This design comes from an exercise in tuning for small area and a short achievable clock period on the open sky130 flow, not from production work.
Only simulation tests tie the RTL to the original design; equivalence was not proved.
The series may have gaps, and a smaller design here may also do less where the tests do not look.
Power and IR drop assume default switching activity.

==> flow/design.v <==
`timescale 1ns / 1ps
module Decoder(
    output[5:0]  opcode,
    output[4:0]  rs,
	 output[4:0]  rt,
	 output[4:0]  rd,
	 output[4:0]  shamt,
	 output[5:0]  funct,
	 output[15:0] constant,
	 output[25:0] jumpConst,
    input [31:0] Instruction
    );
    reg[5:0]   tempOpcode;
    reg[4:0]   tempRs;
    reg[4:0]   tempRt;
    reg[4:0]   tempRd;
	 reg[4:0]   tempShamt;
    reg[5:0]   tempFunct;
    reg[15:0]  tempConstant;
    reg[25:0]  tempJumpConst;
	 always@(*)
	 begin
	       tempOpcode    = Instruction[31:26];
			 tempRs        = Instruction[25:21];
			 tempRt        = Instruction[20:16];
			 tempRd        = Instruction[15:11];
			 tempShamt     = Instruction[10:6];
			 tempFunct     = Instruction[5:0];
			 tempConstant  = Instruction[15:0];
			 tempJumpConst = Instruction[25:0];
	 end
	  assign   opcode     =     tempOpcode   ;
	  assign   rs         =     tempRs       ;
	  assign   rt         =     tempRt       ;
	  assign   rd         =     tempRd       ;
	  assign   shamt      =     tempShamt    ;
	  assign   funct      =     tempFunct    ;
	  assign   constant   =     tempConstant ;
	  assign   jumpConst  =     tempJumpConst;
endmodule
`timescale 1ns / 1ps
module ControlUnit(
output RegDst,
output ALUSrc,
output MemtoReg,
output RegWrite,
output MemRead,
output MemWrite,
output Branch,
output Jump,
output SignZero,
output [1:0 ]ALUOp,
input [5:0]Opcode
);
reg tempRegDst,tempALUSrc,tempMemtoReg,tempRegWrite,tempMemRead,tempMemWrite,tempBranch,tempJump,tempSignZero;
reg [1:0] tempALUOp;
always @(*)
begin
casex (Opcode)
 6'b000000 : begin  
    tempRegDst = 1'b1;
    tempALUSrc = 1'b0;
    tempMemtoReg= 1'b0;
    tempRegWrite= 1'b1;
    tempMemRead = 1'b0;
    tempMemWrite= 1'b0;
    tempBranch = 1'b0;
    tempALUOp = 2'b10;
    tempJump = 1'b0;
    tempSignZero= 1'b0;
    end
	 6'b000001 : begin  
    tempRegDst = 1'b1;
    tempALUSrc = 1'b0;
    tempMemtoReg= 1'b0;
    tempRegWrite= 1'b1;
    tempMemRead = 1'b0;
    tempMemWrite= 1'b0;
    tempBranch = 1'b0;
    tempALUOp = 2'b01;
    tempJump = 1'b0;
    tempSignZero= 1'b0;
    end
	 6'b000010 : begin  
    tempRegDst = 1'b1;
    tempALUSrc = 1'b0;
    tempMemtoReg= 1'b0;
    tempRegWrite= 1'b1;
    tempMemRead = 1'b0;
    tempMemWrite= 1'b0;
    tempBranch = 1'b0;
    tempALUOp = 2'b00;
    tempJump = 1'b0;
    tempSignZero= 1'b0;
    end
	 6'b000011 : begin  
    tempRegDst = 1'b1;
    tempALUSrc = 1'b0;
    tempMemtoReg= 1'b0;
    tempRegWrite= 1'b1;
    tempMemRead = 1'b0;
    tempMemWrite= 1'b0;
    tempBranch = 1'b0;
    tempALUOp = 2'b11;
    tempJump = 1'b0;
    tempSignZero= 1'b0;
    end
 6'b100011 : begin  
     tempRegDst = 1'b0;
     tempALUSrc = 1'b1;
     tempMemtoReg= 1'b1;
     tempRegWrite= 1'b1;
     tempMemRead = 1'b1;
     tempMemWrite= 1'b0;
     tempBranch = 1'b0;
     tempALUOp = 2'b00;
     tempJump = 1'b0;
     tempSignZero= 1'b0;  
    end
 6'b101011 : begin  
     tempRegDst = 1'b0;
     tempALUSrc = 1'b1;
     tempMemtoReg= 1'b0;
     tempRegWrite= 1'b0;
     tempMemRead = 1'b0;
     tempMemWrite= 1'b1;
     tempBranch = 1'b0;
     tempALUOp = 2'b00;
     tempJump = 1'b0;
     tempSignZero= 1'b0;
    end
 6'b000100 : begin  
     tempRegDst = 1'b0;
     tempALUSrc = 1'b0;
     tempMemtoReg= 1'b0;
     tempRegWrite= 1'b0;
     tempMemRead = 1'b0;
     tempMemWrite= 1'b0;
     tempBranch = 1'b1;
     tempALUOp = 2'b01;
     tempJump = 1'b0;
     tempSignZero= 1'b0;  
    end
 6'b001111 : begin  
     tempRegDst = 1'b0;
     tempALUSrc = 1'b1;
     tempMemtoReg= 1'b0;
     tempRegWrite= 1'b1;
     tempMemRead = 1'b0;
     tempMemWrite= 1'b0;
     tempBranch = 1'b0;
     tempALUOp = 2'b11;
     tempJump = 1'b0;
     tempSignZero= 1'b1;  
    end
 6'b100000 : begin  
     tempRegDst = 1'b0;
     tempALUSrc = 1'b0;
     tempMemtoReg= 1'b0;
     tempRegWrite= 1'b0;
     tempMemRead = 1'b0;
     tempMemWrite= 1'b0;
     tempBranch = 1'b0;
     tempALUOp = 2'b00;
     tempJump = 1'b1;
     tempSignZero= 1'b0;
    end
 default : begin 
     tempRegDst = 1'b0;
     tempALUSrc = 1'b0;
     tempMemtoReg= 1'b0;
     tempRegWrite= 1'b0;
     tempMemRead = 1'b0;
     tempMemWrite= 1'b0;
     tempBranch = 1'b0;
     tempALUOp = 2'b10;
     tempJump = 1'b0;
     tempSignZero= 1'b0;
    end
endcase
end
assign  RegDst       =    tempRegDst;
assign  ALUSrc       =    tempALUSrc;
assign  MemtoReg     =    tempMemtoReg;
assign  RegWrite     =    tempRegWrite;
assign  MemRead      =    tempMemRead ;
assign  MemWrite     =    tempMemWrite;
assign  Branch       =    tempBranch; 
assign  ALUOp        =    tempALUOp; 
assign  Jump         =    tempJump;
assign  SignZero     =    tempSignZero;
endmodule 
`timescale 1ns / 1ps
module SignExtensionMod(
    output [31:0] SignExtConst,
    input [15:0] Constant,
    input SignZero
    );
	  reg[31:0] tempextendedImmediate;
     always@(*)
     begin
            tempextendedImmediate[15:0] = Constant[15:0];
             if(Constant[15] == 1'b0 || SignZero == 1'b1)
                begin
                  tempextendedImmediate[31:16] = 16'd0;
                end
             else
                begin
                  tempextendedImmediate[31:16] = 16'b1111111111111111;
                end
     end
	  assign SignExtConst = tempextendedImmediate;
endmodule
`timescale 1ns / 1ps
module BranchCalculator(
    output [31:0] BranchAddress,
    input [31:0] SignExtConst,
	 input [31:0] Instruction,
	 input [31:0] pcWire
    );
	 reg[31:0] tempBranchAddr;
	 always@(*)
	 begin
		  tempBranchAddr = (SignExtConst << 2);
        tempBranchAddr = tempBranchAddr + pcWire;
	 end
	 assign BranchAddress = tempBranchAddr;
endmodule
`timescale 1ns / 1ps
module jumpcalc(
input [31:0] pc,
input [25:0]jumpinstr,
output[31:0] jumper
);
reg[31:0] tempjumper;
always@(*)
begin 
tempjumper= (jumpinstr<<2);
tempjumper[31:28]= pc[31:28];
end
assign jumper=tempjumper;
endmodule
`timescale 1ns / 1ps
module PCmodule(
    output [31:0] muxout,
    input [31:0] plus1,
    input [31:0] branchAddr,
	 input [31:0] jumpaddress,
	 input jump,
	 input pcSrc
    );
	 reg[31:0] tempmuxout;
	 always@(*)
	 begin
	       if(pcSrc == 1)
			   begin
			      tempmuxout  = branchAddr;
			   end
				else if(jump==1)
				begin
				tempmuxout=jumpaddress;
				end
	         else
			   begin
			      tempmuxout  =  plus1;
			   end
	 end
	 assign muxout = tempmuxout;
endmodule
`timescale 1ns / 1ps
module PCregister(
    output [31:0] PCwire,
    input [31:0] PCin,
	 input clk
    );
	 reg[31:0] PCreg;
	 always@(*)
	 begin 
	     PCreg = PCin;
	 end
	 assign PCwire = PCreg; 
endmodule
`timescale 1ns / 1ps
module FetchModule(
    output [31:0] InstrOut,
    output [31:0] PCAdderOut,
    input [31:0] PCin,
    input [31:0] InstrMemData,
	 input clk,
	 input rst,
	 input PCWrite
    );
  reg [31:0] tempInstrOut;
  reg [31:0 ]tempPCAdderOut;
	  always@(posedge clk)
	  begin
	      if(rst)
	      begin
			tempInstrOut <= 32'd0;
			tempPCAdderOut <= 32'd0;
	      end
	      else
	      begin
			tempInstrOut <= InstrMemData;
			if(PCWrite==1'b1)
			begin
				tempPCAdderOut <= PCin + 1;
			end
	      end
	  end
	  assign InstrOut   = tempInstrOut;
	  assign PCAdderOut = tempPCAdderOut;
endmodule
`timescale 1ns / 1ps
module InstrRegMux(
    output IFIDWriteMux,
    input IFIDWrite,
    input[31:0] PCWire
    );
	 reg tempOut;
	 always@(*)
	 begin
	     if(PCWire==32'd0)
		  begin
		      tempOut = 1'b1;
		  end
		  else
		  begin
		      tempOut = IFIDWrite;
		  end
	 end
	 assign IFIDWriteMux = tempOut;
endmodule
`timescale 1ns / 1ps
module InstructionRegister(
    output [31:0] InstructionOut,
    input [31:0] InstructionIn,
	 input clk,
	 input rst,
	 input IFIDWrite, 
	 input IFFLush
    );
   reg[31:0] InstructionReg;
   always@(posedge clk)
   begin
		if(rst == 1'b1 || IFFLush == 1'b1)
		begin
		InstructionReg <= 32'b0;
		end
		else if(IFIDWrite == 1'b1)
			begin
            InstructionReg <= InstructionIn;
			end 
	end
	assign InstructionOut = InstructionReg;
endmodule
`timescale 1ns / 1ps
module RegisterModule(
    output [31:0] RsData,
    output [31:0] RtData,
    input clk,
    input rst,
    input [4:0] rs,
    input [4:0] rt,
    input [31:0] WriteData,
    input RegWrite,
	 input [4:0]WriteAddress
    );
   reg [31:0] registerFile[31:1];
   integer i;
   always@(posedge clk)
   begin
       if(rst)
       begin
           for(i = 1; i < 32; i = i + 1)
               registerFile[i] <= i * 10;
       end
       else if(RegWrite==1 && WriteAddress != 5'd0)
       begin
           registerFile[WriteAddress] <= WriteData;
       end
   end
	reg [31:0] tempRsData;
	reg [31:0] tempRtData;
   always@(*)
	begin
	    if(rs == 5'd0)
	        tempRsData = 32'd0;
	    else if(RegWrite==1 && WriteAddress == rs)
	        tempRsData = WriteData;
	    else
	        tempRsData = registerFile[rs];
	    if(rt == 5'd0)
	        tempRtData = 32'd0;
	    else if(RegWrite==1 && WriteAddress == rt)
	        tempRtData = WriteData;
	    else
	        tempRtData = registerFile[rt];
	end
	assign RsData = tempRsData;
	assign RtData = tempRtData;
endmodule
`timescale 1ns / 1ps
module BranchChecker(
    output branchFlag,    
	 output BranchTaken,
    input [31:0] RsData,
    input [31:0] RtData,
    input branch_control
    );
  reg tempbranchflag;
  reg TempBranchTaken;
  always@(*)
  begin
      if(RsData == RtData)
		  begin
			 TempBranchTaken = 1'b1;
			 tempbranchflag = branch_control;
	     end
		else
		  begin
		    tempbranchflag = 1'b0;
			 TempBranchTaken = 1'b0;
		  end
  end
  assign branchFlag  = tempbranchflag;
  assign BranchTaken = TempBranchTaken;
endmodule
`timescale 1ns / 1ps
module Stalling(
   output IFIDFlush,
   output IFIDWrite,
	output PCWrite,
	output hazard,
	input[4:0]rsfetch,
	input [4:0]rtfetch,
	input [4:0]rtexecute,
	input [4:0] rdexecute,
	input IDEXmemread,
	input branch,
	input branchtaken,
	input regwriteIDEX,
	input StallControl
	);
	reg ifidflush;
	reg ifidwritereg;
	reg pcwritereg;
	reg hazardreg;
	always@(*)
	begin
	ifidwritereg=1'b1;
	pcwritereg=1'b1;
	hazardreg=1'b0;
	ifidflush=1'b0;
 if(StallControl==1)
 begin
	if(IDEXmemread && (rtfetch==rtexecute || rsfetch==rtexecute))   
		begin
			ifidwritereg=0;
			pcwritereg=0;
			hazardreg=1;
		end
	if (branch && branchtaken && !((rdexecute == rsfetch) || (rdexecute == rtfetch))) 
		begin
            ifidwritereg= 0;
            ifidflush = 1;
           hazardreg = 0;
		end
	if (branch && regwriteIDEX && ((rdexecute == rsfetch) || (rdexecute == rtfetch)))
		begin
            pcwritereg = 0;
            ifidwritereg = 0;
            hazardreg = 0;
		end
	if (branch && IDEXmemread && ((rtexecute == rsfetch) || (rtexecute == rtfetch))) 
		begin
            pcwritereg = 0;
            ifidwritereg = 0;
            hazardreg = 0;
		end
	if (branch && branchtaken && IDEXmemread && !((rtexecute == rsfetch) || (rtexecute==rtfetch))) 
		begin
            ifidwritereg = 0;
            ifidflush = 1;
            hazardreg = 0;
		end
	end
end
	assign IFIDWrite = ifidwritereg;
	assign PCWrite = pcwritereg;
	assign hazard =hazardreg;
	assign IFIDFlush=ifidflush;
endmodule
`timescale 1ns / 1ps
module HazardMux(
	 output pcSrcOut,
	 output RegDstOut,
    output ALUSrcOut,
    output MemtoRegOut,
    output RegWriteOut,
    output MemReadOut,
    output MemWriteOut,
    output BranchOut,
    output JumpOut,
    output SignZeroOut,
    output [1:0 ]ALUOpOut,
	 input pcSrcin,
	 input RegDstin,
    input ALUSrcin,
    input MemtoRegin,
    input RegWritein,
    input MemReadin,
    input MemWritein,
    input Branchin,
    input Jumpin,
    input SignZeroin,
    input [1:0]ALUOpin,
	 input Hazard
    );
	 reg              pcSrctemp ;
    reg              RegDsttemp;
    reg              ALUSrctemp;
    reg            MemtoRegtemp;
    reg            RegWritetemp;
    reg             MemReadtemp;
    reg            MemWritetemp;
    reg              Branchtemp;
    reg                Jumptemp;
    reg            SignZerotemp;
    reg [1:0]         ALUOptemp;
	 always@(*)
	 begin
		  if (Hazard==1)
		  begin
	      pcSrctemp        =     1'b0;
			RegDsttemp		  =     1'b0;
			ALUSrctemp		  =     1'b0;
			MemtoRegtemp	  =     1'b0;
			RegWritetemp	  =     1'b0;
			MemReadtemp		  =     1'b0;
			MemWritetemp	  =     1'b0;
			Branchtemp		  =     1'b0;
			Jumptemp		     =     1'b0;
			SignZerotemp	  =     1'b0;
			ALUOptemp		  =     2'b00;
		  end
		  else
		  begin
		   pcSrctemp        =     pcSrcin;
			RegDsttemp		  =     RegDstin;
			ALUSrctemp		  =     ALUSrcin;
			MemtoRegtemp	  =     MemtoRegin;
			RegWritetemp	  =     RegWritein;
			MemReadtemp		  =     MemReadin;
			MemWritetemp	  =     MemWritein;
			Branchtemp		  =     Branchin;
			Jumptemp		     =     Jumpin;
			SignZerotemp	  =     SignZeroin;
			ALUOptemp		  =     ALUOpin;
		  end
	 end
assign      pcSrcOut           =    pcSrctemp         ;
assign      RegDstOut          =    RegDsttemp		   ;
assign      ALUSrcOut          =    ALUSrctemp		   ;
assign      MemtoRegOut        =    MemtoRegtemp	   ;
assign      RegWriteOut        =    RegWritetemp	   ;
assign      MemReadOut         =    MemReadtemp	      ;
assign      MemWriteOut        =    MemWritetemp	   ;
assign      BranchOut          =    Branchtemp		   ;
assign      JumpOut            =    Jumptemp		      ;
assign      SignZeroOut        =    SignZerotemp	   ;
assign      ALUOpOut           =    ALUOptemp		   ;
endmodule
`timescale 1ns / 1ps
module ID_EX_REGISTER(
    output [31:0] InstrOut,
    output [31:0] RsData,
    output [31:0] RtData,
    output [31:0] SignExtConst,
	 output [31:0] BranchAddress,
	 output [31:0] jumpaddress2,
	 output [4:0] rs,
    output [4:0] rt,
    output [4:0] rd,
	 output [5:0] opcode,
	 output pcSrc,
	 output RegDst,
    output ALUSrc,
    output MemtoReg,
    output RegWrite,
    output MemRead,
    output MemWrite,
    output Branch,
    output Jump,
    output SignZero,
    output [1:0 ]ALUOp,
	 input clk,
	 input         rst,
    input [31:0] Instrin,
    input [31:0] RsDatain,
    input [31:0] RtDatain,
    input [31:0] SignExtConstin,
	 input [31:0] BranchAddressin,
	 input [4:0] rsin,
    input [4:0] rtin,
    input [4:0] rdin,
	 input [5:0] opcodein,
	 input pcSrcin,
	 input RegDstin,
    input ALUSrcin,
    input MemtoRegin,
    input RegWritein,
    input MemReadin,
    input MemWritein,
    input Branchin,
    input Jumpin,
    input SignZeroin,
    input [1:0]ALUOpin,
	 input [31:0] jumpaddress
    );
	 reg [31:0]     InstrOuttemp;
    reg [31:0]       RsDatatemp;
    reg [31:0]       RtDatatemp;
    reg [31:0] SignExtConsttemp;
	 reg [31:0] BranchAddresstemp;
	 reg [31:0] jumpaddressreg;
	 reg [4:0]            rstemp;
    reg [4:0]            rttemp;
    reg [4:0]            rdtemp;
	 reg [5:0]        opcodetemp;
	 reg              pcSrctemp ;
    reg              RegDsttemp;
    reg              ALUSrctemp;
    reg            MemtoRegtemp;
    reg            RegWritetemp;
    reg             MemReadtemp;
    reg            MemWritetemp;
    reg              Branchtemp;
    reg                Jumptemp;
    reg            SignZerotemp;
    reg [1:0]         ALUOptemp;
	 always@(posedge clk)
	 begin
	   if(rst)
	   begin
		InstrOuttemp <= 0;
		RsDatatemp <= 0;
		RtDatatemp <= 0;
		SignExtConsttemp <= 0;
		BranchAddresstemp <= 0;
		rstemp <= 0;
		rttemp <= 0;
		rdtemp <= 0;
		opcodetemp <= 0;
		pcSrctemp <= 0;
		RegDsttemp <= 0;
		ALUSrctemp <= 0;
		MemtoRegtemp <= 0;
		RegWritetemp <= 0;
		MemReadtemp <= 0;
		MemWritetemp <= 0;
		Branchtemp <= 0;
		Jumptemp <= 0;
		SignZerotemp <= 0;
		ALUOptemp <= 0;
		jumpaddressreg <= 0;
	   end
	   else
	   begin
	     InstrOuttemp      <=     Instrin;
			RsDatatemp		  <=     RsDatain;
			RtDatatemp		  <=     RtDatain;
			SignExtConsttemp <=     SignExtConstin;
			BranchAddresstemp<=     BranchAddressin;
			rstemp           <=     rsin;
			rttemp			  <=     rtin;
			rdtemp			  <=     rdin;
			opcodetemp       <=     opcodein;
			pcSrctemp        <=     pcSrcin;
			RegDsttemp		  <=     RegDstin;
			ALUSrctemp		  <=     ALUSrcin;
			MemtoRegtemp	  <=     MemtoRegin;
			RegWritetemp	  <=     RegWritein;
			MemReadtemp		  <=     MemReadin;
			MemWritetemp	  <=     MemWritein;
			Branchtemp		  <=     Branchin;
			Jumptemp		     <=     Jumpin;
			SignZerotemp	  <=     SignZeroin;
			ALUOptemp		  <=     ALUOpin;
			jumpaddressreg   <=     jumpaddress;
	   end
	 end
assign     InstrOut         =    InstrOuttemp      ;
assign     RsData           =    RsDatatemp		   ;
assign     RtData           =    RtDatatemp		   ;
assign     SignExtConst     =    SignExtConsttemp  ;
assign     BranchAddress    =    BranchAddresstemp ;
assign      rs              =    rstemp            ;
assign      rt              =    rttemp			   ;
assign      rd              =    rdtemp			   ;
assign     opcode           =    opcodetemp        ;
assign      pcSrc           =    pcSrctemp;
assign      RegDst          =    RegDsttemp		   ;
assign      ALUSrc          =    ALUSrctemp		   ;
assign      MemtoReg        =    MemtoRegtemp	   ;
assign      RegWrite        =    RegWritetemp	   ;
assign      MemRead         =    MemReadtemp	   ;
assign      MemWrite        =    MemWritetemp	   ;
assign      Branch          =    Branchtemp		   ;
assign      Jump            =    Jumptemp		   ;
assign      SignZero        =    SignZerotemp	   ;
assign    ALUOp             =    ALUOptemp		   ;
assign    jumpaddress2      =    jumpaddressreg;
endmodule
`timescale 1ns / 1ps
module Forwarding_Unit	(			 
    output [1:0] forward_a_mux,		 
    output [1:0] forward_b_mux,			 
    input RegWrite_ex,				 
    input RegWrite_mem,				 
    input [4:0] id_rs,				 
	 input [4:0] id_rt,				 
	 input [4:0] ex_rd,				 
    input [4:0] mem_rd,				 
	 input ForwardControl
);
    reg [1:0] a;					
    reg [1:0] b;
    always @(*) begin
     a = 2'b00;
     b = 2'b00;
     if(ForwardControl)
	  begin
        if (RegWrite_ex && (ex_rd != 5'b0) && (ex_rd == id_rs)) begin
            a = 2'b01; 
        end else if (RegWrite_mem && (mem_rd != 5'b0) && (mem_rd == id_rs)) begin
            a = 2'b10; 
        end else begin
            a = 2'b00;
        end
        if (RegWrite_ex && (ex_rd != 5'b0) && (ex_rd == id_rt)) begin
            b = 2'b01;
        end else if (RegWrite_mem && (mem_rd != 5'b0) && (mem_rd == id_rt)) begin
            b = 2'b10; 
        end else begin
            b = 2'b00; 
        end
	 end
    end
    assign forward_a_mux = a;		
    assign forward_b_mux = b;
endmodule
`timescale 1ns / 1ps
module AluMUX1(
    output [31:0] Mux1Output,
    input [31:0] RsData1,
	 input [31:0] AluOut_exmem,
	 input [31:0] MuxOut_memwb,
	 input [1:0] selectLine1
    );
	 reg[31:0] tempOut;
	 always@(*)
	 begin
			 if(selectLine1 == 2'b01)
			 begin
			      tempOut = AluOut_exmem;
			 end
			 else if(selectLine1 == 2'b10)
			 begin
			      tempOut = MuxOut_memwb;
			 end
			 else 
			 begin
			      tempOut = RsData1;
			 end
	 end
	 assign Mux1Output = tempOut;
endmodule
`timescale 1ns / 1ps
module BackAluMux(
    output [31:0] BackAluMux_Out,
    input [31:0] RtData1,
    input [31:0] SignExtConst1,
	 input ALUSrc1
    );
    reg[31:0] tempOut;
	 always@(*)
	 begin
		  if(ALUSrc1==0)
		  begin
		      tempOut = RtData1;
		  end
		  else
		  begin
		      tempOut = SignExtConst1;
		  end
	 end
   assign BackAluMux_Out = tempOut;
endmodule
`timescale 1ns / 1ps
module AluMux2(
    output[31:0] AluMux2Out,
    input [31:0] BackAluMux_in,
	 input [31:0] AluOut_exmem,
	 input [31:0] MuxOut_memwb,
	 input [1:0] selectLine2
    );
    reg[31:0] tempOut;
	 always@(*)
	 begin
			 if(selectLine2 == 2'b01)
			 begin
			      tempOut = AluOut_exmem;
			 end
			 else if(selectLine2 == 2'b10)
			 begin
			      tempOut = MuxOut_memwb;
			 end
			 else 
			 begin
			      tempOut = BackAluMux_in;
			 end
	 end
	 assign AluMux2Out = tempOut;
endmodule
`timescale 1ns / 1ps
module ALU_Control(
    output [3:0] ALUControl,
    input [5:0] opcode,
    input [1:0] ALUOp
    );
	 reg[3:0] tempALUControl;
	 always@(*)
	 begin
	     tempALUControl = 4'b0000;     
	     if(opcode == 6'b000000 && ALUOp ==2'b10)    
          begin
			   tempALUControl = 4'b0000;     
          end
        else if(opcode == 6'b000001 && ALUOp ==2'b01)   
          begin
			   tempALUControl = 4'b0110;     
          end			   
		  else if(opcode == 6'b000010 && ALUOp ==2'b00)    
          begin
			   tempALUControl = 4'b0001;     
          end
		  else if(opcode == 6'b000011 && ALUOp ==2'b11)    
          begin
			   tempALUControl = 4'b0010;     
          end
		  else if(opcode == 6'b100011)     
		    begin
			   tempALUControl = 4'b0000;  
			 end
		  else if(opcode == 6'b101011)     
		    begin
			   tempALUControl = 4'b0000;  
			 end
		  else if(opcode == 6'b000101)     
		    begin
			   tempALUControl = 4'b0110;  
			 end
		  else if(opcode == 6'b001111)     
		    begin
			   tempALUControl = 4'b1100;  
			 end
		  else if(opcode == 6'b100000)     
		    begin
			   tempALUControl = 4'b0000;  
			 end	
	 end
assign ALUControl = tempALUControl;
endmodule
`timescale 1ns / 1ps
module ALU(
    output [31:0] ALUResult,
	 input[31:0] Mux1Out,
	 input[31:0] Mux2Out,
    input [3:0] ALUControl
    );
	 reg[31:0] tempALUResult;
	 always@(*)
	 begin
	      if(ALUControl == 4'b0110)
			  begin
			      tempALUResult = Mux1Out - Mux2Out;
			  end
			else if(ALUControl == 4'b0001)
			  begin
			      tempALUResult = Mux1Out | Mux2Out;
			  end
			else if(ALUControl == 4'b0010)
			  begin
			      tempALUResult = Mux1Out & Mux2Out;
			  end
			else if(ALUControl == 4'b1100)
			  begin
			      tempALUResult = Mux1Out ^ Mux2Out;
			  end
			else
			  begin
			      tempALUResult = Mux1Out + Mux2Out;
			  end
	 end
	 assign ALUResult = tempALUResult;
endmodule
`timescale 1ns / 1ps
module RegWriteAddressSelector(
    output [4:0] WriteAddress,
    input [4:0] rt,
    input [4:0] rd,
    input RegDst
    );
	 reg [4:0]tempWriteAddress;
	 always@(*)
	begin
		 if(RegDst == 0)
		 begin
		   tempWriteAddress = rt;
		 end
		 else
		 begin
		   tempWriteAddress = rd;
		 end
	end
  assign WriteAddress = tempWriteAddress;
endmodule
`timescale 1ns / 1ps
module ExMemReg(
    output [31:0] ALUResult,
	 output [31:0] RtData,
	 output [4:0]  rs,
    output [4:0]  rt,
	 output [4:0]  regwriteAddress,
	 output [31:0] BranchAddress,
	 output        pcSrc,
	 output        ZeroFlag,
    output MemtoReg,   
    output RegWrite,   
    output MemRead,    
    output MemWrite,   
	 output Branch,     
	 input         clk,
	 input         rst,
	 input [31:0]  ALUResultin,
	 input [31:0]  RtDatain,
	 input [4:0]   rsin,
	 input [4:0]   rtin,
	 input [4:0]   regwriteAddressin,
	 input  [31:0] BranchAddressin,
	 input         pcSrcin,
	 input         ZeroFlagin,
	 input         MemtoRegin,
	 input         RegWritein,
    input         MemReadin,   
    input         MemWritein,  
	 input      	Branchin
    );
	 reg [31:0] tempALUResult;
	 reg [31:0] tempRtData;
	 reg [4:0]  temprs;
	 reg [4:0]  temprt;
	 reg [4:0]  tempregwriteAddress;
	 reg [31:0] tempBranchAddress;
	 reg        temppcSrc;
	 reg        tempZeroFlag;
	 reg        tempMemtoReg;  
	 reg        tempRegWrite;   
	 reg        tempMemRead;  
	 reg        tempMemWrite;  
	 reg        tempBranch;  
	 always@(posedge clk)
	 begin
	   if(rst)
	   begin
		tempALUResult <= 0;
		tempRtData <= 0;
		temprs <= 0;
		temprt <= 0;
		tempregwriteAddress <= 0;
		tempBranchAddress <= 0;
		temppcSrc <= 0;
		tempZeroFlag <= 0;
		tempMemtoReg <= 0;
		tempRegWrite <= 0;
		tempMemRead <= 0;
		tempMemWrite <= 0;
		tempBranch <= 0;
	   end
	   else
	   begin
            tempALUResult         <=  ALUResultin         ;
				tempRtData            <=  RtDatain            ;
				temprs                <=  rsin                ;
            temprt                <=  rtin                ;
            tempregwriteAddress   <=  regwriteAddressin   ;
				tempBranchAddress     <= BranchAddressin      ;
				temppcSrc             <= pcSrcin              ;
            tempZeroFlag          <=  ZeroFlagin          ;
            tempMemtoReg          <=  MemtoRegin          ;
            tempRegWrite          <=  RegWritein          ;
            tempMemRead           <=  MemReadin           ;
            tempMemWrite          <=  MemWritein          ;
            tempBranch            <=  Branchin            ;	 
	   end
	 end
      assign          ALUResult         =  tempALUResult       ;
      assign          RtData            =  tempRtData          ;
      assign		    rs                =  temprs              ;
      assign          rt                =  temprt              ;
      assign          regwriteAddress   =  tempregwriteAddress ;
		assign          BranchAddress     =  tempBranchAddress   ;
		assign          pcSrc             =  temppcSrc           ;
      assign          ZeroFlag          =  tempZeroFlag        ;
      assign          MemtoReg          =  tempMemtoReg        ;
      assign          RegWrite          =  tempRegWrite        ;
      assign          MemRead           =  tempMemRead         ;
      assign          MemWrite          =  tempMemWrite        ;
      assign          Branch            =  tempBranch          ;
endmodule
`timescale 1ns / 1ps
module MEMWB_Reg(
    output [31:0] DataMemOut,
    output [31:0] ALUOutput,
    output [4:0] RegWriteAddress,
	 output [31:0] BranchAddress,
	 output pcSrc,
    output MemToReg,
    output RegWrite,
    input clk,
	 input         rst,
    input [31:0] DataMemOutin,
    input [31:0] ALUOutputin,
    input [4:0] RegWriteAddressin,
	 input [31:0] BranchAddressin,
	 input pcSrcin,
    input MemToRegin,
    input RegWritein
    );
	 reg [31:0]  tempDataMemOut;
	 reg [31:0]  tempALUOutput;
	 reg [4:0]   tempRegWriteAddress;
	 reg [31:0]  tempBranchAddress;
	 reg         temppcSrc;
	 reg         tempMemToReg;
	 reg         tempRegWrite;
	 always@(posedge clk)
	 begin
	   if(rst)
	   begin
		tempDataMemOut <= 0;
		tempALUOutput <= 0;
		tempRegWriteAddress <= 0;
		tempBranchAddress <= 0;
		temppcSrc <= 0;
		tempMemToReg <= 0;
		tempRegWrite <= 0;
	   end
	   else
	   begin
	     tempDataMemOut      <= DataMemOutin;
		  tempALUOutput       <= ALUOutputin;
		  tempRegWriteAddress <= RegWriteAddressin;
		  tempBranchAddress   <= BranchAddressin;
		  temppcSrc           <= pcSrcin;
		  tempMemToReg        <= MemToRegin;
		  tempRegWrite        <= RegWritein;
	   end
	 end
	 assign DataMemOut      = tempDataMemOut;
	 assign ALUOutput       = tempALUOutput;
	 assign RegWriteAddress = tempRegWriteAddress;
	 assign BranchAddress   = tempBranchAddress;
	 assign pcSrc           = temppcSrc;
	 assign MemToReg        = tempMemToReg;
	 assign RegWrite        = tempRegWrite;
endmodule
`timescale 1ns / 1ps
module OutputSelectorMUX(
    output [31:0] regWriteData,
    input [31:0] DataMemOut,
    input [31:0] ALUResult,
    input MemToReg
    );
	 reg[31:0] tempregWriteData;
	 always@(*)
	   begin
		    if(MemToReg == 0)
			  begin
			    tempregWriteData = ALUResult;
			  end
			  else
			   begin
				    tempregWriteData = DataMemOut;
				end
		end
		assign regWriteData = tempregWriteData;
endmodule
`timescale 1ns / 1ps
module TopModule(
    input clk,
    input rst,
	 input stallingControl,
	 input forwardControl,
    output [31:0] imem_addr,
    input  [31:0] imem_rdata,
    output [31:0] dmem_addr,
    output [31:0] dmem_wdata,
    output dmem_we,
    output dmem_re,
    input  [31:0] dmem_rdata,
    output wb_we,
    output [4:0] wb_addr,
    output [31:0] wb_data
    );
   wire [31:0] jumpaddr;
	wire[31:0] PCmuxout;
	wire[31:0] plus1;
	wire[31:0] BranchAddress;
	wire pcSrc;
	wire[31:0]  BranchAddress1;
	wire   pcSrc1;
	wire[31:0]  BranchAddress2;
	wire   pcSrc2;
	wire[31:0]  BranchAddress3;
	wire   pcSrc3;
	wire   Jump1;
	PCmodule uut_pcmod(PCmuxout,plus1,BranchAddress1,jumpaddr,Jump1,pcSrc1);
	wire[31:0] PCwire;
	PCregister uut_pcreg(PCwire,PCmuxout,clk);      
	assign imem_addr = PCwire;
	wire PCWrite;
	wire[31:0] FetchOut;
	FetchModule uut_fetch(FetchOut,plus1,PCwire,imem_rdata,clk,rst,PCWrite);     
	wire[31:0] InstrRegOut;
	wire Write_IFID;
	wire Flush_IFID; 
	wire TestIFIDWrite;
	InstrRegMux uut_instrRegMux(TestIFIDWrite,Write_IFID,PCwire);
	InstructionRegister uut_InstructionReg(InstrRegOut,FetchOut,clk,rst,TestIFIDWrite,Flush_IFID);     
	 wire[5:0]  opcode;
    wire[4:0]  rs;
	 wire[4:0]  rt;
	 wire[4:0]  rd;
	 wire[4:0]  shamt;
	 wire[5:0]  funct;
	 wire[15:0] constant;
	 wire[25:0] jumpConst;
	Decoder uut_decoder(opcode,rs,rt,rd,shamt,funct,constant,jumpConst,InstrRegOut);
	wire   RegDst;
	wire   ALUSrc;
	wire   MemtoReg;
	wire   RegWrite;
	wire   MemRead;
	wire   MemWrite;
	wire   Branch;
	wire   Jump;
   wire   SignZero;
	wire   [1:0]ALUOp;
	ControlUnit uut_ControlUnit(RegDst,ALUSrc,MemtoReg,RegWrite,MemRead,MemWrite,Branch,Jump,SignZero,ALUOp,opcode);
	wire[31:0] SignExtConst;
	SignExtensionMod uut_signExt(SignExtConst,constant,SignZero);
	wire[31:0] jumpaddress;
	BranchCalculator uut_branchCalc(BranchAddress,SignExtConst,InstrRegOut,PCwire);
	jumpcalc uut_jumper(PCwire,jumpConst,jumpaddress);
	wire[31:0] RsData;
	wire[31:0] RtData;
	wire[31:0] regWriteData;
	wire[4:0] RegWriteAddress;
   wire [4:0] RegWriteAddress3;
   wire RegWrite3;		 
	RegisterModule uut_RegistersMod(RsData,RtData,clk,rst,rs,rt,regWriteData,RegWrite3,RegWriteAddress3);
	wire BranchTaken;
	BranchChecker uut_BranchChecker(pcSrc,BranchTaken,RsData,RtData,Branch);   
   wire[31:0]      InstrOut1;
   wire[31:0]        RsData1;
   wire[31:0]        RtData1;
   wire[31:0]  SignExtConst1;
	wire[4:0]             rs1;
   wire[4:0]             rt1;
   wire[4:0]             rd1;
	wire[5:0]         opcode1;
   wire              RegDst1;
   wire              ALUSrc1;
   wire            MemtoReg1;
   wire            RegWrite1;
   wire             MemRead1;
   wire            MemWrite1;
   wire              Branch1;
   wire            SignZero1;
   wire[1:0]          ALUOp1;	
	wire Hazard;
	Stalling uut_stall(Flush_IFID,Write_IFID,PCWrite,Hazard,rs,rt,rt1,rd1,MemRead1,Branch,BranchTaken,
	                   RegWrite1,stallingControl);
	 wire pcSrcMux;
	 wire RegDstMux;
    wire ALUSrcMux;
    wire MemtoRegMux;
    wire RegWriteMux;
    wire MemReadMux;
    wire MemWriteMux;
    wire BranchMux;
    wire JumpMux;
    wire SignZeroMux;
    wire [1:0 ]ALUOpMux;
	HazardMux uut_MuxHazard(pcSrcMux,RegDstMux,ALUSrcMux,MemtoRegMux,RegWriteMux,MemReadMux,MemWriteMux,
	                        BranchMux,JumpMux,SignZeroMux,ALUOpMux,pcSrc,RegDst,ALUSrc,MemtoReg,
										RegWrite,MemRead,MemWrite,Branch,Jump,SignZero,ALUOp, Hazard );
	ID_EX_REGISTER uut_IdExReg(InstrOut1,RsData1,RtData1,SignExtConst1,BranchAddress1,jumpaddr,rs1,rt1,rd1,opcode1,pcSrc1,
	                           RegDst1,ALUSrc1,MemtoReg1,RegWrite1,MemRead1,MemWrite1,Branch1,Jump1,SignZero1,ALUOp1,
										clk,rst,InstrRegOut,RsData,RtData,SignExtConst,BranchAddress,rs,rt,rd,opcode,pcSrcMux,RegDstMux,ALUSrcMux,
										MemtoRegMux,RegWriteMux,MemReadMux,MemWriteMux,BranchMux,JumpMux,SignZeroMux,ALUOpMux,jumpaddress);
	wire [1:0] ForwardingOutput1;
	wire [1:0] ForwardingOutput2;
	wire RegWrite2;
	wire [4:0] RegWriteAddress2;
	Forwarding_Unit uut_Forwarding(ForwardingOutput1,ForwardingOutput2,RegWrite2,RegWrite3,rs1,rt1,RegWriteAddress2,RegWriteAddress3,forwardControl);
	wire [31:0] ALUResult2;
	wire [31:0] AluMuxOneOut;
	AluMUX1   uut_AluMux1(AluMuxOneOut,RsData1,ALUResult2,regWriteData,ForwardingOutput1);
	wire [31:0] BackAluMuxOut;
	BackAluMux  uut_BackAluMux(BackAluMuxOut,RtData1,SignExtConst1,ALUSrc1);
	wire [31:0] AluMuxTwoOut;	
	AluMux2 uut_AluMux2(AluMuxTwoOut,BackAluMuxOut,ALUResult2,regWriteData,ForwardingOutput2);
	wire[3:0] ALUControl;
	ALU_Control uut_ALUControl(ALUControl,opcode1,ALUOp1);
	wire[31:0] ALUResult;
	ALU uut_ALU(ALUResult,AluMuxOneOut,AluMuxTwoOut,ALUControl);
	RegWriteAddressSelector uut_regWrtAddressSelector(RegWriteAddress,rt1,rd1,RegDst1);
	wire [31:0] RtData2;
	wire [4:0] rs2;
	wire [4:0] rt2;
	wire zeroFlag2;
	wire MemtoReg2;
   wire MemRead2;
   wire MemWrite2;  
	wire Branch2;
	ExMemReg uut_ExMemReg(ALUResult2,RtData2,rs2,rt2,RegWriteAddress2,BranchAddress2,pcSrc2,zeroFlag2,MemtoReg2,RegWrite2,MemRead2,
	                      MemWrite2,Branch2,clk,rst,ALUResult,RtData1,rs1,rt1,RegWriteAddress,BranchAddress1,
								 pcSrc1,1'b0,MemtoReg1,RegWrite1,MemRead1,MemWrite1,Branch1);
	assign dmem_addr  = ALUResult2;
	assign dmem_wdata = RtData2;
	assign dmem_we    = MemWrite2;
	assign dmem_re    = MemRead2;
    wire [31:0] DataMemOutput3;
    wire [31:0] ALUResult3;
    wire MemtoReg3;
	 MEMWB_Reg uut_MemWbReg(DataMemOutput3,ALUResult3,RegWriteAddress3,BranchAddress3,pcSrc3,MemtoReg3,RegWrite3,clk,rst,dmem_rdata,
	           ALUResult2,RegWriteAddress2,BranchAddress2,pcSrc2,MemtoReg2,RegWrite2);
	OutputSelectorMUX uut_outputSelectorMux(regWriteData,DataMemOutput3,ALUResult3,MemtoReg3);
	assign wb_we   = RegWrite3;
	assign wb_addr = RegWriteAddress3;
	assign wb_data = regWriteData;
endmodule
==> flow/run.sh <==
#!/bin/bash
# synth_recipe.tcl (not shown) runs the flow's synth.tcl, then flattens the netlist and writes it again
# the make line also repeats each setting of config.mk as NAME=value (left out here)
make -C /OpenROAD-flow-scripts/flow DESIGN_CONFIG=/design/flow/config.mk WORK_HOME=/design/flow/orfs CLKGATE_MAP_FILE= SYNTH_SCRIPT=/design/flow/synth_recipe.tcl finish
==> flow/config.mk <==
export PLATFORM = sky130hd
export DESIGN_NAME = TopModule
export DESIGN_NICKNAME = TopModule
export VERILOG_FILES = /design/flow/design.v
export SDC_FILE = /design/flow/constraint.sdc
export NUM_CORES = 4
export LEC_CHECK = 0
export CAP_MARGIN = 20
export CORE_MARGIN = 2
export CORE_UTILIZATION = 40
export SLEW_MARGIN = 20
==> flow/constraint.sdc <==
create_clock -name core_clock -period 7.0 [get_ports {clk}]
set_input_delay 1.4000 -clock core_clock [delete_from_list [all_inputs] [get_ports {clk}]]
set_output_delay 1.4000 -clock core_clock [all_outputs]
set_load 0.01 [all_outputs]
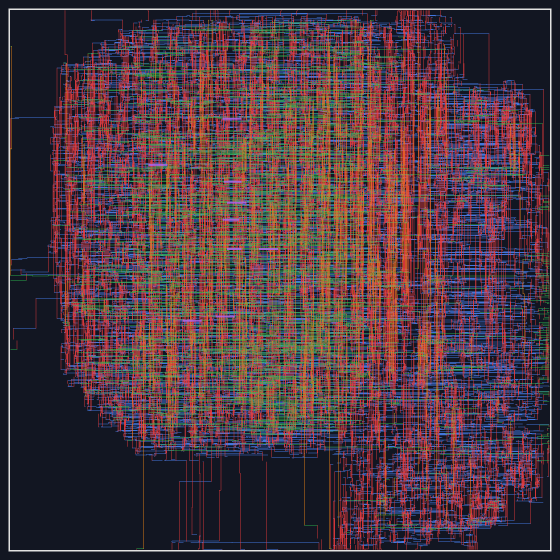
Run 1: wiring by layer
[orange] metal 4 | wire length: 17,200 um
[green] metal 3 | wire length: 38.6 mm
[purple] metal 5 | wire length: 118 um
[blue] metal 1 | wire length: 108 mm
[red] metal 2 | wire length: 135 mm

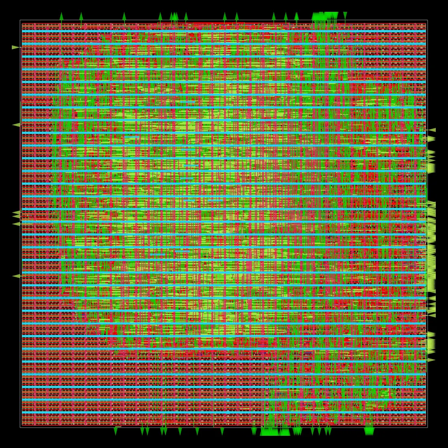
Run 1: the whole layout, all layers
Die Area: 190,300 um2
die span in x: 436.3 um
I/O pin count: 204

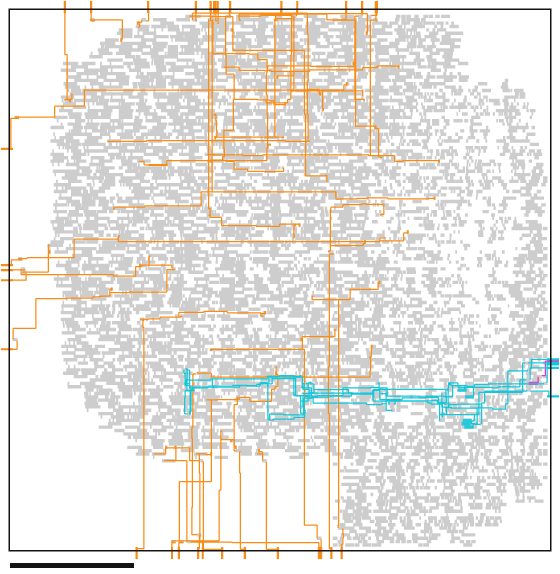
Run 1: port wiring
Bar = 100 um.
[magenta] dmem_we | direction: output | edge: east | end cells: 1 | buffers: 1 | wire: 22.4 um
[cyan] wb_addr | direction: output | edge: east | end cells: 5 | buffers: 9 | wire: 2,100 um
[orange] wb_data | direction: output | edge: 15 north, 12 south, 5 west | end cells: 32 | buffers: 32 | wire: 7,260 um
IO Port Bufs: 203

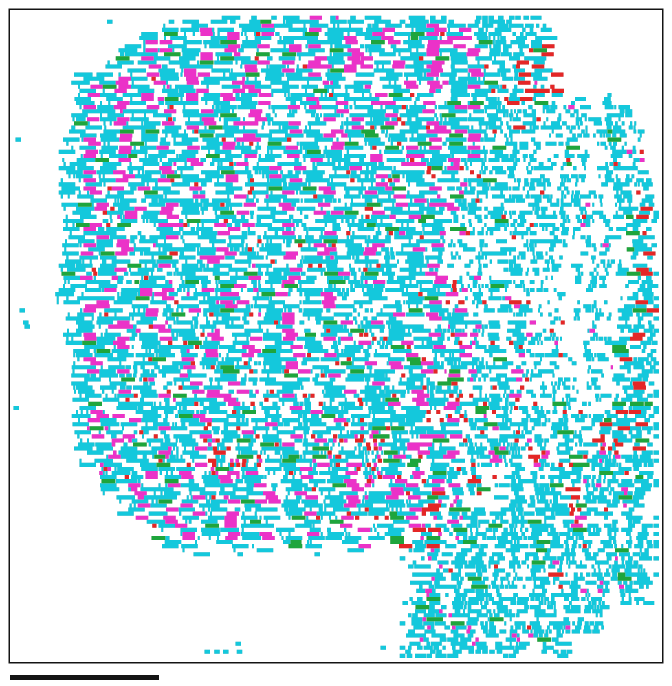
Run 1: cells by drive strength
Bar = 100 um.
[cyan] _0 and _1 cells | cells: 5,410 | share: 82%
[green] _6 and larger | cells: 212 | share: 3.2%
[red] _3 and _4 cells | cells: 316 | share: 4.8%
[magenta] _2 cells | cells: 672 | share: 10%
Final WS setup: 619.8 ps
design area: 85,600 um2
Area Overhead vs Synth: 14.52%
Signal buffers: 476

[run 1: state kept, by name (all words and copies together) (netlist names), 2 cells and up, named ones only]
register                           count
uut_RegistersMod.registerFile       1024
uut_MemWbReg.tempALUOutput            32
uut_InstructionReg.InstructionReg     32
uut_IdExReg.opcodetemp                 6
uut_fetch.tempPCAdderOut              32
uut_ExMemReg.tempRtData               32
uut_ExMemReg.tempALUResult            32
uut_fetch.tempInstrOut                32
uut_MemWbReg.tempDataMemOut           32
uut_IdExReg.ALUOptemp                  2
uut_MemWbReg.tempRegWriteAddress       5
uut_IdExReg.jumpaddressreg            26
uut_IdExReg.RtDatatemp                32
uut_ExMemReg.tempregwriteAddress       5
uut_IdExReg.rstemp                     4
uut_IdExReg.BranchAddresstemp         32
uut_IdExReg.RsDatatemp                32
[run 1: layout make-up]
cell class / instances / area (um2) / area share [%]
multi-input combinational: 4242 / 33700 / 39.37
antenna: 6 / 15.01 / 0.01754
clock inverter: 79 / 910.9 / 1.064
timing repair buffer: 476 / 4262 / 4.979
sequential: 1415 / 38610 / 45.11
tap: 2480 / 3103 / 3.625
clock buffer: 200 / 4254 / 4.970
inverter: 198 / 743.2 / 0.8682
==> out/results.txt, run 1 <==
most frequent cells in the layout = 1,268 x nor2_1, 1,024 x edfxtp_1, 491 x mux4_2
post-synthesis xor/xnor area fraction = 1.734%
mapped cell area = 74,750 um2
max-cap viol count = 0
FILL cells = 16,662
Synth Area in Compound Gates = 8.030%
1st-iter DRT viols = 8,659
worst path bufs/invs = 4
LEAKAGE = 0.02902 uW
cell count of the worst hold path = 1
ys flop type = edfxtp_1
Pre-antenna DRT Iters = 6
htree depth = 4
crit share post-route = 91.15%
CP delay by family, top = compound AO/OA/AOI/OAI gates
Final Setup Violations = 0
clock sink total = 1,415
Hold WS = 446.4 ps
uppermost layer routed = met5
crit path max-delay cell type = dfxtp_4
WL met1 = 107,900 um
Max power group = sequential cells
Crit Path Max Fanout = 32
clock-net power = 8410 uW
Tightest Hold Check Type = flop to flop
R2R Path End = uut_InstructionReg.InstructionReg[25]$_SDFFE_PP0N_
wire per inst = 32.86 um
ratio of cells with drive above 1 in the final layout = 18.15%
Post-CTS Hold Fix Bufs = 0
met1 usage = 38.55%
met2 wire length = 135,100 um
fin cells = 9,096
CP dominant cell by count = buf_4
root buf cell = clkbuf_16
largest family of logic cells by synthesized area = multiplexers
adder-cell share of the synthesized area = 2.240%
WP depth = 15
Setup TNS = 0 ps
CTS tree = yes
met3 Track Usage GR = 9.718%
end of the critical path = uut_InstructionReg.InstructionReg[25]$_SDFFE_PP0N_
Initial Utilization = 40.27%
initial antenna violation count = 20
CP Cell Sequence = buf_4 -> buf_4 -> nor2b_1 -> a22oi_1 -> nand3_1 -> a41oi_1 -> nand2_1 -> a22oi_1 -> o2111ai_1 -> a311oi_1 -> o2111ai_1 -> buf_4 -> o21ai_4 -> buf_12 -> nor2_2
Synth cell types = 92
total power = 20,720 uW
fin crit period = 6380 ps
Cells after Synth = 6,368
startpoint of the worst hold path = uut_IdExReg.MemWritetemp$_SDFF_PP0_
status = timing/DRC/antenna clean
peak supply drop = 0.2803 mV
post-synthesis mux area share = 19.03%
Num CTS Buffers = 155
global routing usage on met2 = 47.63%
crit-path max cell delay = 950 ps
Placed Area = 80,390 um2
clock-pin slew on the worst setup and hold paths = 60 ps
first-pass GRT wire length = 418,500 um
sequential share of power = 46.1%
Run 1, metal 2:
Bar = 100 um.
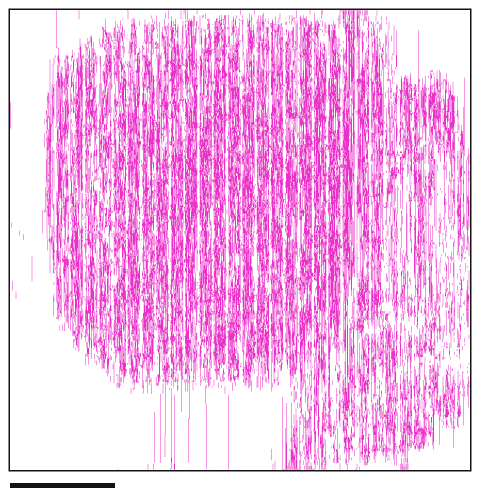

## Run 2: files that changed since run 1, shown whole
==> flow/design.v <==
`timescale 1ns / 1ps
module TopModule(
    input clk,
    input rst,
    input stallingControl,
    input forwardControl,
    output [31:0] imem_addr,
    input  [31:0] imem_rdata,
    output [31:0] dmem_addr,
    output [31:0] dmem_wdata,
    output dmem_we,
    output dmem_re,
    input  [31:0] dmem_rdata,
    output wb_we,
    output [4:0] wb_addr,
    output [31:0] wb_data
    );
   reg  [31:0] fq;             
   reg  [31:0] pcn;            
   reg  [31:0] ir;             
   reg  [31:0] rsv, rtv;       
   reg         e_redir;        
   reg  [31:0] e_tgt;
   reg         e_rw, e_mr, e_mw, e_regdst, e_alusrc;
   reg  [2:0]  e_op;           
   reg  [4:0]  e_rt, e_rd;
   reg  [31:0] e_a, e_b;
   reg  [15:0] e_imm;
   reg         e_ext;
   reg         e_fa1, e_fa2, e_fb1, e_fb2;
   reg  [31:0] m_alu, m_st;    
   reg  [4:0]  m_wa;
   reg         m_rw, m_mr, m_mw;
   reg  [31:0] w_d;            
   reg  [4:0]  w_wa;
   reg         w_rw;
   wire [5:0] op = ir[31:26];
   wire [4:0] rs = ir[25:21];
   wire [4:0] rt = ir[20:16];
   wire [4:0] rd = ir[15:11];
   wire d_isR  = (op[5:2] == 4'b0000);
   wire d_lw   = (op == 6'b100011);
   wire d_sw   = (op == 6'b101011);
   wire d_beq  = (op == 6'b000100);
   wire d_xori = (op == 6'b001111);
   wire d_j    = (op == 6'b100000);
   wire d_rw   = d_isR | d_lw | d_xori;
   wire taken = (rsv == rtv);
   wire [31:0] pc = e_redir ? e_tgt : pcn;
   assign imem_addr = pc;
   wire x_rd    = (e_rd == rs) | (e_rd == rt);
   wire x_rt    = (e_rt == rs) | (e_rt == rt);
   wire lu      = e_mr & x_rt;
   wire stallb  = d_beq & ((e_rw & x_rd) | (e_mr & x_rt));
   wire flushc  = d_beq & taken & (~x_rd | (e_mr & ~x_rt));
   wire sc      = stallingControl;
   wire hazard  = sc & lu & ~d_beq;
   wire flush   = sc & flushc;
   wire pcwrite = ~(sc & (lu | stallb));
   wire irload  = (pc == 32'd0) | (pcwrite & ~flush);
   wire [4:0] e_wa = e_regdst ? e_rd : e_rt;
   reg  [31:0] rf [1:31];
   wire [31:0] rfa [0:31];
   assign rfa[0] = 32'd0;
   wire [31:0] wd1 = w_d | {32{rst}};
   wire [31:0] wd0 = w_d & ~{32{rst}};
   genvar gi;
   generate
      for (gi = 1; gi < 32; gi = gi + 1) begin : g_rf
         localparam [31:0] RV = gi * 10;
         always @(posedge clk)
            if (rst | (w_rw & (w_wa == gi)))
               rf[gi] <= (RV & wd1) | (~RV & wd0);
         assign rfa[gi] = rf[gi];
      end
   endgenerate
   wire [4:0]  frs = fq[25:21];
   wire [4:0]  frt = fq[20:16];
   wire [31:0] wdn = m_mr ? dmem_rdata : m_alu;
   wire [31:0] lrs = (frs == 5'd0) ? 32'd0 :
                     (m_rw & (m_wa == frs)) ? wdn :
                     (w_rw & (w_wa == frs)) ? w_d : rfa[frs];
   wire [31:0] lrt = (frt == 5'd0) ? 32'd0 :
                     (m_rw & (m_wa == frt)) ? wdn :
                     (w_rw & (w_wa == frt)) ? w_d : rfa[frt];
   wire [31:0] hrs = (m_rw & (m_wa == rs) & (rs != 5'd0)) ? wdn : rsv;
   wire [31:0] hrt = (m_rw & (m_wa == rt) & (rt != 5'd0)) ? wdn : rtv;
   always @(posedge clk) begin
      if (rst) fq <= 32'd0;
      else     fq <= imem_rdata;
      if (rst)          pcn <= 32'd0;
      else if (pcwrite) pcn <= pc + 32'd1;
      if (rst | flush) begin
         ir  <= 32'd0;
         rsv <= 32'd0;
         rtv <= 32'd0;
      end else if (irload) begin
         ir  <= fq;
         rsv <= lrs;
         rtv <= lrt;
      end else begin
         rsv <= hrs;
         rtv <= hrt;
      end
   end
   always @(posedge clk) begin
      if (rst) begin
         e_redir <= 1'b0;
         e_rw    <= 1'b0;
         e_mr    <= 1'b0;
         e_mw    <= 1'b0;
      end else begin
         e_redir <= ~hazard & ((d_beq & taken) | d_j);
         e_rw    <= ~hazard & d_rw;
         e_mr    <= ~hazard & d_lw;
         e_mw    <= ~hazard & d_sw;
      end
      e_tgt    <= d_beq ? pc + {{14{ir[15]}}, ir[15:0], 2'b00}
                        : {pc[31:28], ir[25:0], 2'b00};
      e_regdst <= d_isR;
      e_alusrc <= d_lw | d_sw | d_xori;
      e_op     <= {~op[5] & op[3], (op[5] | op[3]) ? 2'b00 : op[1:0]};
      e_rt     <= rt;
      e_rd     <= rd;
      e_a      <= rsv;
      e_b      <= rtv;
      e_imm    <= ir[15:0];
      e_ext    <= ir[15] & ~d_xori;
      e_fa1    <= e_rw & (e_wa != 5'd0) & (e_wa == rs);
      e_fa2    <= m_rw & (m_wa != 5'd0) & (m_wa == rs);
      e_fb1    <= e_rw & (e_wa != 5'd0) & (e_wa == rt);
      e_fb2    <= m_rw & (m_wa != 5'd0) & (m_wa == rt);
   end
   wire        fc  = forwardControl;
   wire [31:0] bb  = e_alusrc ? {{16{e_ext}}, e_imm} : e_b;
   wire [31:0] opa = (fc & e_fa1) ? m_alu : (fc & e_fa2) ? w_d : e_a;
   wire [31:0] opb = (fc & e_fb1) ? m_alu : (fc & e_fb2) ? w_d : bb;
   wire        sub = ~e_op[2] & (e_op[1:0] == 2'b01);
   wire [31:0] sum = opa + (sub ? ~opb : opb) + {31'd0, sub};
   reg  [31:0] res;
   always @(*) begin
      if (e_op[2])                 res = opa ^ opb;
      else if (e_op[1:0] == 2'b10) res = opa | opb;
      else if (e_op[1:0] == 2'b11) res = opa & opb;
      else                         res = sum;
   end
   always @(posedge clk) begin
      if (rst) begin
         m_rw <= 1'b0;
         m_mr <= 1'b0;
         m_mw <= 1'b0;
         w_rw <= 1'b0;
      end else begin
         m_rw <= e_rw;
         m_mr <= e_mr;
         m_mw <= e_mw;
         w_rw <= m_rw;
      end
      m_alu <= res;
      m_st  <= e_b;
      m_wa  <= e_wa;
      w_d   <= wdn;
      w_wa  <= m_wa;
   end
   assign dmem_addr  = m_alu;
   assign dmem_wdata = m_st;
   assign dmem_we    = m_mw;
   assign dmem_re    = m_mr;
   assign wb_we   = w_rw;
   assign wb_addr = w_wa;
   assign wb_data = w_d;
endmodule
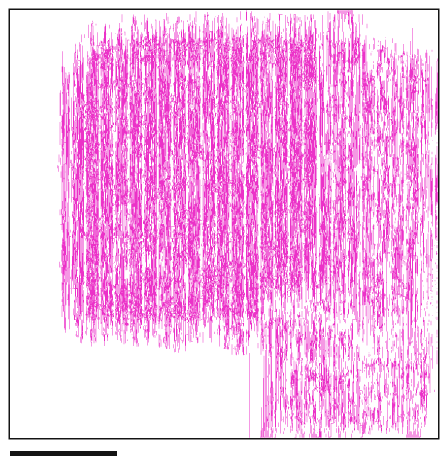
Run 2: metal 2
Bar = 100 um.
wire length on this layer: 118 mm
main direction: vertical
nets with wire on the layer: 4,561
global routing usage on met2: 50.09%
Routed WL: 286,900 um
DR vias: 52,788

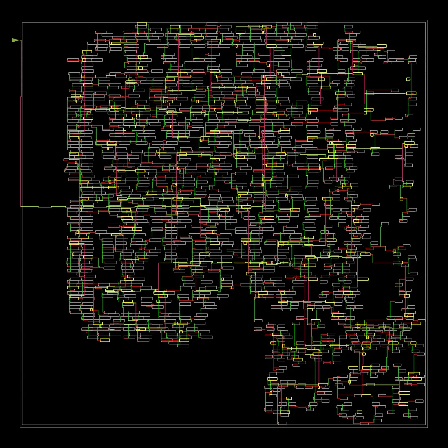
Run 2: clock routing
Num CTS Buffers: 143
Clock Latency Late Sink: 840 ps

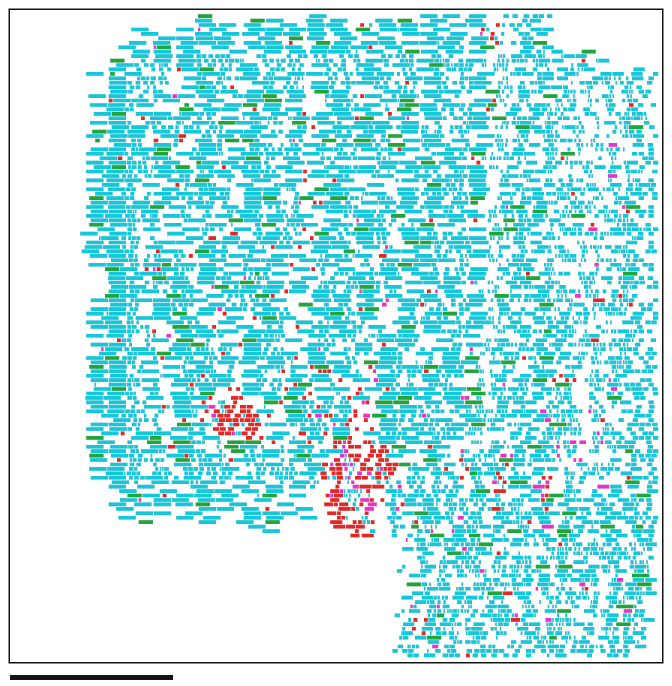
Run 2: cells by drive strength
Bar = 100 um.
[green] _6 and larger | cells: 190 | share: 3.5%
[magenta] _2 cells | cells: 101 | share: 1.9%
[red] _3 and _4 cells | cells: 281 | share: 5.2%
[cyan] _0 and _1 cells | cells: 4,824 | share: 89%

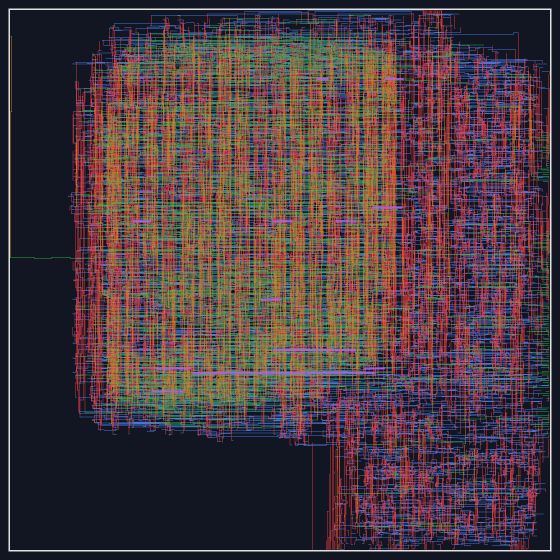
Run 2: wiring by layer
[red] metal 2 | wire length: 118 mm
[orange] metal 4 | wire length: 23.1 mm
[green] metal 3 | wire length: 46.0 mm
[blue] metal 1 | wire length: 99.8 mm
[purple] metal 5 | wire length: 346 um

==> run 2 against run 1 <==
  * Critical path type is now primary input to flop
  * Core utilization increased by 0.61 points
  * Setup slack improved by 870 ps
  * Sequential share of layout area increased by 6.8 points
  * Design area decreased by 15%
  * Critical path depth increased by 4
  * Cell count decreased by 18%
  * Still clean
  * Die area decreased by 16%
  * Register-to-register slack improved by 1300 ps
  * Fmax increased by 16%
==> out/results.txt, run 2 <==
Cells after Synth = 5,135 (-19%)
I/O pin count = 204 (unchanged)
Synth Area in Compound Gates = 20.05% (+12 points)
first-pass GRT wire length = 388,000 um (-7.3%)
Taps Inserted = 2,058 (-17%)
Final Setup Violations = 0 (unchanged)
crit-path max cell delay = 670 ps (-280 ps)
die span in x = 399.5 um (-8.4%)
multi-input logic area = 23,500 um2 (-30%)
post-synthesis xor/xnor area fraction = 2.785% (+1.1 points)
Placed Area = 67,810 um2 (-16%)
ratio of cells with drive above 1 in the final layout = 10.60% (-7.6 points)
1st-iter DRT viols = 11,446 (+32%)
max-cap viol count = 0 (unchanged)
LEAKAGE = 0.02668 uW (-8.1%)
Crit Path Max Fanout = 49 (+53%)
htree depth = 4 (unchanged)
fin crit period = 5509 ps (-870.8 ps)
cell count of the worst hold path = 0 (-1)
Area Overhead vs Synth = 16.34%
clock buf count = 173 (-14%)
IO Port Bufs = 203 (unchanged)
Seq area share = 51.94% (+6.8 points)
Tightest Hold Check Type = flop to flop
startpoint of the worst hold path = e_b[15]$_DFF_P_
Synth cell types = 77 (-16%)
root buf cell = clkbuf_16
initial antenna violation count = 13 (-35%)
Die Area = 159,600 um2 (-16%)
Inverters excl. clock = 167 (-16%)
Pre-antenna DRT Iters = 12 (+6)
CTS tree = yes
Setup TNS = 0 ps (unchanged)
Reg with most FFs = rf
multi-input gate share of the layout cell area = 32.27% (-7.1 points)
Data buffer area share = 4.640% (-0.34 points)
Seq Cell Count = 1,393 (-1.6%)
ys flop type = edfxtp_1
adder-cell share of the synthesized area = 2.519% (+0.28 points)
Hold WS = 353.4 ps (-93.00 ps)
Initial Utilization = 40.16% (-0.11 points)
status = timing/DRC/antenna clean
largest family of logic cells by synthesized area = compound AO/OA/AOI/OAI gates
Post-CTS Hold Fix Bufs = 0 (unchanged)
Clock-cell share = 6.743% (+0.71 points)
register area = 37,820 um2 (-2.1%)
R2R Path End = rsv[20]$_SDFFE_PP0P_
run 2: cell count changes in the layout (fill, tap and decap cells not counted), moves of 103 or more:
cell / delta
nor2_1: -1115
mux4_2: -491
a221oi_1: +358
a22o_1: +295
o21ai_0: +162
nand4_1: +122
nor2b_1: -120
a22oi_1: +103
run 2: metrics by stage:
stage,std cells,power [uW]
6_report,7456,22810
5_1_grt,7455,23280
4_1_cts,7451,22550
3_5_place_dp,7187,14680
3_3_place_gp,7185,14650
2_1_floorplan,5135,12680
run 2: worst max-delay path by stage:
stage	slack, ps	depth (start not counted)	to
floorplan	1450	19	m_alu[30]$_DFF_P_
global placement	740	19	m_alu[30]$_DFF_P_
detailed placement	730	19	m_alu[30]$_DFF_P_
CTS	1570	19	m_alu[30]$_DFF_P_
global route	1140	19	m_alu[28]$_DFF_P_
finish	1490	19	m_alu[30]$_DFF_P_
run 2: routing by layer:
layer,track usage [%],wire (um)
met1,42.59,99790
met2,50.09,117700
met3,14.97,46020
met4,21.38,23080
met5,0.9080,345
run 2: where the power goes:
group | internal (uW) | switching, uW
combinational | 1090 | 2150
clock | 4460 | 3580
sequential | 10400 | 1150
Run 2, the whole layout, all layers:
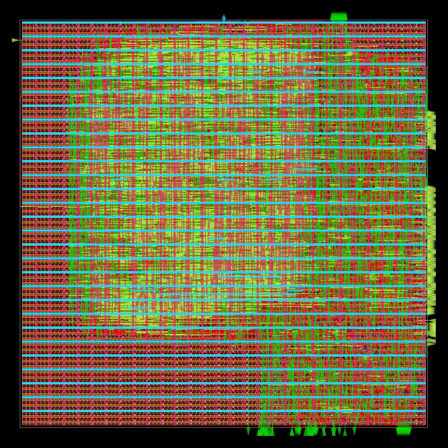

==> run 3: a larger rewrite; changed files in full <==
removed: flow/run.sh
==> flow/design.v <==
`timescale 1ns / 1ps
module TopModule(
    input clk,
    input rst,
    input stallingControl,
    input forwardControl,
    output [31:0] imem_addr,
    input  [31:0] imem_rdata,
    output [31:0] dmem_addr,
    output [31:0] dmem_wdata,
    output dmem_we,
    output dmem_re,
    input  [31:0] dmem_rdata,
    output wb_we,
    output [4:0] wb_addr,
    output [31:0] wb_data
    );
   reg  [31:0] fq;             
   reg  [31:0] pc;             
   reg  [31:0] pcn;            
   reg  [31:0] ir;             
   reg  [31:0] rsv, rtv;       
   reg         e_rw, e_mr, e_mw, e_regdst;              
   reg         e_sub, e_or, e_and, e_xor;               
   reg  [4:0]  e_rt, e_rd;
   reg  [31:0] e_a, e_b;
   reg  [31:0] e_bx;           
   reg         e_fa1, e_fb1;   
   reg  [31:0] e_af, e_bf;     
   reg  [31:0] m_alu, m_st;    
   reg  [4:0]  m_wa;
   reg         m_rw, m_mr, m_mw;
   reg  [31:0] w_d;            
   reg  [4:0]  w_wa;
   reg         w_rw;
   wire [5:0] op = ir[31:26];
   wire [4:0] rs = ir[25:21];
   wire [4:0] rt = ir[20:16];
   wire [4:0] rd = ir[15:11];
   wire d_isR  = (op[5:2] == 4'b0000);
   wire d_lw   = (op == 6'b100011);
   wire d_sw   = (op == 6'b101011);
   wire d_beq  = (op == 6'b000100);
   wire d_xori = (op == 6'b001111);
   wire d_j    = (op == 6'b100000);
   wire d_rw   = d_isR | d_lw | d_xori;
   wire d_sub  = ~op[5] & ~op[3] & (op[1:0] == 2'b01);
   wire taken = (rsv == rtv);
   assign imem_addr = pc;
   wire x_rd    = (e_rd == rs) | (e_rd == rt);
   wire x_rt    = (e_rt == rs) | (e_rt == rt);
   wire lu      = e_mr & x_rt;
   wire stallb  = d_beq & ((e_rw & x_rd) | (e_mr & x_rt));
   wire flushc  = d_beq & taken & (~x_rd | (e_mr & ~x_rt));
   wire sc      = stallingControl;
   wire hazard  = sc & lu & ~d_beq;
   wire flush   = sc & flushc;
   wire pcwrite = ~(sc & (lu | stallb));
   wire irload  = (pc == 32'd0) | (pcwrite & ~flush);
   wire [4:0] e_wa = e_regdst ? e_rd : e_rt;
   wire        redir = ~hazard & ((d_beq & taken) | d_j);
   wire [31:0] tgt   = d_beq ? pc + {{14{ir[15]}}, ir[15:0], 2'b00}
                             : {pc[31:28], ir[25:0], 2'b00};
   reg  [31:0] rf [1:31];
   wire [31:0] rfa [0:31];
   assign rfa[0] = 32'd0;
   wire [31:0] wdn = m_mr ? dmem_rdata : m_alu;     
   wire [31:0] wd1 = wdn | {32{rst}};
   wire [31:0] wd0 = wdn & ~{32{rst}};
   genvar gi;
   generate
      for (gi = 1; gi < 32; gi = gi + 1) begin : g_rf
         localparam [31:0] RV = gi * 10;
         always @(posedge clk)
            if (rst | (m_rw & (m_wa == gi)))
               rf[gi] <= (RV & wd1) | (~RV & wd0);
         assign rfa[gi] = rf[gi];
      end
   endgenerate
   wire [4:0]  frs = fq[25:21];
   wire [4:0]  frt = fq[20:16];
   wire [31:0] lrs = (frs == 5'd0) ? 32'd0 :
                     (m_rw & (m_wa == frs)) ? wdn : rfa[frs];
   wire [31:0] lrt = (frt == 5'd0) ? 32'd0 :
                     (m_rw & (m_wa == frt)) ? wdn : rfa[frt];
   wire [31:0] hrs = (m_rw & (m_wa == rs) & (rs != 5'd0)) ? wdn : rsv;
   wire [31:0] hrt = (m_rw & (m_wa == rt) & (rt != 5'd0)) ? wdn : rtv;
   always @(posedge clk) begin
      if (rst) fq <= 32'd0;
      else     fq <= imem_rdata;
      if (rst)          pcn <= 32'd0;
      else if (pcwrite) pcn <= pc + 32'd1;
      if (rst)          pc <= 32'd0;
      else if (redir)   pc <= tgt;
      else if (pcwrite) pc <= pc + 32'd1;
      else              pc <= pcn;
      if (rst | flush) begin
         ir  <= 32'd0;
         rsv <= 32'd0;
         rtv <= 32'd0;
      end else if (irload) begin
         ir  <= fq;
         rsv <= lrs;
         rtv <= lrt;
      end else begin
         rsv <= hrs;
         rtv <= hrt;
      end
   end
   wire [31:0] d_bx  = ((d_lw | d_sw | d_xori) ? {{16{ir[15] & ~d_xori}}, ir[15:0]} : rtv)
                       ^ {32{d_sub}};
   wire        d_fa1 = e_rw & (e_wa != 5'd0) & (e_wa == rs);
   wire        d_fa2 = m_rw & (m_wa != 5'd0) & (m_wa == rs);
   wire        d_fb1 = e_rw & (e_wa != 5'd0) & (e_wa == rt);
   wire        d_fb2 = m_rw & (m_wa != 5'd0) & (m_wa == rt);
   always @(posedge clk) begin
      if (rst) begin
         e_rw    <= 1'b0;
         e_mr    <= 1'b0;
         e_mw    <= 1'b0;
      end else begin
         e_rw    <= ~hazard & d_rw;
         e_mr    <= ~hazard & d_lw;
         e_mw    <= ~hazard & d_sw;
      end
      e_regdst <= d_isR;
      e_sub    <= d_sub;
      e_or     <= (op[5] | op[3]) ? 1'b0 : (op[1:0] == 2'b10);
      e_and    <= (op[5] | op[3]) ? 1'b0 : (op[1:0] == 2'b11);
      e_xor    <= ~op[5] & op[3];
      e_rt     <= rt;
      e_rd     <= rd;
      e_a      <= rsv;
      e_b      <= rtv;
      e_bx     <= d_bx;
      e_fa1    <= d_fa1;
      e_fb1    <= d_fb1;
      e_af     <= d_fa1 ? 32'd0 : d_fa2 ? wdn : rsv;
      e_bf     <= d_fb1 ? 32'd0 : d_fb2 ? (wdn ^ {32{d_sub}}) : d_bx;
   end
   wire [31:0] opa = ({32{e_fa1}} & m_alu) | e_af;
   wire [31:0] opb = ({32{e_fb1}} & (m_alu ^ {32{e_sub}})) | e_bf;
   wire        e_log = e_xor | e_or | e_and;
   wire [32:0] sumf = {opa, 1'b1} + {opb, e_sub};
   wire [32:0] sum0 = {e_a, 1'b1} + {e_bx, e_sub};
   wire [31:0] logf = e_xor ? (opa ^ opb) : e_or ? (opa | opb) : (opa & opb);
   wire [31:0] log0 = e_xor ? (e_a ^ e_bx) : e_or ? (e_a | e_bx) : (e_a & e_bx);
   wire [31:0] resf = e_log ? logf : sumf[32:1];
   wire [31:0] res0 = e_log ? log0 : sum0[32:1];
   wire [31:0] res  = forwardControl ? resf : res0;
   always @(posedge clk) begin
      if (rst) begin
         m_rw <= 1'b0;
         m_mr <= 1'b0;
         m_mw <= 1'b0;
         w_rw <= 1'b0;
      end else begin
         m_rw <= e_rw;
         m_mr <= e_mr;
         m_mw <= e_mw;
         w_rw <= m_rw;
      end
      m_alu <= res;
      m_st  <= e_b;
      m_wa  <= e_wa;
      w_d   <= wdn;
      w_wa  <= m_wa;
   end
   assign dmem_addr  = m_alu;
   assign dmem_wdata = m_st;
   assign dmem_we    = m_mw;
   assign dmem_re    = m_mr;
   assign wb_we   = w_rw;
   assign wb_addr = w_wa;
   assign wb_data = w_d;
endmodule
==> flow/flow/run.sh <==
#!/bin/bash
# The standard layout (standard.sh, unchanged synthesis and steps), except that the
# input and output port buffers are sky130_fd_sc_hd__buf_2 cells instead of the delay
# cells buffer_ports picks by default. The make output goes to flow_make.log; each ORFS
# step writes its own log under orfs/logs/.
set -euo pipefail
cd "$(dirname "$0")/.."
bash standard.sh 'BUFFER_PORTS_ARGS=-buffer_cell sky130_fd_sc_hd__buf_2' finish > flow_make.log 2>&1
==> flow/standard.sh <==
#!/bin/bash
# synth_recipe.tcl (not shown) runs the flow's synth.tcl, then flattens the netlist and writes it again
# the make line also repeats each setting of config.mk as NAME=value (left out here)
make -C /OpenROAD-flow-scripts/flow DESIGN_CONFIG=/design/flow/config.mk WORK_HOME=/design/flow/orfs CLKGATE_MAP_FILE= SYNTH_SCRIPT=/design/flow/synth_recipe.tcl "${@:-finish}"
==> flow/config.mk <==
export PLATFORM = sky130hd
export DESIGN_NAME = TopModule
export DESIGN_NICKNAME = TopModule
export VERILOG_FILES = /design/flow/design.v
export SDC_FILE = /design/flow/constraint.sdc
export NUM_CORES = 4
export LEC_CHECK = 0
export CAP_MARGIN = 20
export CORE_MARGIN = 2
export CORE_UTILIZATION = 55
export CTS_CLUSTER_DIAMETER = 80
export CTS_CLUSTER_SIZE = 24
export PLACE_DENSITY = 0.65
export SETUP_SLACK_MARGIN = 4.0
export SLEW_MARGIN = 20
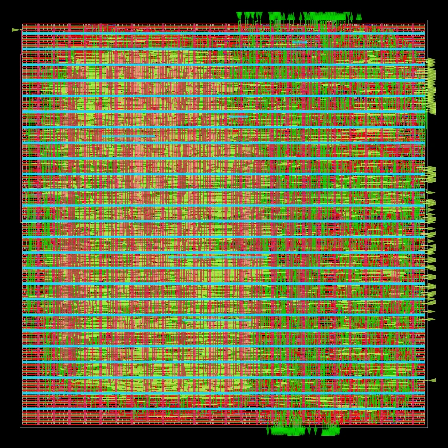
Run 3: the whole layout, all layers
die span in x: 354.3 um
final core occ: 63.87%
die outline height: 354.3 um
row cnt: 128
Routed WL: 302,900 um

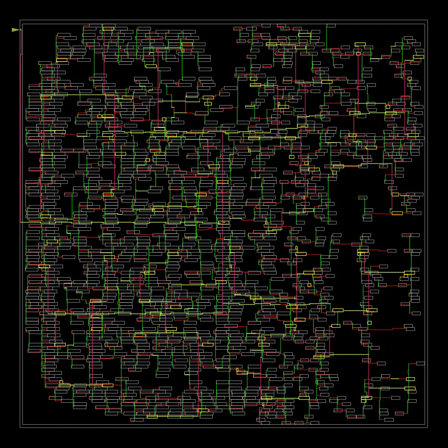
Run 3: clock routing
Clock Latency Late Sink: 730 ps
clock sink total: 1,474
Num CTS Buffers: 78

==> run 3 against run 2 <==
  * Fmax increased by 63%
  * Cell count increased by 7.2%
  * Die area decreased by 21%
  * Wire length increased by 5.5%
  * Sequential power about the same
  * Critical path type is now flop to flop
  * First-iteration DRC count increased by 26%
  * Design area increased by 6.8%
  * Flip-flop and latch count increased by 81
  * Core utilization increased by 17 points
==> out/results.txt, run 3 <==
Area Overhead vs Synth = 15.15%
Die Area = 125,600 um2 (-21%)
met3 WL post-DR = 51,540 um (+12%)
Comb power frac = 19.5% (+5.3 points)
Pre-antenna DRT Iters = 14 (+2)
Crit Path Max Fanout = 8 (-84%)
clock buf count = 92 (-47%)
Synth cell types = 78 (+1.3%)
Worst Path Class, Setup = flop to flop
RSZ-0062 raised after global routing = yes
met2 wire length = 122,000 um (+3.6%)
Power Combinational = 4090 uW (+26%)
crit path max-delay cell type = dfxtp_4
sw frac = 31.76% (+1.6 points)
Seq area share = 50.89% (-1.1 points)
ratio of cells with drive above 1 in the final layout = 17.74% (+7.1 points)
LEAKAGE = 0.02884 uW (+8.1%)
htree depth = 3 (-1)
crit-path max cell delay = 470 ps (-200 ps)
placed cells = 7,640 (+6.3%)
number of synthesized flops with an enable pin = 992
Hold WS = 316.6 ps (-36.82 ps)
Taps Inserted = 1,625 (-21%)
CTS tree = yes
root buf cell = clkbuf_16
crit share post-route = 48.26%
Initial Utilization = 55.46% (+15 points)
fin cells = 7,996 (+7.2%)
Inverters excl. clock = 207 (+24%)
Tightest Hold Check Type = flop to flop
Setup TNS = 0 ps (unchanged)
Max power group = sequential cells
multi-input gate share of the layout cell area = 35.87% (+3.6 points)
status = timing/DRC/antenna clean
Reg with most FFs = rf
clock-net power = 5250 uW (-35%)
Placed Area = 71,370 um2 (+5.2%)
most used routing layer = met2
sequential share of power = 55.5% (+4.9 points)
Seq Cell Count = 1,474 (+5.8%)
multi-input logic area = 27,880 um2 (+19%)
Clock-cell share = 3.071% (-3.7 points)
Internal = 14,310 uW (-10%)
main area contributors after synthesis = edfxtp_1 44%, dfxtp_1 14%, a22oi_1 9.2%, ha_1 2.9%, nor2_1 2.5%
uppermost layer routed = met5
1st-iter DRT viols = 14,458 (+26%)
Clk pwr share = 25.0% (-10 points)
register area = 39,560 um2 (+4.6%)
sequential power = 11,600 uW (about the same)
max-cap viol count = 0 (unchanged)
met1 usage = 56.48% (+14 points)
IO Port Bufs = 203 (unchanged)
ys flop type = edfxtp_1
I/O pin count = 204 (unchanged)
Data buffer area share = 6.478% (+1.8 points)
total power = 20,980 uW (-8.0%)
Sw Pwr = 6663 uW (-3.2%)
fin crit period = 3378 ps (-2131 ps)
WL met1 = 99,010 um (-0.79%)
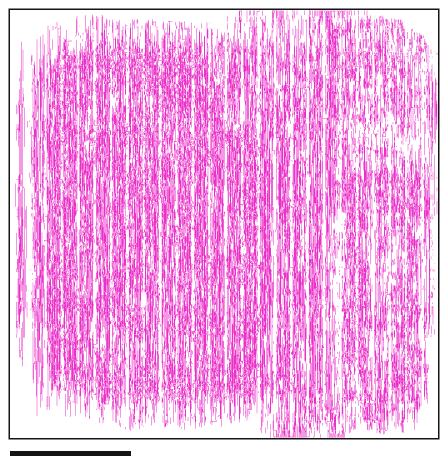
Run 3: metal 2
Bar = 100 um.
share of all routed wire: 40%
longest straight run: 122 um
nets with wire on the layer: 5,417
DR vias: 60,157
global routing usage on met2: 64.98%

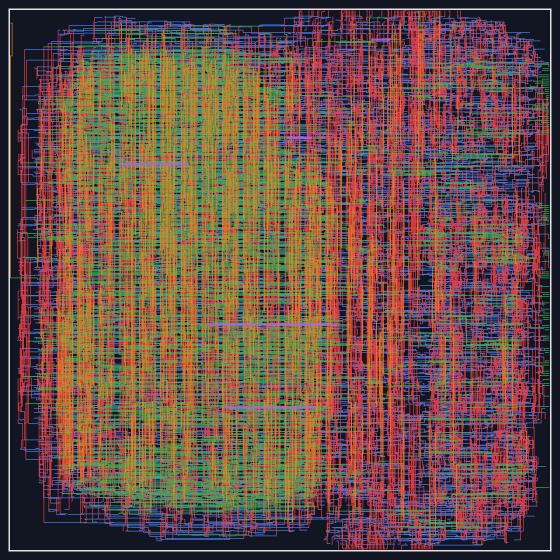
Run 3: wiring by layer
[blue] metal 1 | wire length: 99.0 mm
[red] metal 2 | wire length: 122 mm
[purple] metal 5 | wire length: 212 um
[orange] metal 4 | wire length: 30.1 mm
[green] metal 3 | wire length: 51.5 mm
Overall Global Routing Usage: 46.08%
wire per inst: 37.88 um

-- run 3: what timing repair did --
| item | CTS | global route |
|---|---|---|
| buffers inserted | 128 | 76 |
| cloned | 8 | 7 |
| hold endpoints to repair | 0 | 0 |
| pin swaps | 89 | 76 |
| setup endpoints to repair | 1040 | 678 |
| resized for setup | 249 | 200 |
-- run 3: cells by family (layout without fill, tap and decap cells) --
group | count (synthesis) | count (layout) | share of synthesized area [%]
compound gates | 1955 | 1959 | 20.04
xor+xnor | 240 | 240 | 3.114
fa+ha+maj | 162 | 162 | 3.036
buf+inv | 629 | 935 | 3.579
flops | 1474 | 1474 | 58.42
mux | 118 | 118 | 1.774
other cells | 0 | 19 | 0
simple gates | 1460 | 1464 | 10.04
-- run 3: final timing paths --
kind                                 startpoint           endpoint  slack [ps]  cells after the start
worst min-delay path            e_b[19]$_DFF_P_   m_st[19]$_DFF_P_         320                      0
worst min register to register  e_b[19]$_DFF_P_   m_st[19]$_DFF_P_         320                      0
worst max register to register    e_sub$_DFF_P_  m_alu[23]$_DFF_P_        3620                     13
worst max-delay path              e_sub$_DFF_P_  m_alu[23]$_DFF_P_        3620                     13
Run 3, cells by drive strength:
Bar = 100 um.
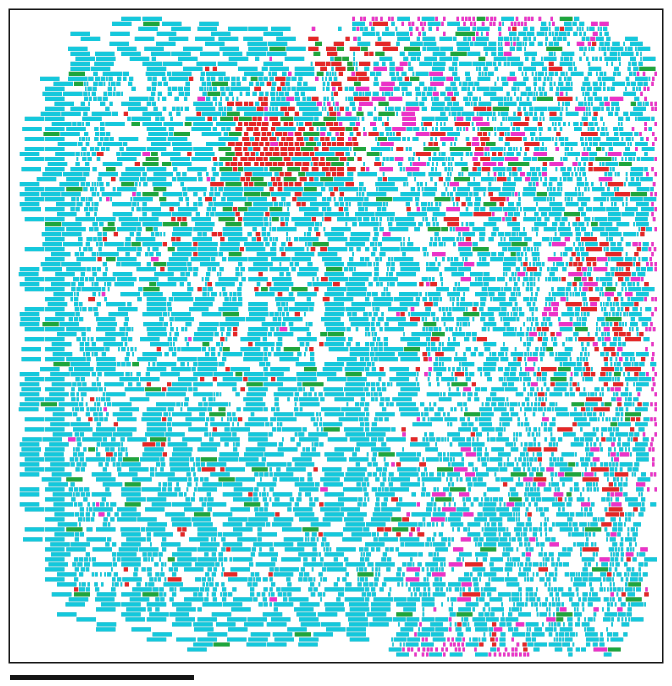

==> run 3 -> run 4 <==
==> flow/run.sh (new file) <==
#!/bin/bash
# synth_recipe.tcl (not shown) runs the flow's synth.tcl, then flattens the netlist and writes it again
# the make line also repeats each setting of config.mk as NAME=value (left out here)
make -C /OpenROAD-flow-scripts/flow DESIGN_CONFIG=/design/flow/config.mk WORK_HOME=/design/flow/orfs CLKGATE_MAP_FILE= SYNTH_SCRIPT=/design/flow/synth_recipe.tcl finish
removed: flow/flow/run.sh
removed: flow/standard.sh
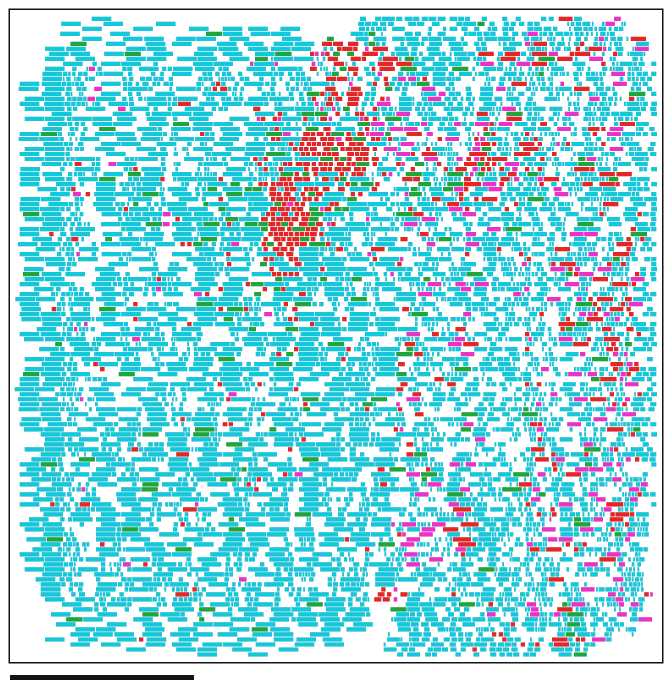
Run 4: cells by drive strength
Bar = 100 um.
[green] _6 and larger | cells: 196 | share: 3.1%
[cyan] _0 and _1 cells | cells: 5,366 | share: 84%
[red] _3 and _4 cells | cells: 568 | share: 8.9%
[magenta] _2 cells | cells: 248 | share: 3.9%
Area Overhead vs Synth: 16.70%
Signal buffers: 631
design area: 78,780 um2

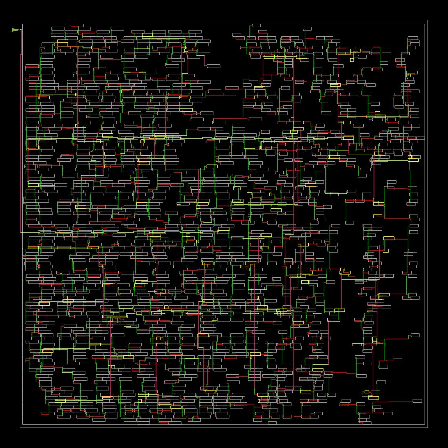
Run 4: clock routing
Clock Latency Late Sink: 750 ps
Seq Cell Count: 1,474
clock skew: 46.31 ps
clock buf count: 89

==> run 4 against run 3 <==
  * Register-to-register slack lost 50 ps
  * Global-route usage increased by 0.62 points
  * Sequential power is essentially flat
  * Largest power group unchanged
==> out/results.txt, run 4 <==
met1 usage = 57.34% (+0.87 points)
LEAKAGE = 0.02936 uW (+1.8%)
Internal = 14,450 uW (+0.93%)
Crit Path Max Fanout = 17 (+9)
Num CTS Buffers = 79 (+1.3%)
end of the critical path = rf[6][14]$_DFFE_PP_
CTS tree = yes
IO Port Bufs = 203 (unchanged)
global routing usage on met2 = 65.92% (+0.94 points)
Data buffer area share = 7.406% (+0.93 points)
status = timing/DRC/antenna clean
Max power group = sequential cells
die span in x = 354.3 um (unchanged)
Inverters excl. clock = 207 (unchanged)
WHS Endpoint = m_st[5]$_DFF_P_
Power Combinational = 4240 uW (+4%)
Seq area share = 50.38% (-0.51 points)
Sw Pwr = 6729 uW (+0.98%)
register area = 39,690 um2 (+0.33%)
crit-path max cell delay = 620 ps (+150 ps)
crit path max-delay cell type = nand2_2
Hold WS = 331.8 ps (+15.17 ps)
crit share post-route = 48.95% (+0.69 points)
ys flop type = edfxtp_1
1st-iter DRT viols = 13,341 (-7.7%)
RSZ-0062 raised after global routing = yes
Synth cell types = 78 (unchanged)
cell count of the worst hold path = 0 (unchanged)
cells on worst reg2reg path = 6 (-7)
total power = 21,180 uW (+0.95%)
PostCTS Resize Cnt = 378 (+52%)
sw frac = 31.77% (about the same)
clock sink total = 1,474 (unchanged)
placed cells = 7,644 (+0.052%)
Tightest Hold Check Type = flop to flop
Critical Path Source = m_wa[0]$_DFF_P_
Initial Utilization = 55.46% (unchanged)
R2R Path End = rf[6][14]$_DFFE_PP_
multi-input gate share of the layout cell area = 35.50% (-0.37 points)
sequential share of power = 55.0% (-0.5 points)
Setup TNS = 0 ps (unchanged)
Comb power frac = 20.0% (+0.5 points)
postcts setup bufs = 153 (+20%)
multi-input logic area = 27,960 um2 (+0.29%)
clock-net power = 5290 uW (+0.8%)
ratio of cells with drive above 1 in the final layout = 15.87% (-1.9 points)
Taps Inserted = 1,625 (unchanged)
I/O pin count = 204 (unchanged)
startpoint of the worst hold path = e_b[5]$_DFF_P_
clock-pin slew on the worst setup and hold paths = 90 ps
fin crit period = 3426 ps (+48.24 ps)
max-cap viol count = 0 (unchanged)
Clk pwr share = 25.0% (about the same)
Worst Path Class, Setup = flop to flop
Clock-cell share = 3.073% (about the same)
htree depth = 3 (unchanged)
root buf cell = clkbuf_16
Reg with most FFs = rf
Overall Global Routing Usage = 46.70% (+0.62 points)
die outline height = 354.3 um (unchanged)
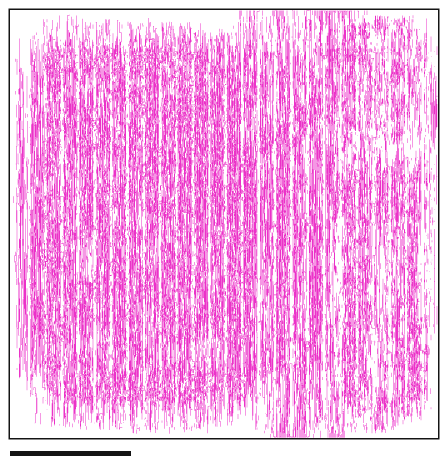
Run 4: metal 2
Bar = 100 um.
main direction: vertical
wire length on this layer: 124 mm
nets with wire on the layer: 5,435
share of all routed wire: 40%
DR vias: 60,307
Routed WL: 307,300 um

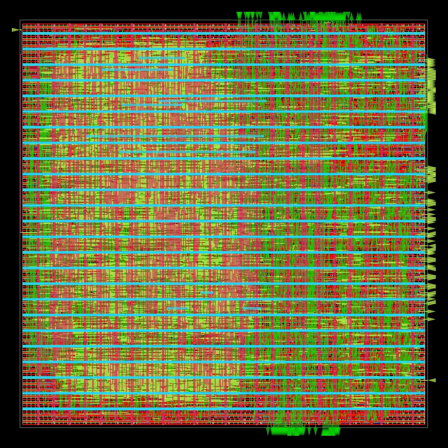
Run 4: the whole layout, all layers
fin cells: 8,022
final core occ: 64.72%
Die Area: 125,600 um2

run 4: cell types whose count changed in the layout (fill, tap and decap cells not counted), sizes merged, moves of 2 or more:
cell | before | now
dlygate4sd2 | 0 | 90
inv | 218 | 221
clkdlybuf4s50 | 0 | 90
bufbuf | 3 | 0
buf | 602 | 428
dlymetal6s2s | 0 | 21
clkbuf | 98 | 91
clkinv | 10 | 12
run 4: kinds of logic (layout without fill, tap and decap cells):
| kind of cell | after synthesis | in the layout | share of synthesized area (%) |
|---|---|---|---|
| DFF | 1474 | 1474 | 58.42 |
| and+or+nand+nor | 1460 | 1466 | 10.04 |
| AOI/OAI and AO/OA | 1955 | 1961 | 20.04 |
| buffers and inverters | 629 | 957 | 3.579 |
| muxes | 118 | 118 | 1.774 |
| xor gates and xnor gates | 240 | 240 | 3.114 |
| adders and majority gates | 162 | 162 | 3.036 |
| other | 0 | 19 | 0 |
run 4: per-layer routing:
layer  vias to the layer above  part of all wire, %
li1                      23725                    -
met1                     28477                   33
met2                      6177                   40
met3                      1908                   17
met4                        20                  9.6
met5                         -                 0.18
Run 4, port wiring:
Bar = 100 um.
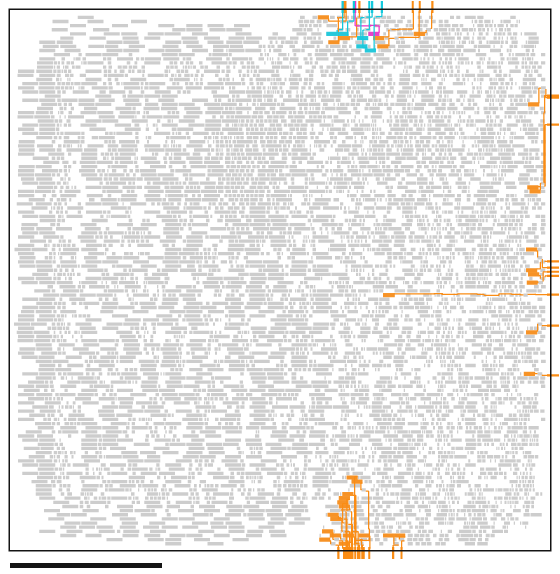

==> run 4 -> run 5 <==
--- a/flow/config.mk
+++ b/flow/config.mk
@@ -11,5 +11,5 @@
 export CTS_CLUSTER_DIAMETER = 80
 export CTS_CLUSTER_SIZE = 24
 export PLACE_DENSITY = 0.65
-export SETUP_SLACK_MARGIN = 4.0
+export SETUP_SLACK_MARGIN = 3.7
 export SLEW_MARGIN = 20
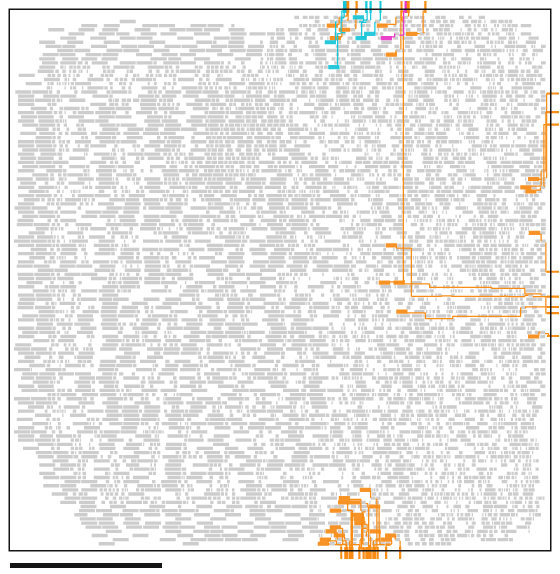
Run 5: port wiring
Bar = 100 um.
[magenta] dmem_we | direction: output | edge: north | end cells: 1 | buffers: 1 | wire: 24.2 um
[orange] wb_data | direction: output | edge: 17 south, 8 east, 7 north | end cells: 32 | buffers: 32 | wire: 1,230 um
[cyan] wb_addr | direction: output | edge: north | end cells: 5 | buffers: 5 | wire: 118 um

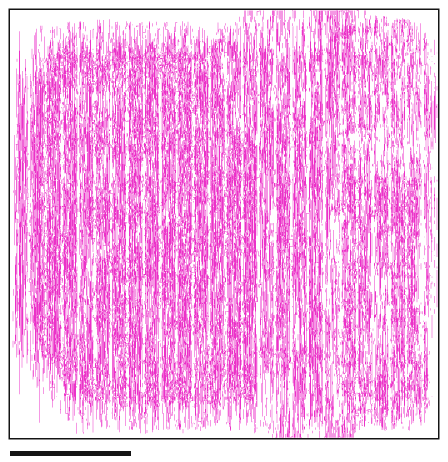
Run 5: metal 2
Bar = 100 um.
longest straight run: 171 um
nets with wire on the layer: 5,319
main direction: vertical
wire length on this layer: 123 mm
share of all routed wire: 41%
DR vias: 59,195
global routing usage on met2: 65.80%

==> run 5 against run 4 <==
  * Clock skew grew 5.2 ps
  * Global-route usage fell by 0.61 points
  * Clock power increased by 2%
  * First-iteration DRC count shrank 0.70%
  * Sequential share of layout area increased by 0.84 points
  * Via count is 1.8% lower
  * Critical path type unchanged
  * Largest power group unchanged
  * Highest routed layer unchanged
==> out/results.txt, run 5 <==
1st-iter DRT viols = 13,247 (-0.70%)
LEAKAGE = 0.02809 uW (-4.3%)
crit-path max cell delay = 460 ps (-160 ps)
root buf cell = clkbuf_16
post-synthesis xor/xnor area fraction = 3.114% (unchanged)
Worst Path Class, Setup = flop to flop
htree depth = 3 (unchanged)
adder-cell share of the synthesized area = 3.036% (unchanged)
Overall Global Routing Usage = 46.09% (-0.61 points)
max-cap viol count = 0 (unchanged)
met3 WL post-DR = 49,050 um (-3.6%)
Synth cell types = 78 (unchanged)
ratio of cells with drive above 1 in the final layout = 11.75% (-4.1 points)
Setup TNS = 0 ps (unchanged)
Initial Utilization = 55.46% (unchanged)
total power = 21,170 uW (about the same)
clock skew = 51.53 ps (+5.223 ps)
placed cells = 7,644 (unchanged)
Num CTS Buffers = 79 (unchanged)
met1 usage = 57.13% (-0.21 points)
die span in x = 354.3 um (unchanged)
Hold WS = 334.3 ps (+2.596 ps)
Die Area = 125,600 um2 (unchanged)
CTS tree = yes
Clock Latency Late Sink = 750 ps (about the same)
status = timing/DRC/antenna clean
largest family of logic cells by synthesized area = compound AO/OA/AOI/OAI gates
RSZ-0062 raised after global routing = yes
crit path max-delay cell type = dfxtp_4
ys flop type = edfxtp_1
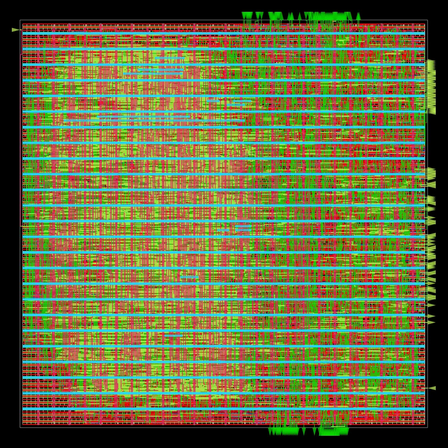
Run 5: the whole layout, all layers
fin cells: 7,905
Routed WL: 299,700 um
final core occ: 63.34%
design area: 77,090 um2

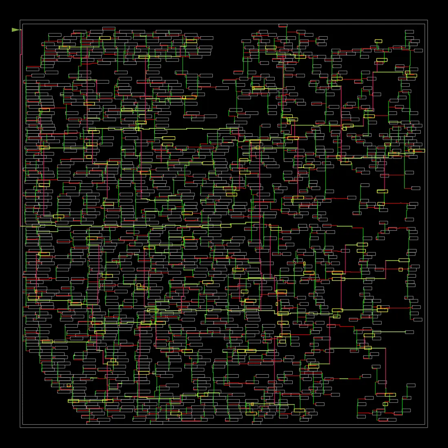
Run 5: clock routing
clock-net power: 5400 uW
clock buf count: 90

-- run 5: worst paths after layout --
kind	start	to	slack, ps	depth (start not counted)
setup / recovery	e_sub$_DFF_P_	m_alu[20]$_DFF_P_	3540	14
hold / removal	e_b[31]$_DFF_P_	m_st[31]$_DFF_P_	330	0
setup reg to reg	e_sub$_DFF_P_	m_alu[20]$_DFF_P_	3540	14
hold reg to reg	e_b[31]$_DFF_P_	m_st[31]$_DFF_P_	330	0
-- run 5: layout make-up --
cell class	count	area (um2)	share of cell area [%]
clock inverters	28	376.6	0.4885
clock buffers	90	2102	2.727
diodes	10	25.02	0.03246
multi-input cells	3942	27330	35.45
repair buffers	529	4956	6.429
flip-flops and latches	1474	39490	51.23
inverters	207	782.0	1.014
well taps	1625	2033	2.637
-- run 5: report_power, final --
part / internal [uW] / total [uW] / switching (uW)
Clock: 2350 / 5400 / 3050
Combinational: 1440 / 4170 / 2730
Sequential: 10700 / 11600 / 864
-- run 5: what timing repair did --
action                                  CTS  global route
cloned                                    7             2
pin swaps                                76            49
setup buffers                            87            36
gates resized for setup                 145           118
endpoints found under the setup margin  186           131

-- afterwards: timing with drivers on the ports --
Ports are ideal in the flow. The routed layouts listed here were re-timed in OpenROAD. Step 1, drivers: a clkbuf_16 drives clk and a buf_2 each remaining input, both assumed. Step 2 also shifts input and output timing later by t, the mid clock arrival at the registers, as if the neighbouring blocks saw the same clock. a / b / c = ideal ports / drivers / drivers and shift; a / b = the first two.
run | t (ns) | setup WS [ns] | worst register clock-pin slew, ns
run 1 | 0.886 | 0.620 / 0.620 / 0.062 | 0.07 / 0.07
run 2 | 0.882 | 1.491 / 1.538 / 0.656 | 0.07 / 0.07
run 3 | 0.784 | 3.622 / 3.622 / 3.279 | 0.11 / 0.11
run 4 | 0.801 | 3.574 / 3.574 / 3.079 | 0.10 / 0.10
run 5 | 0.793 | 3.537 / 3.537 / 2.897 | 0.11 / 0.11
After both steps setup and hold are still met in every run listed. The setup slack of run 2, which loses most, moves by +0.047 ns with the drivers and by -0.835 ns with both steps.
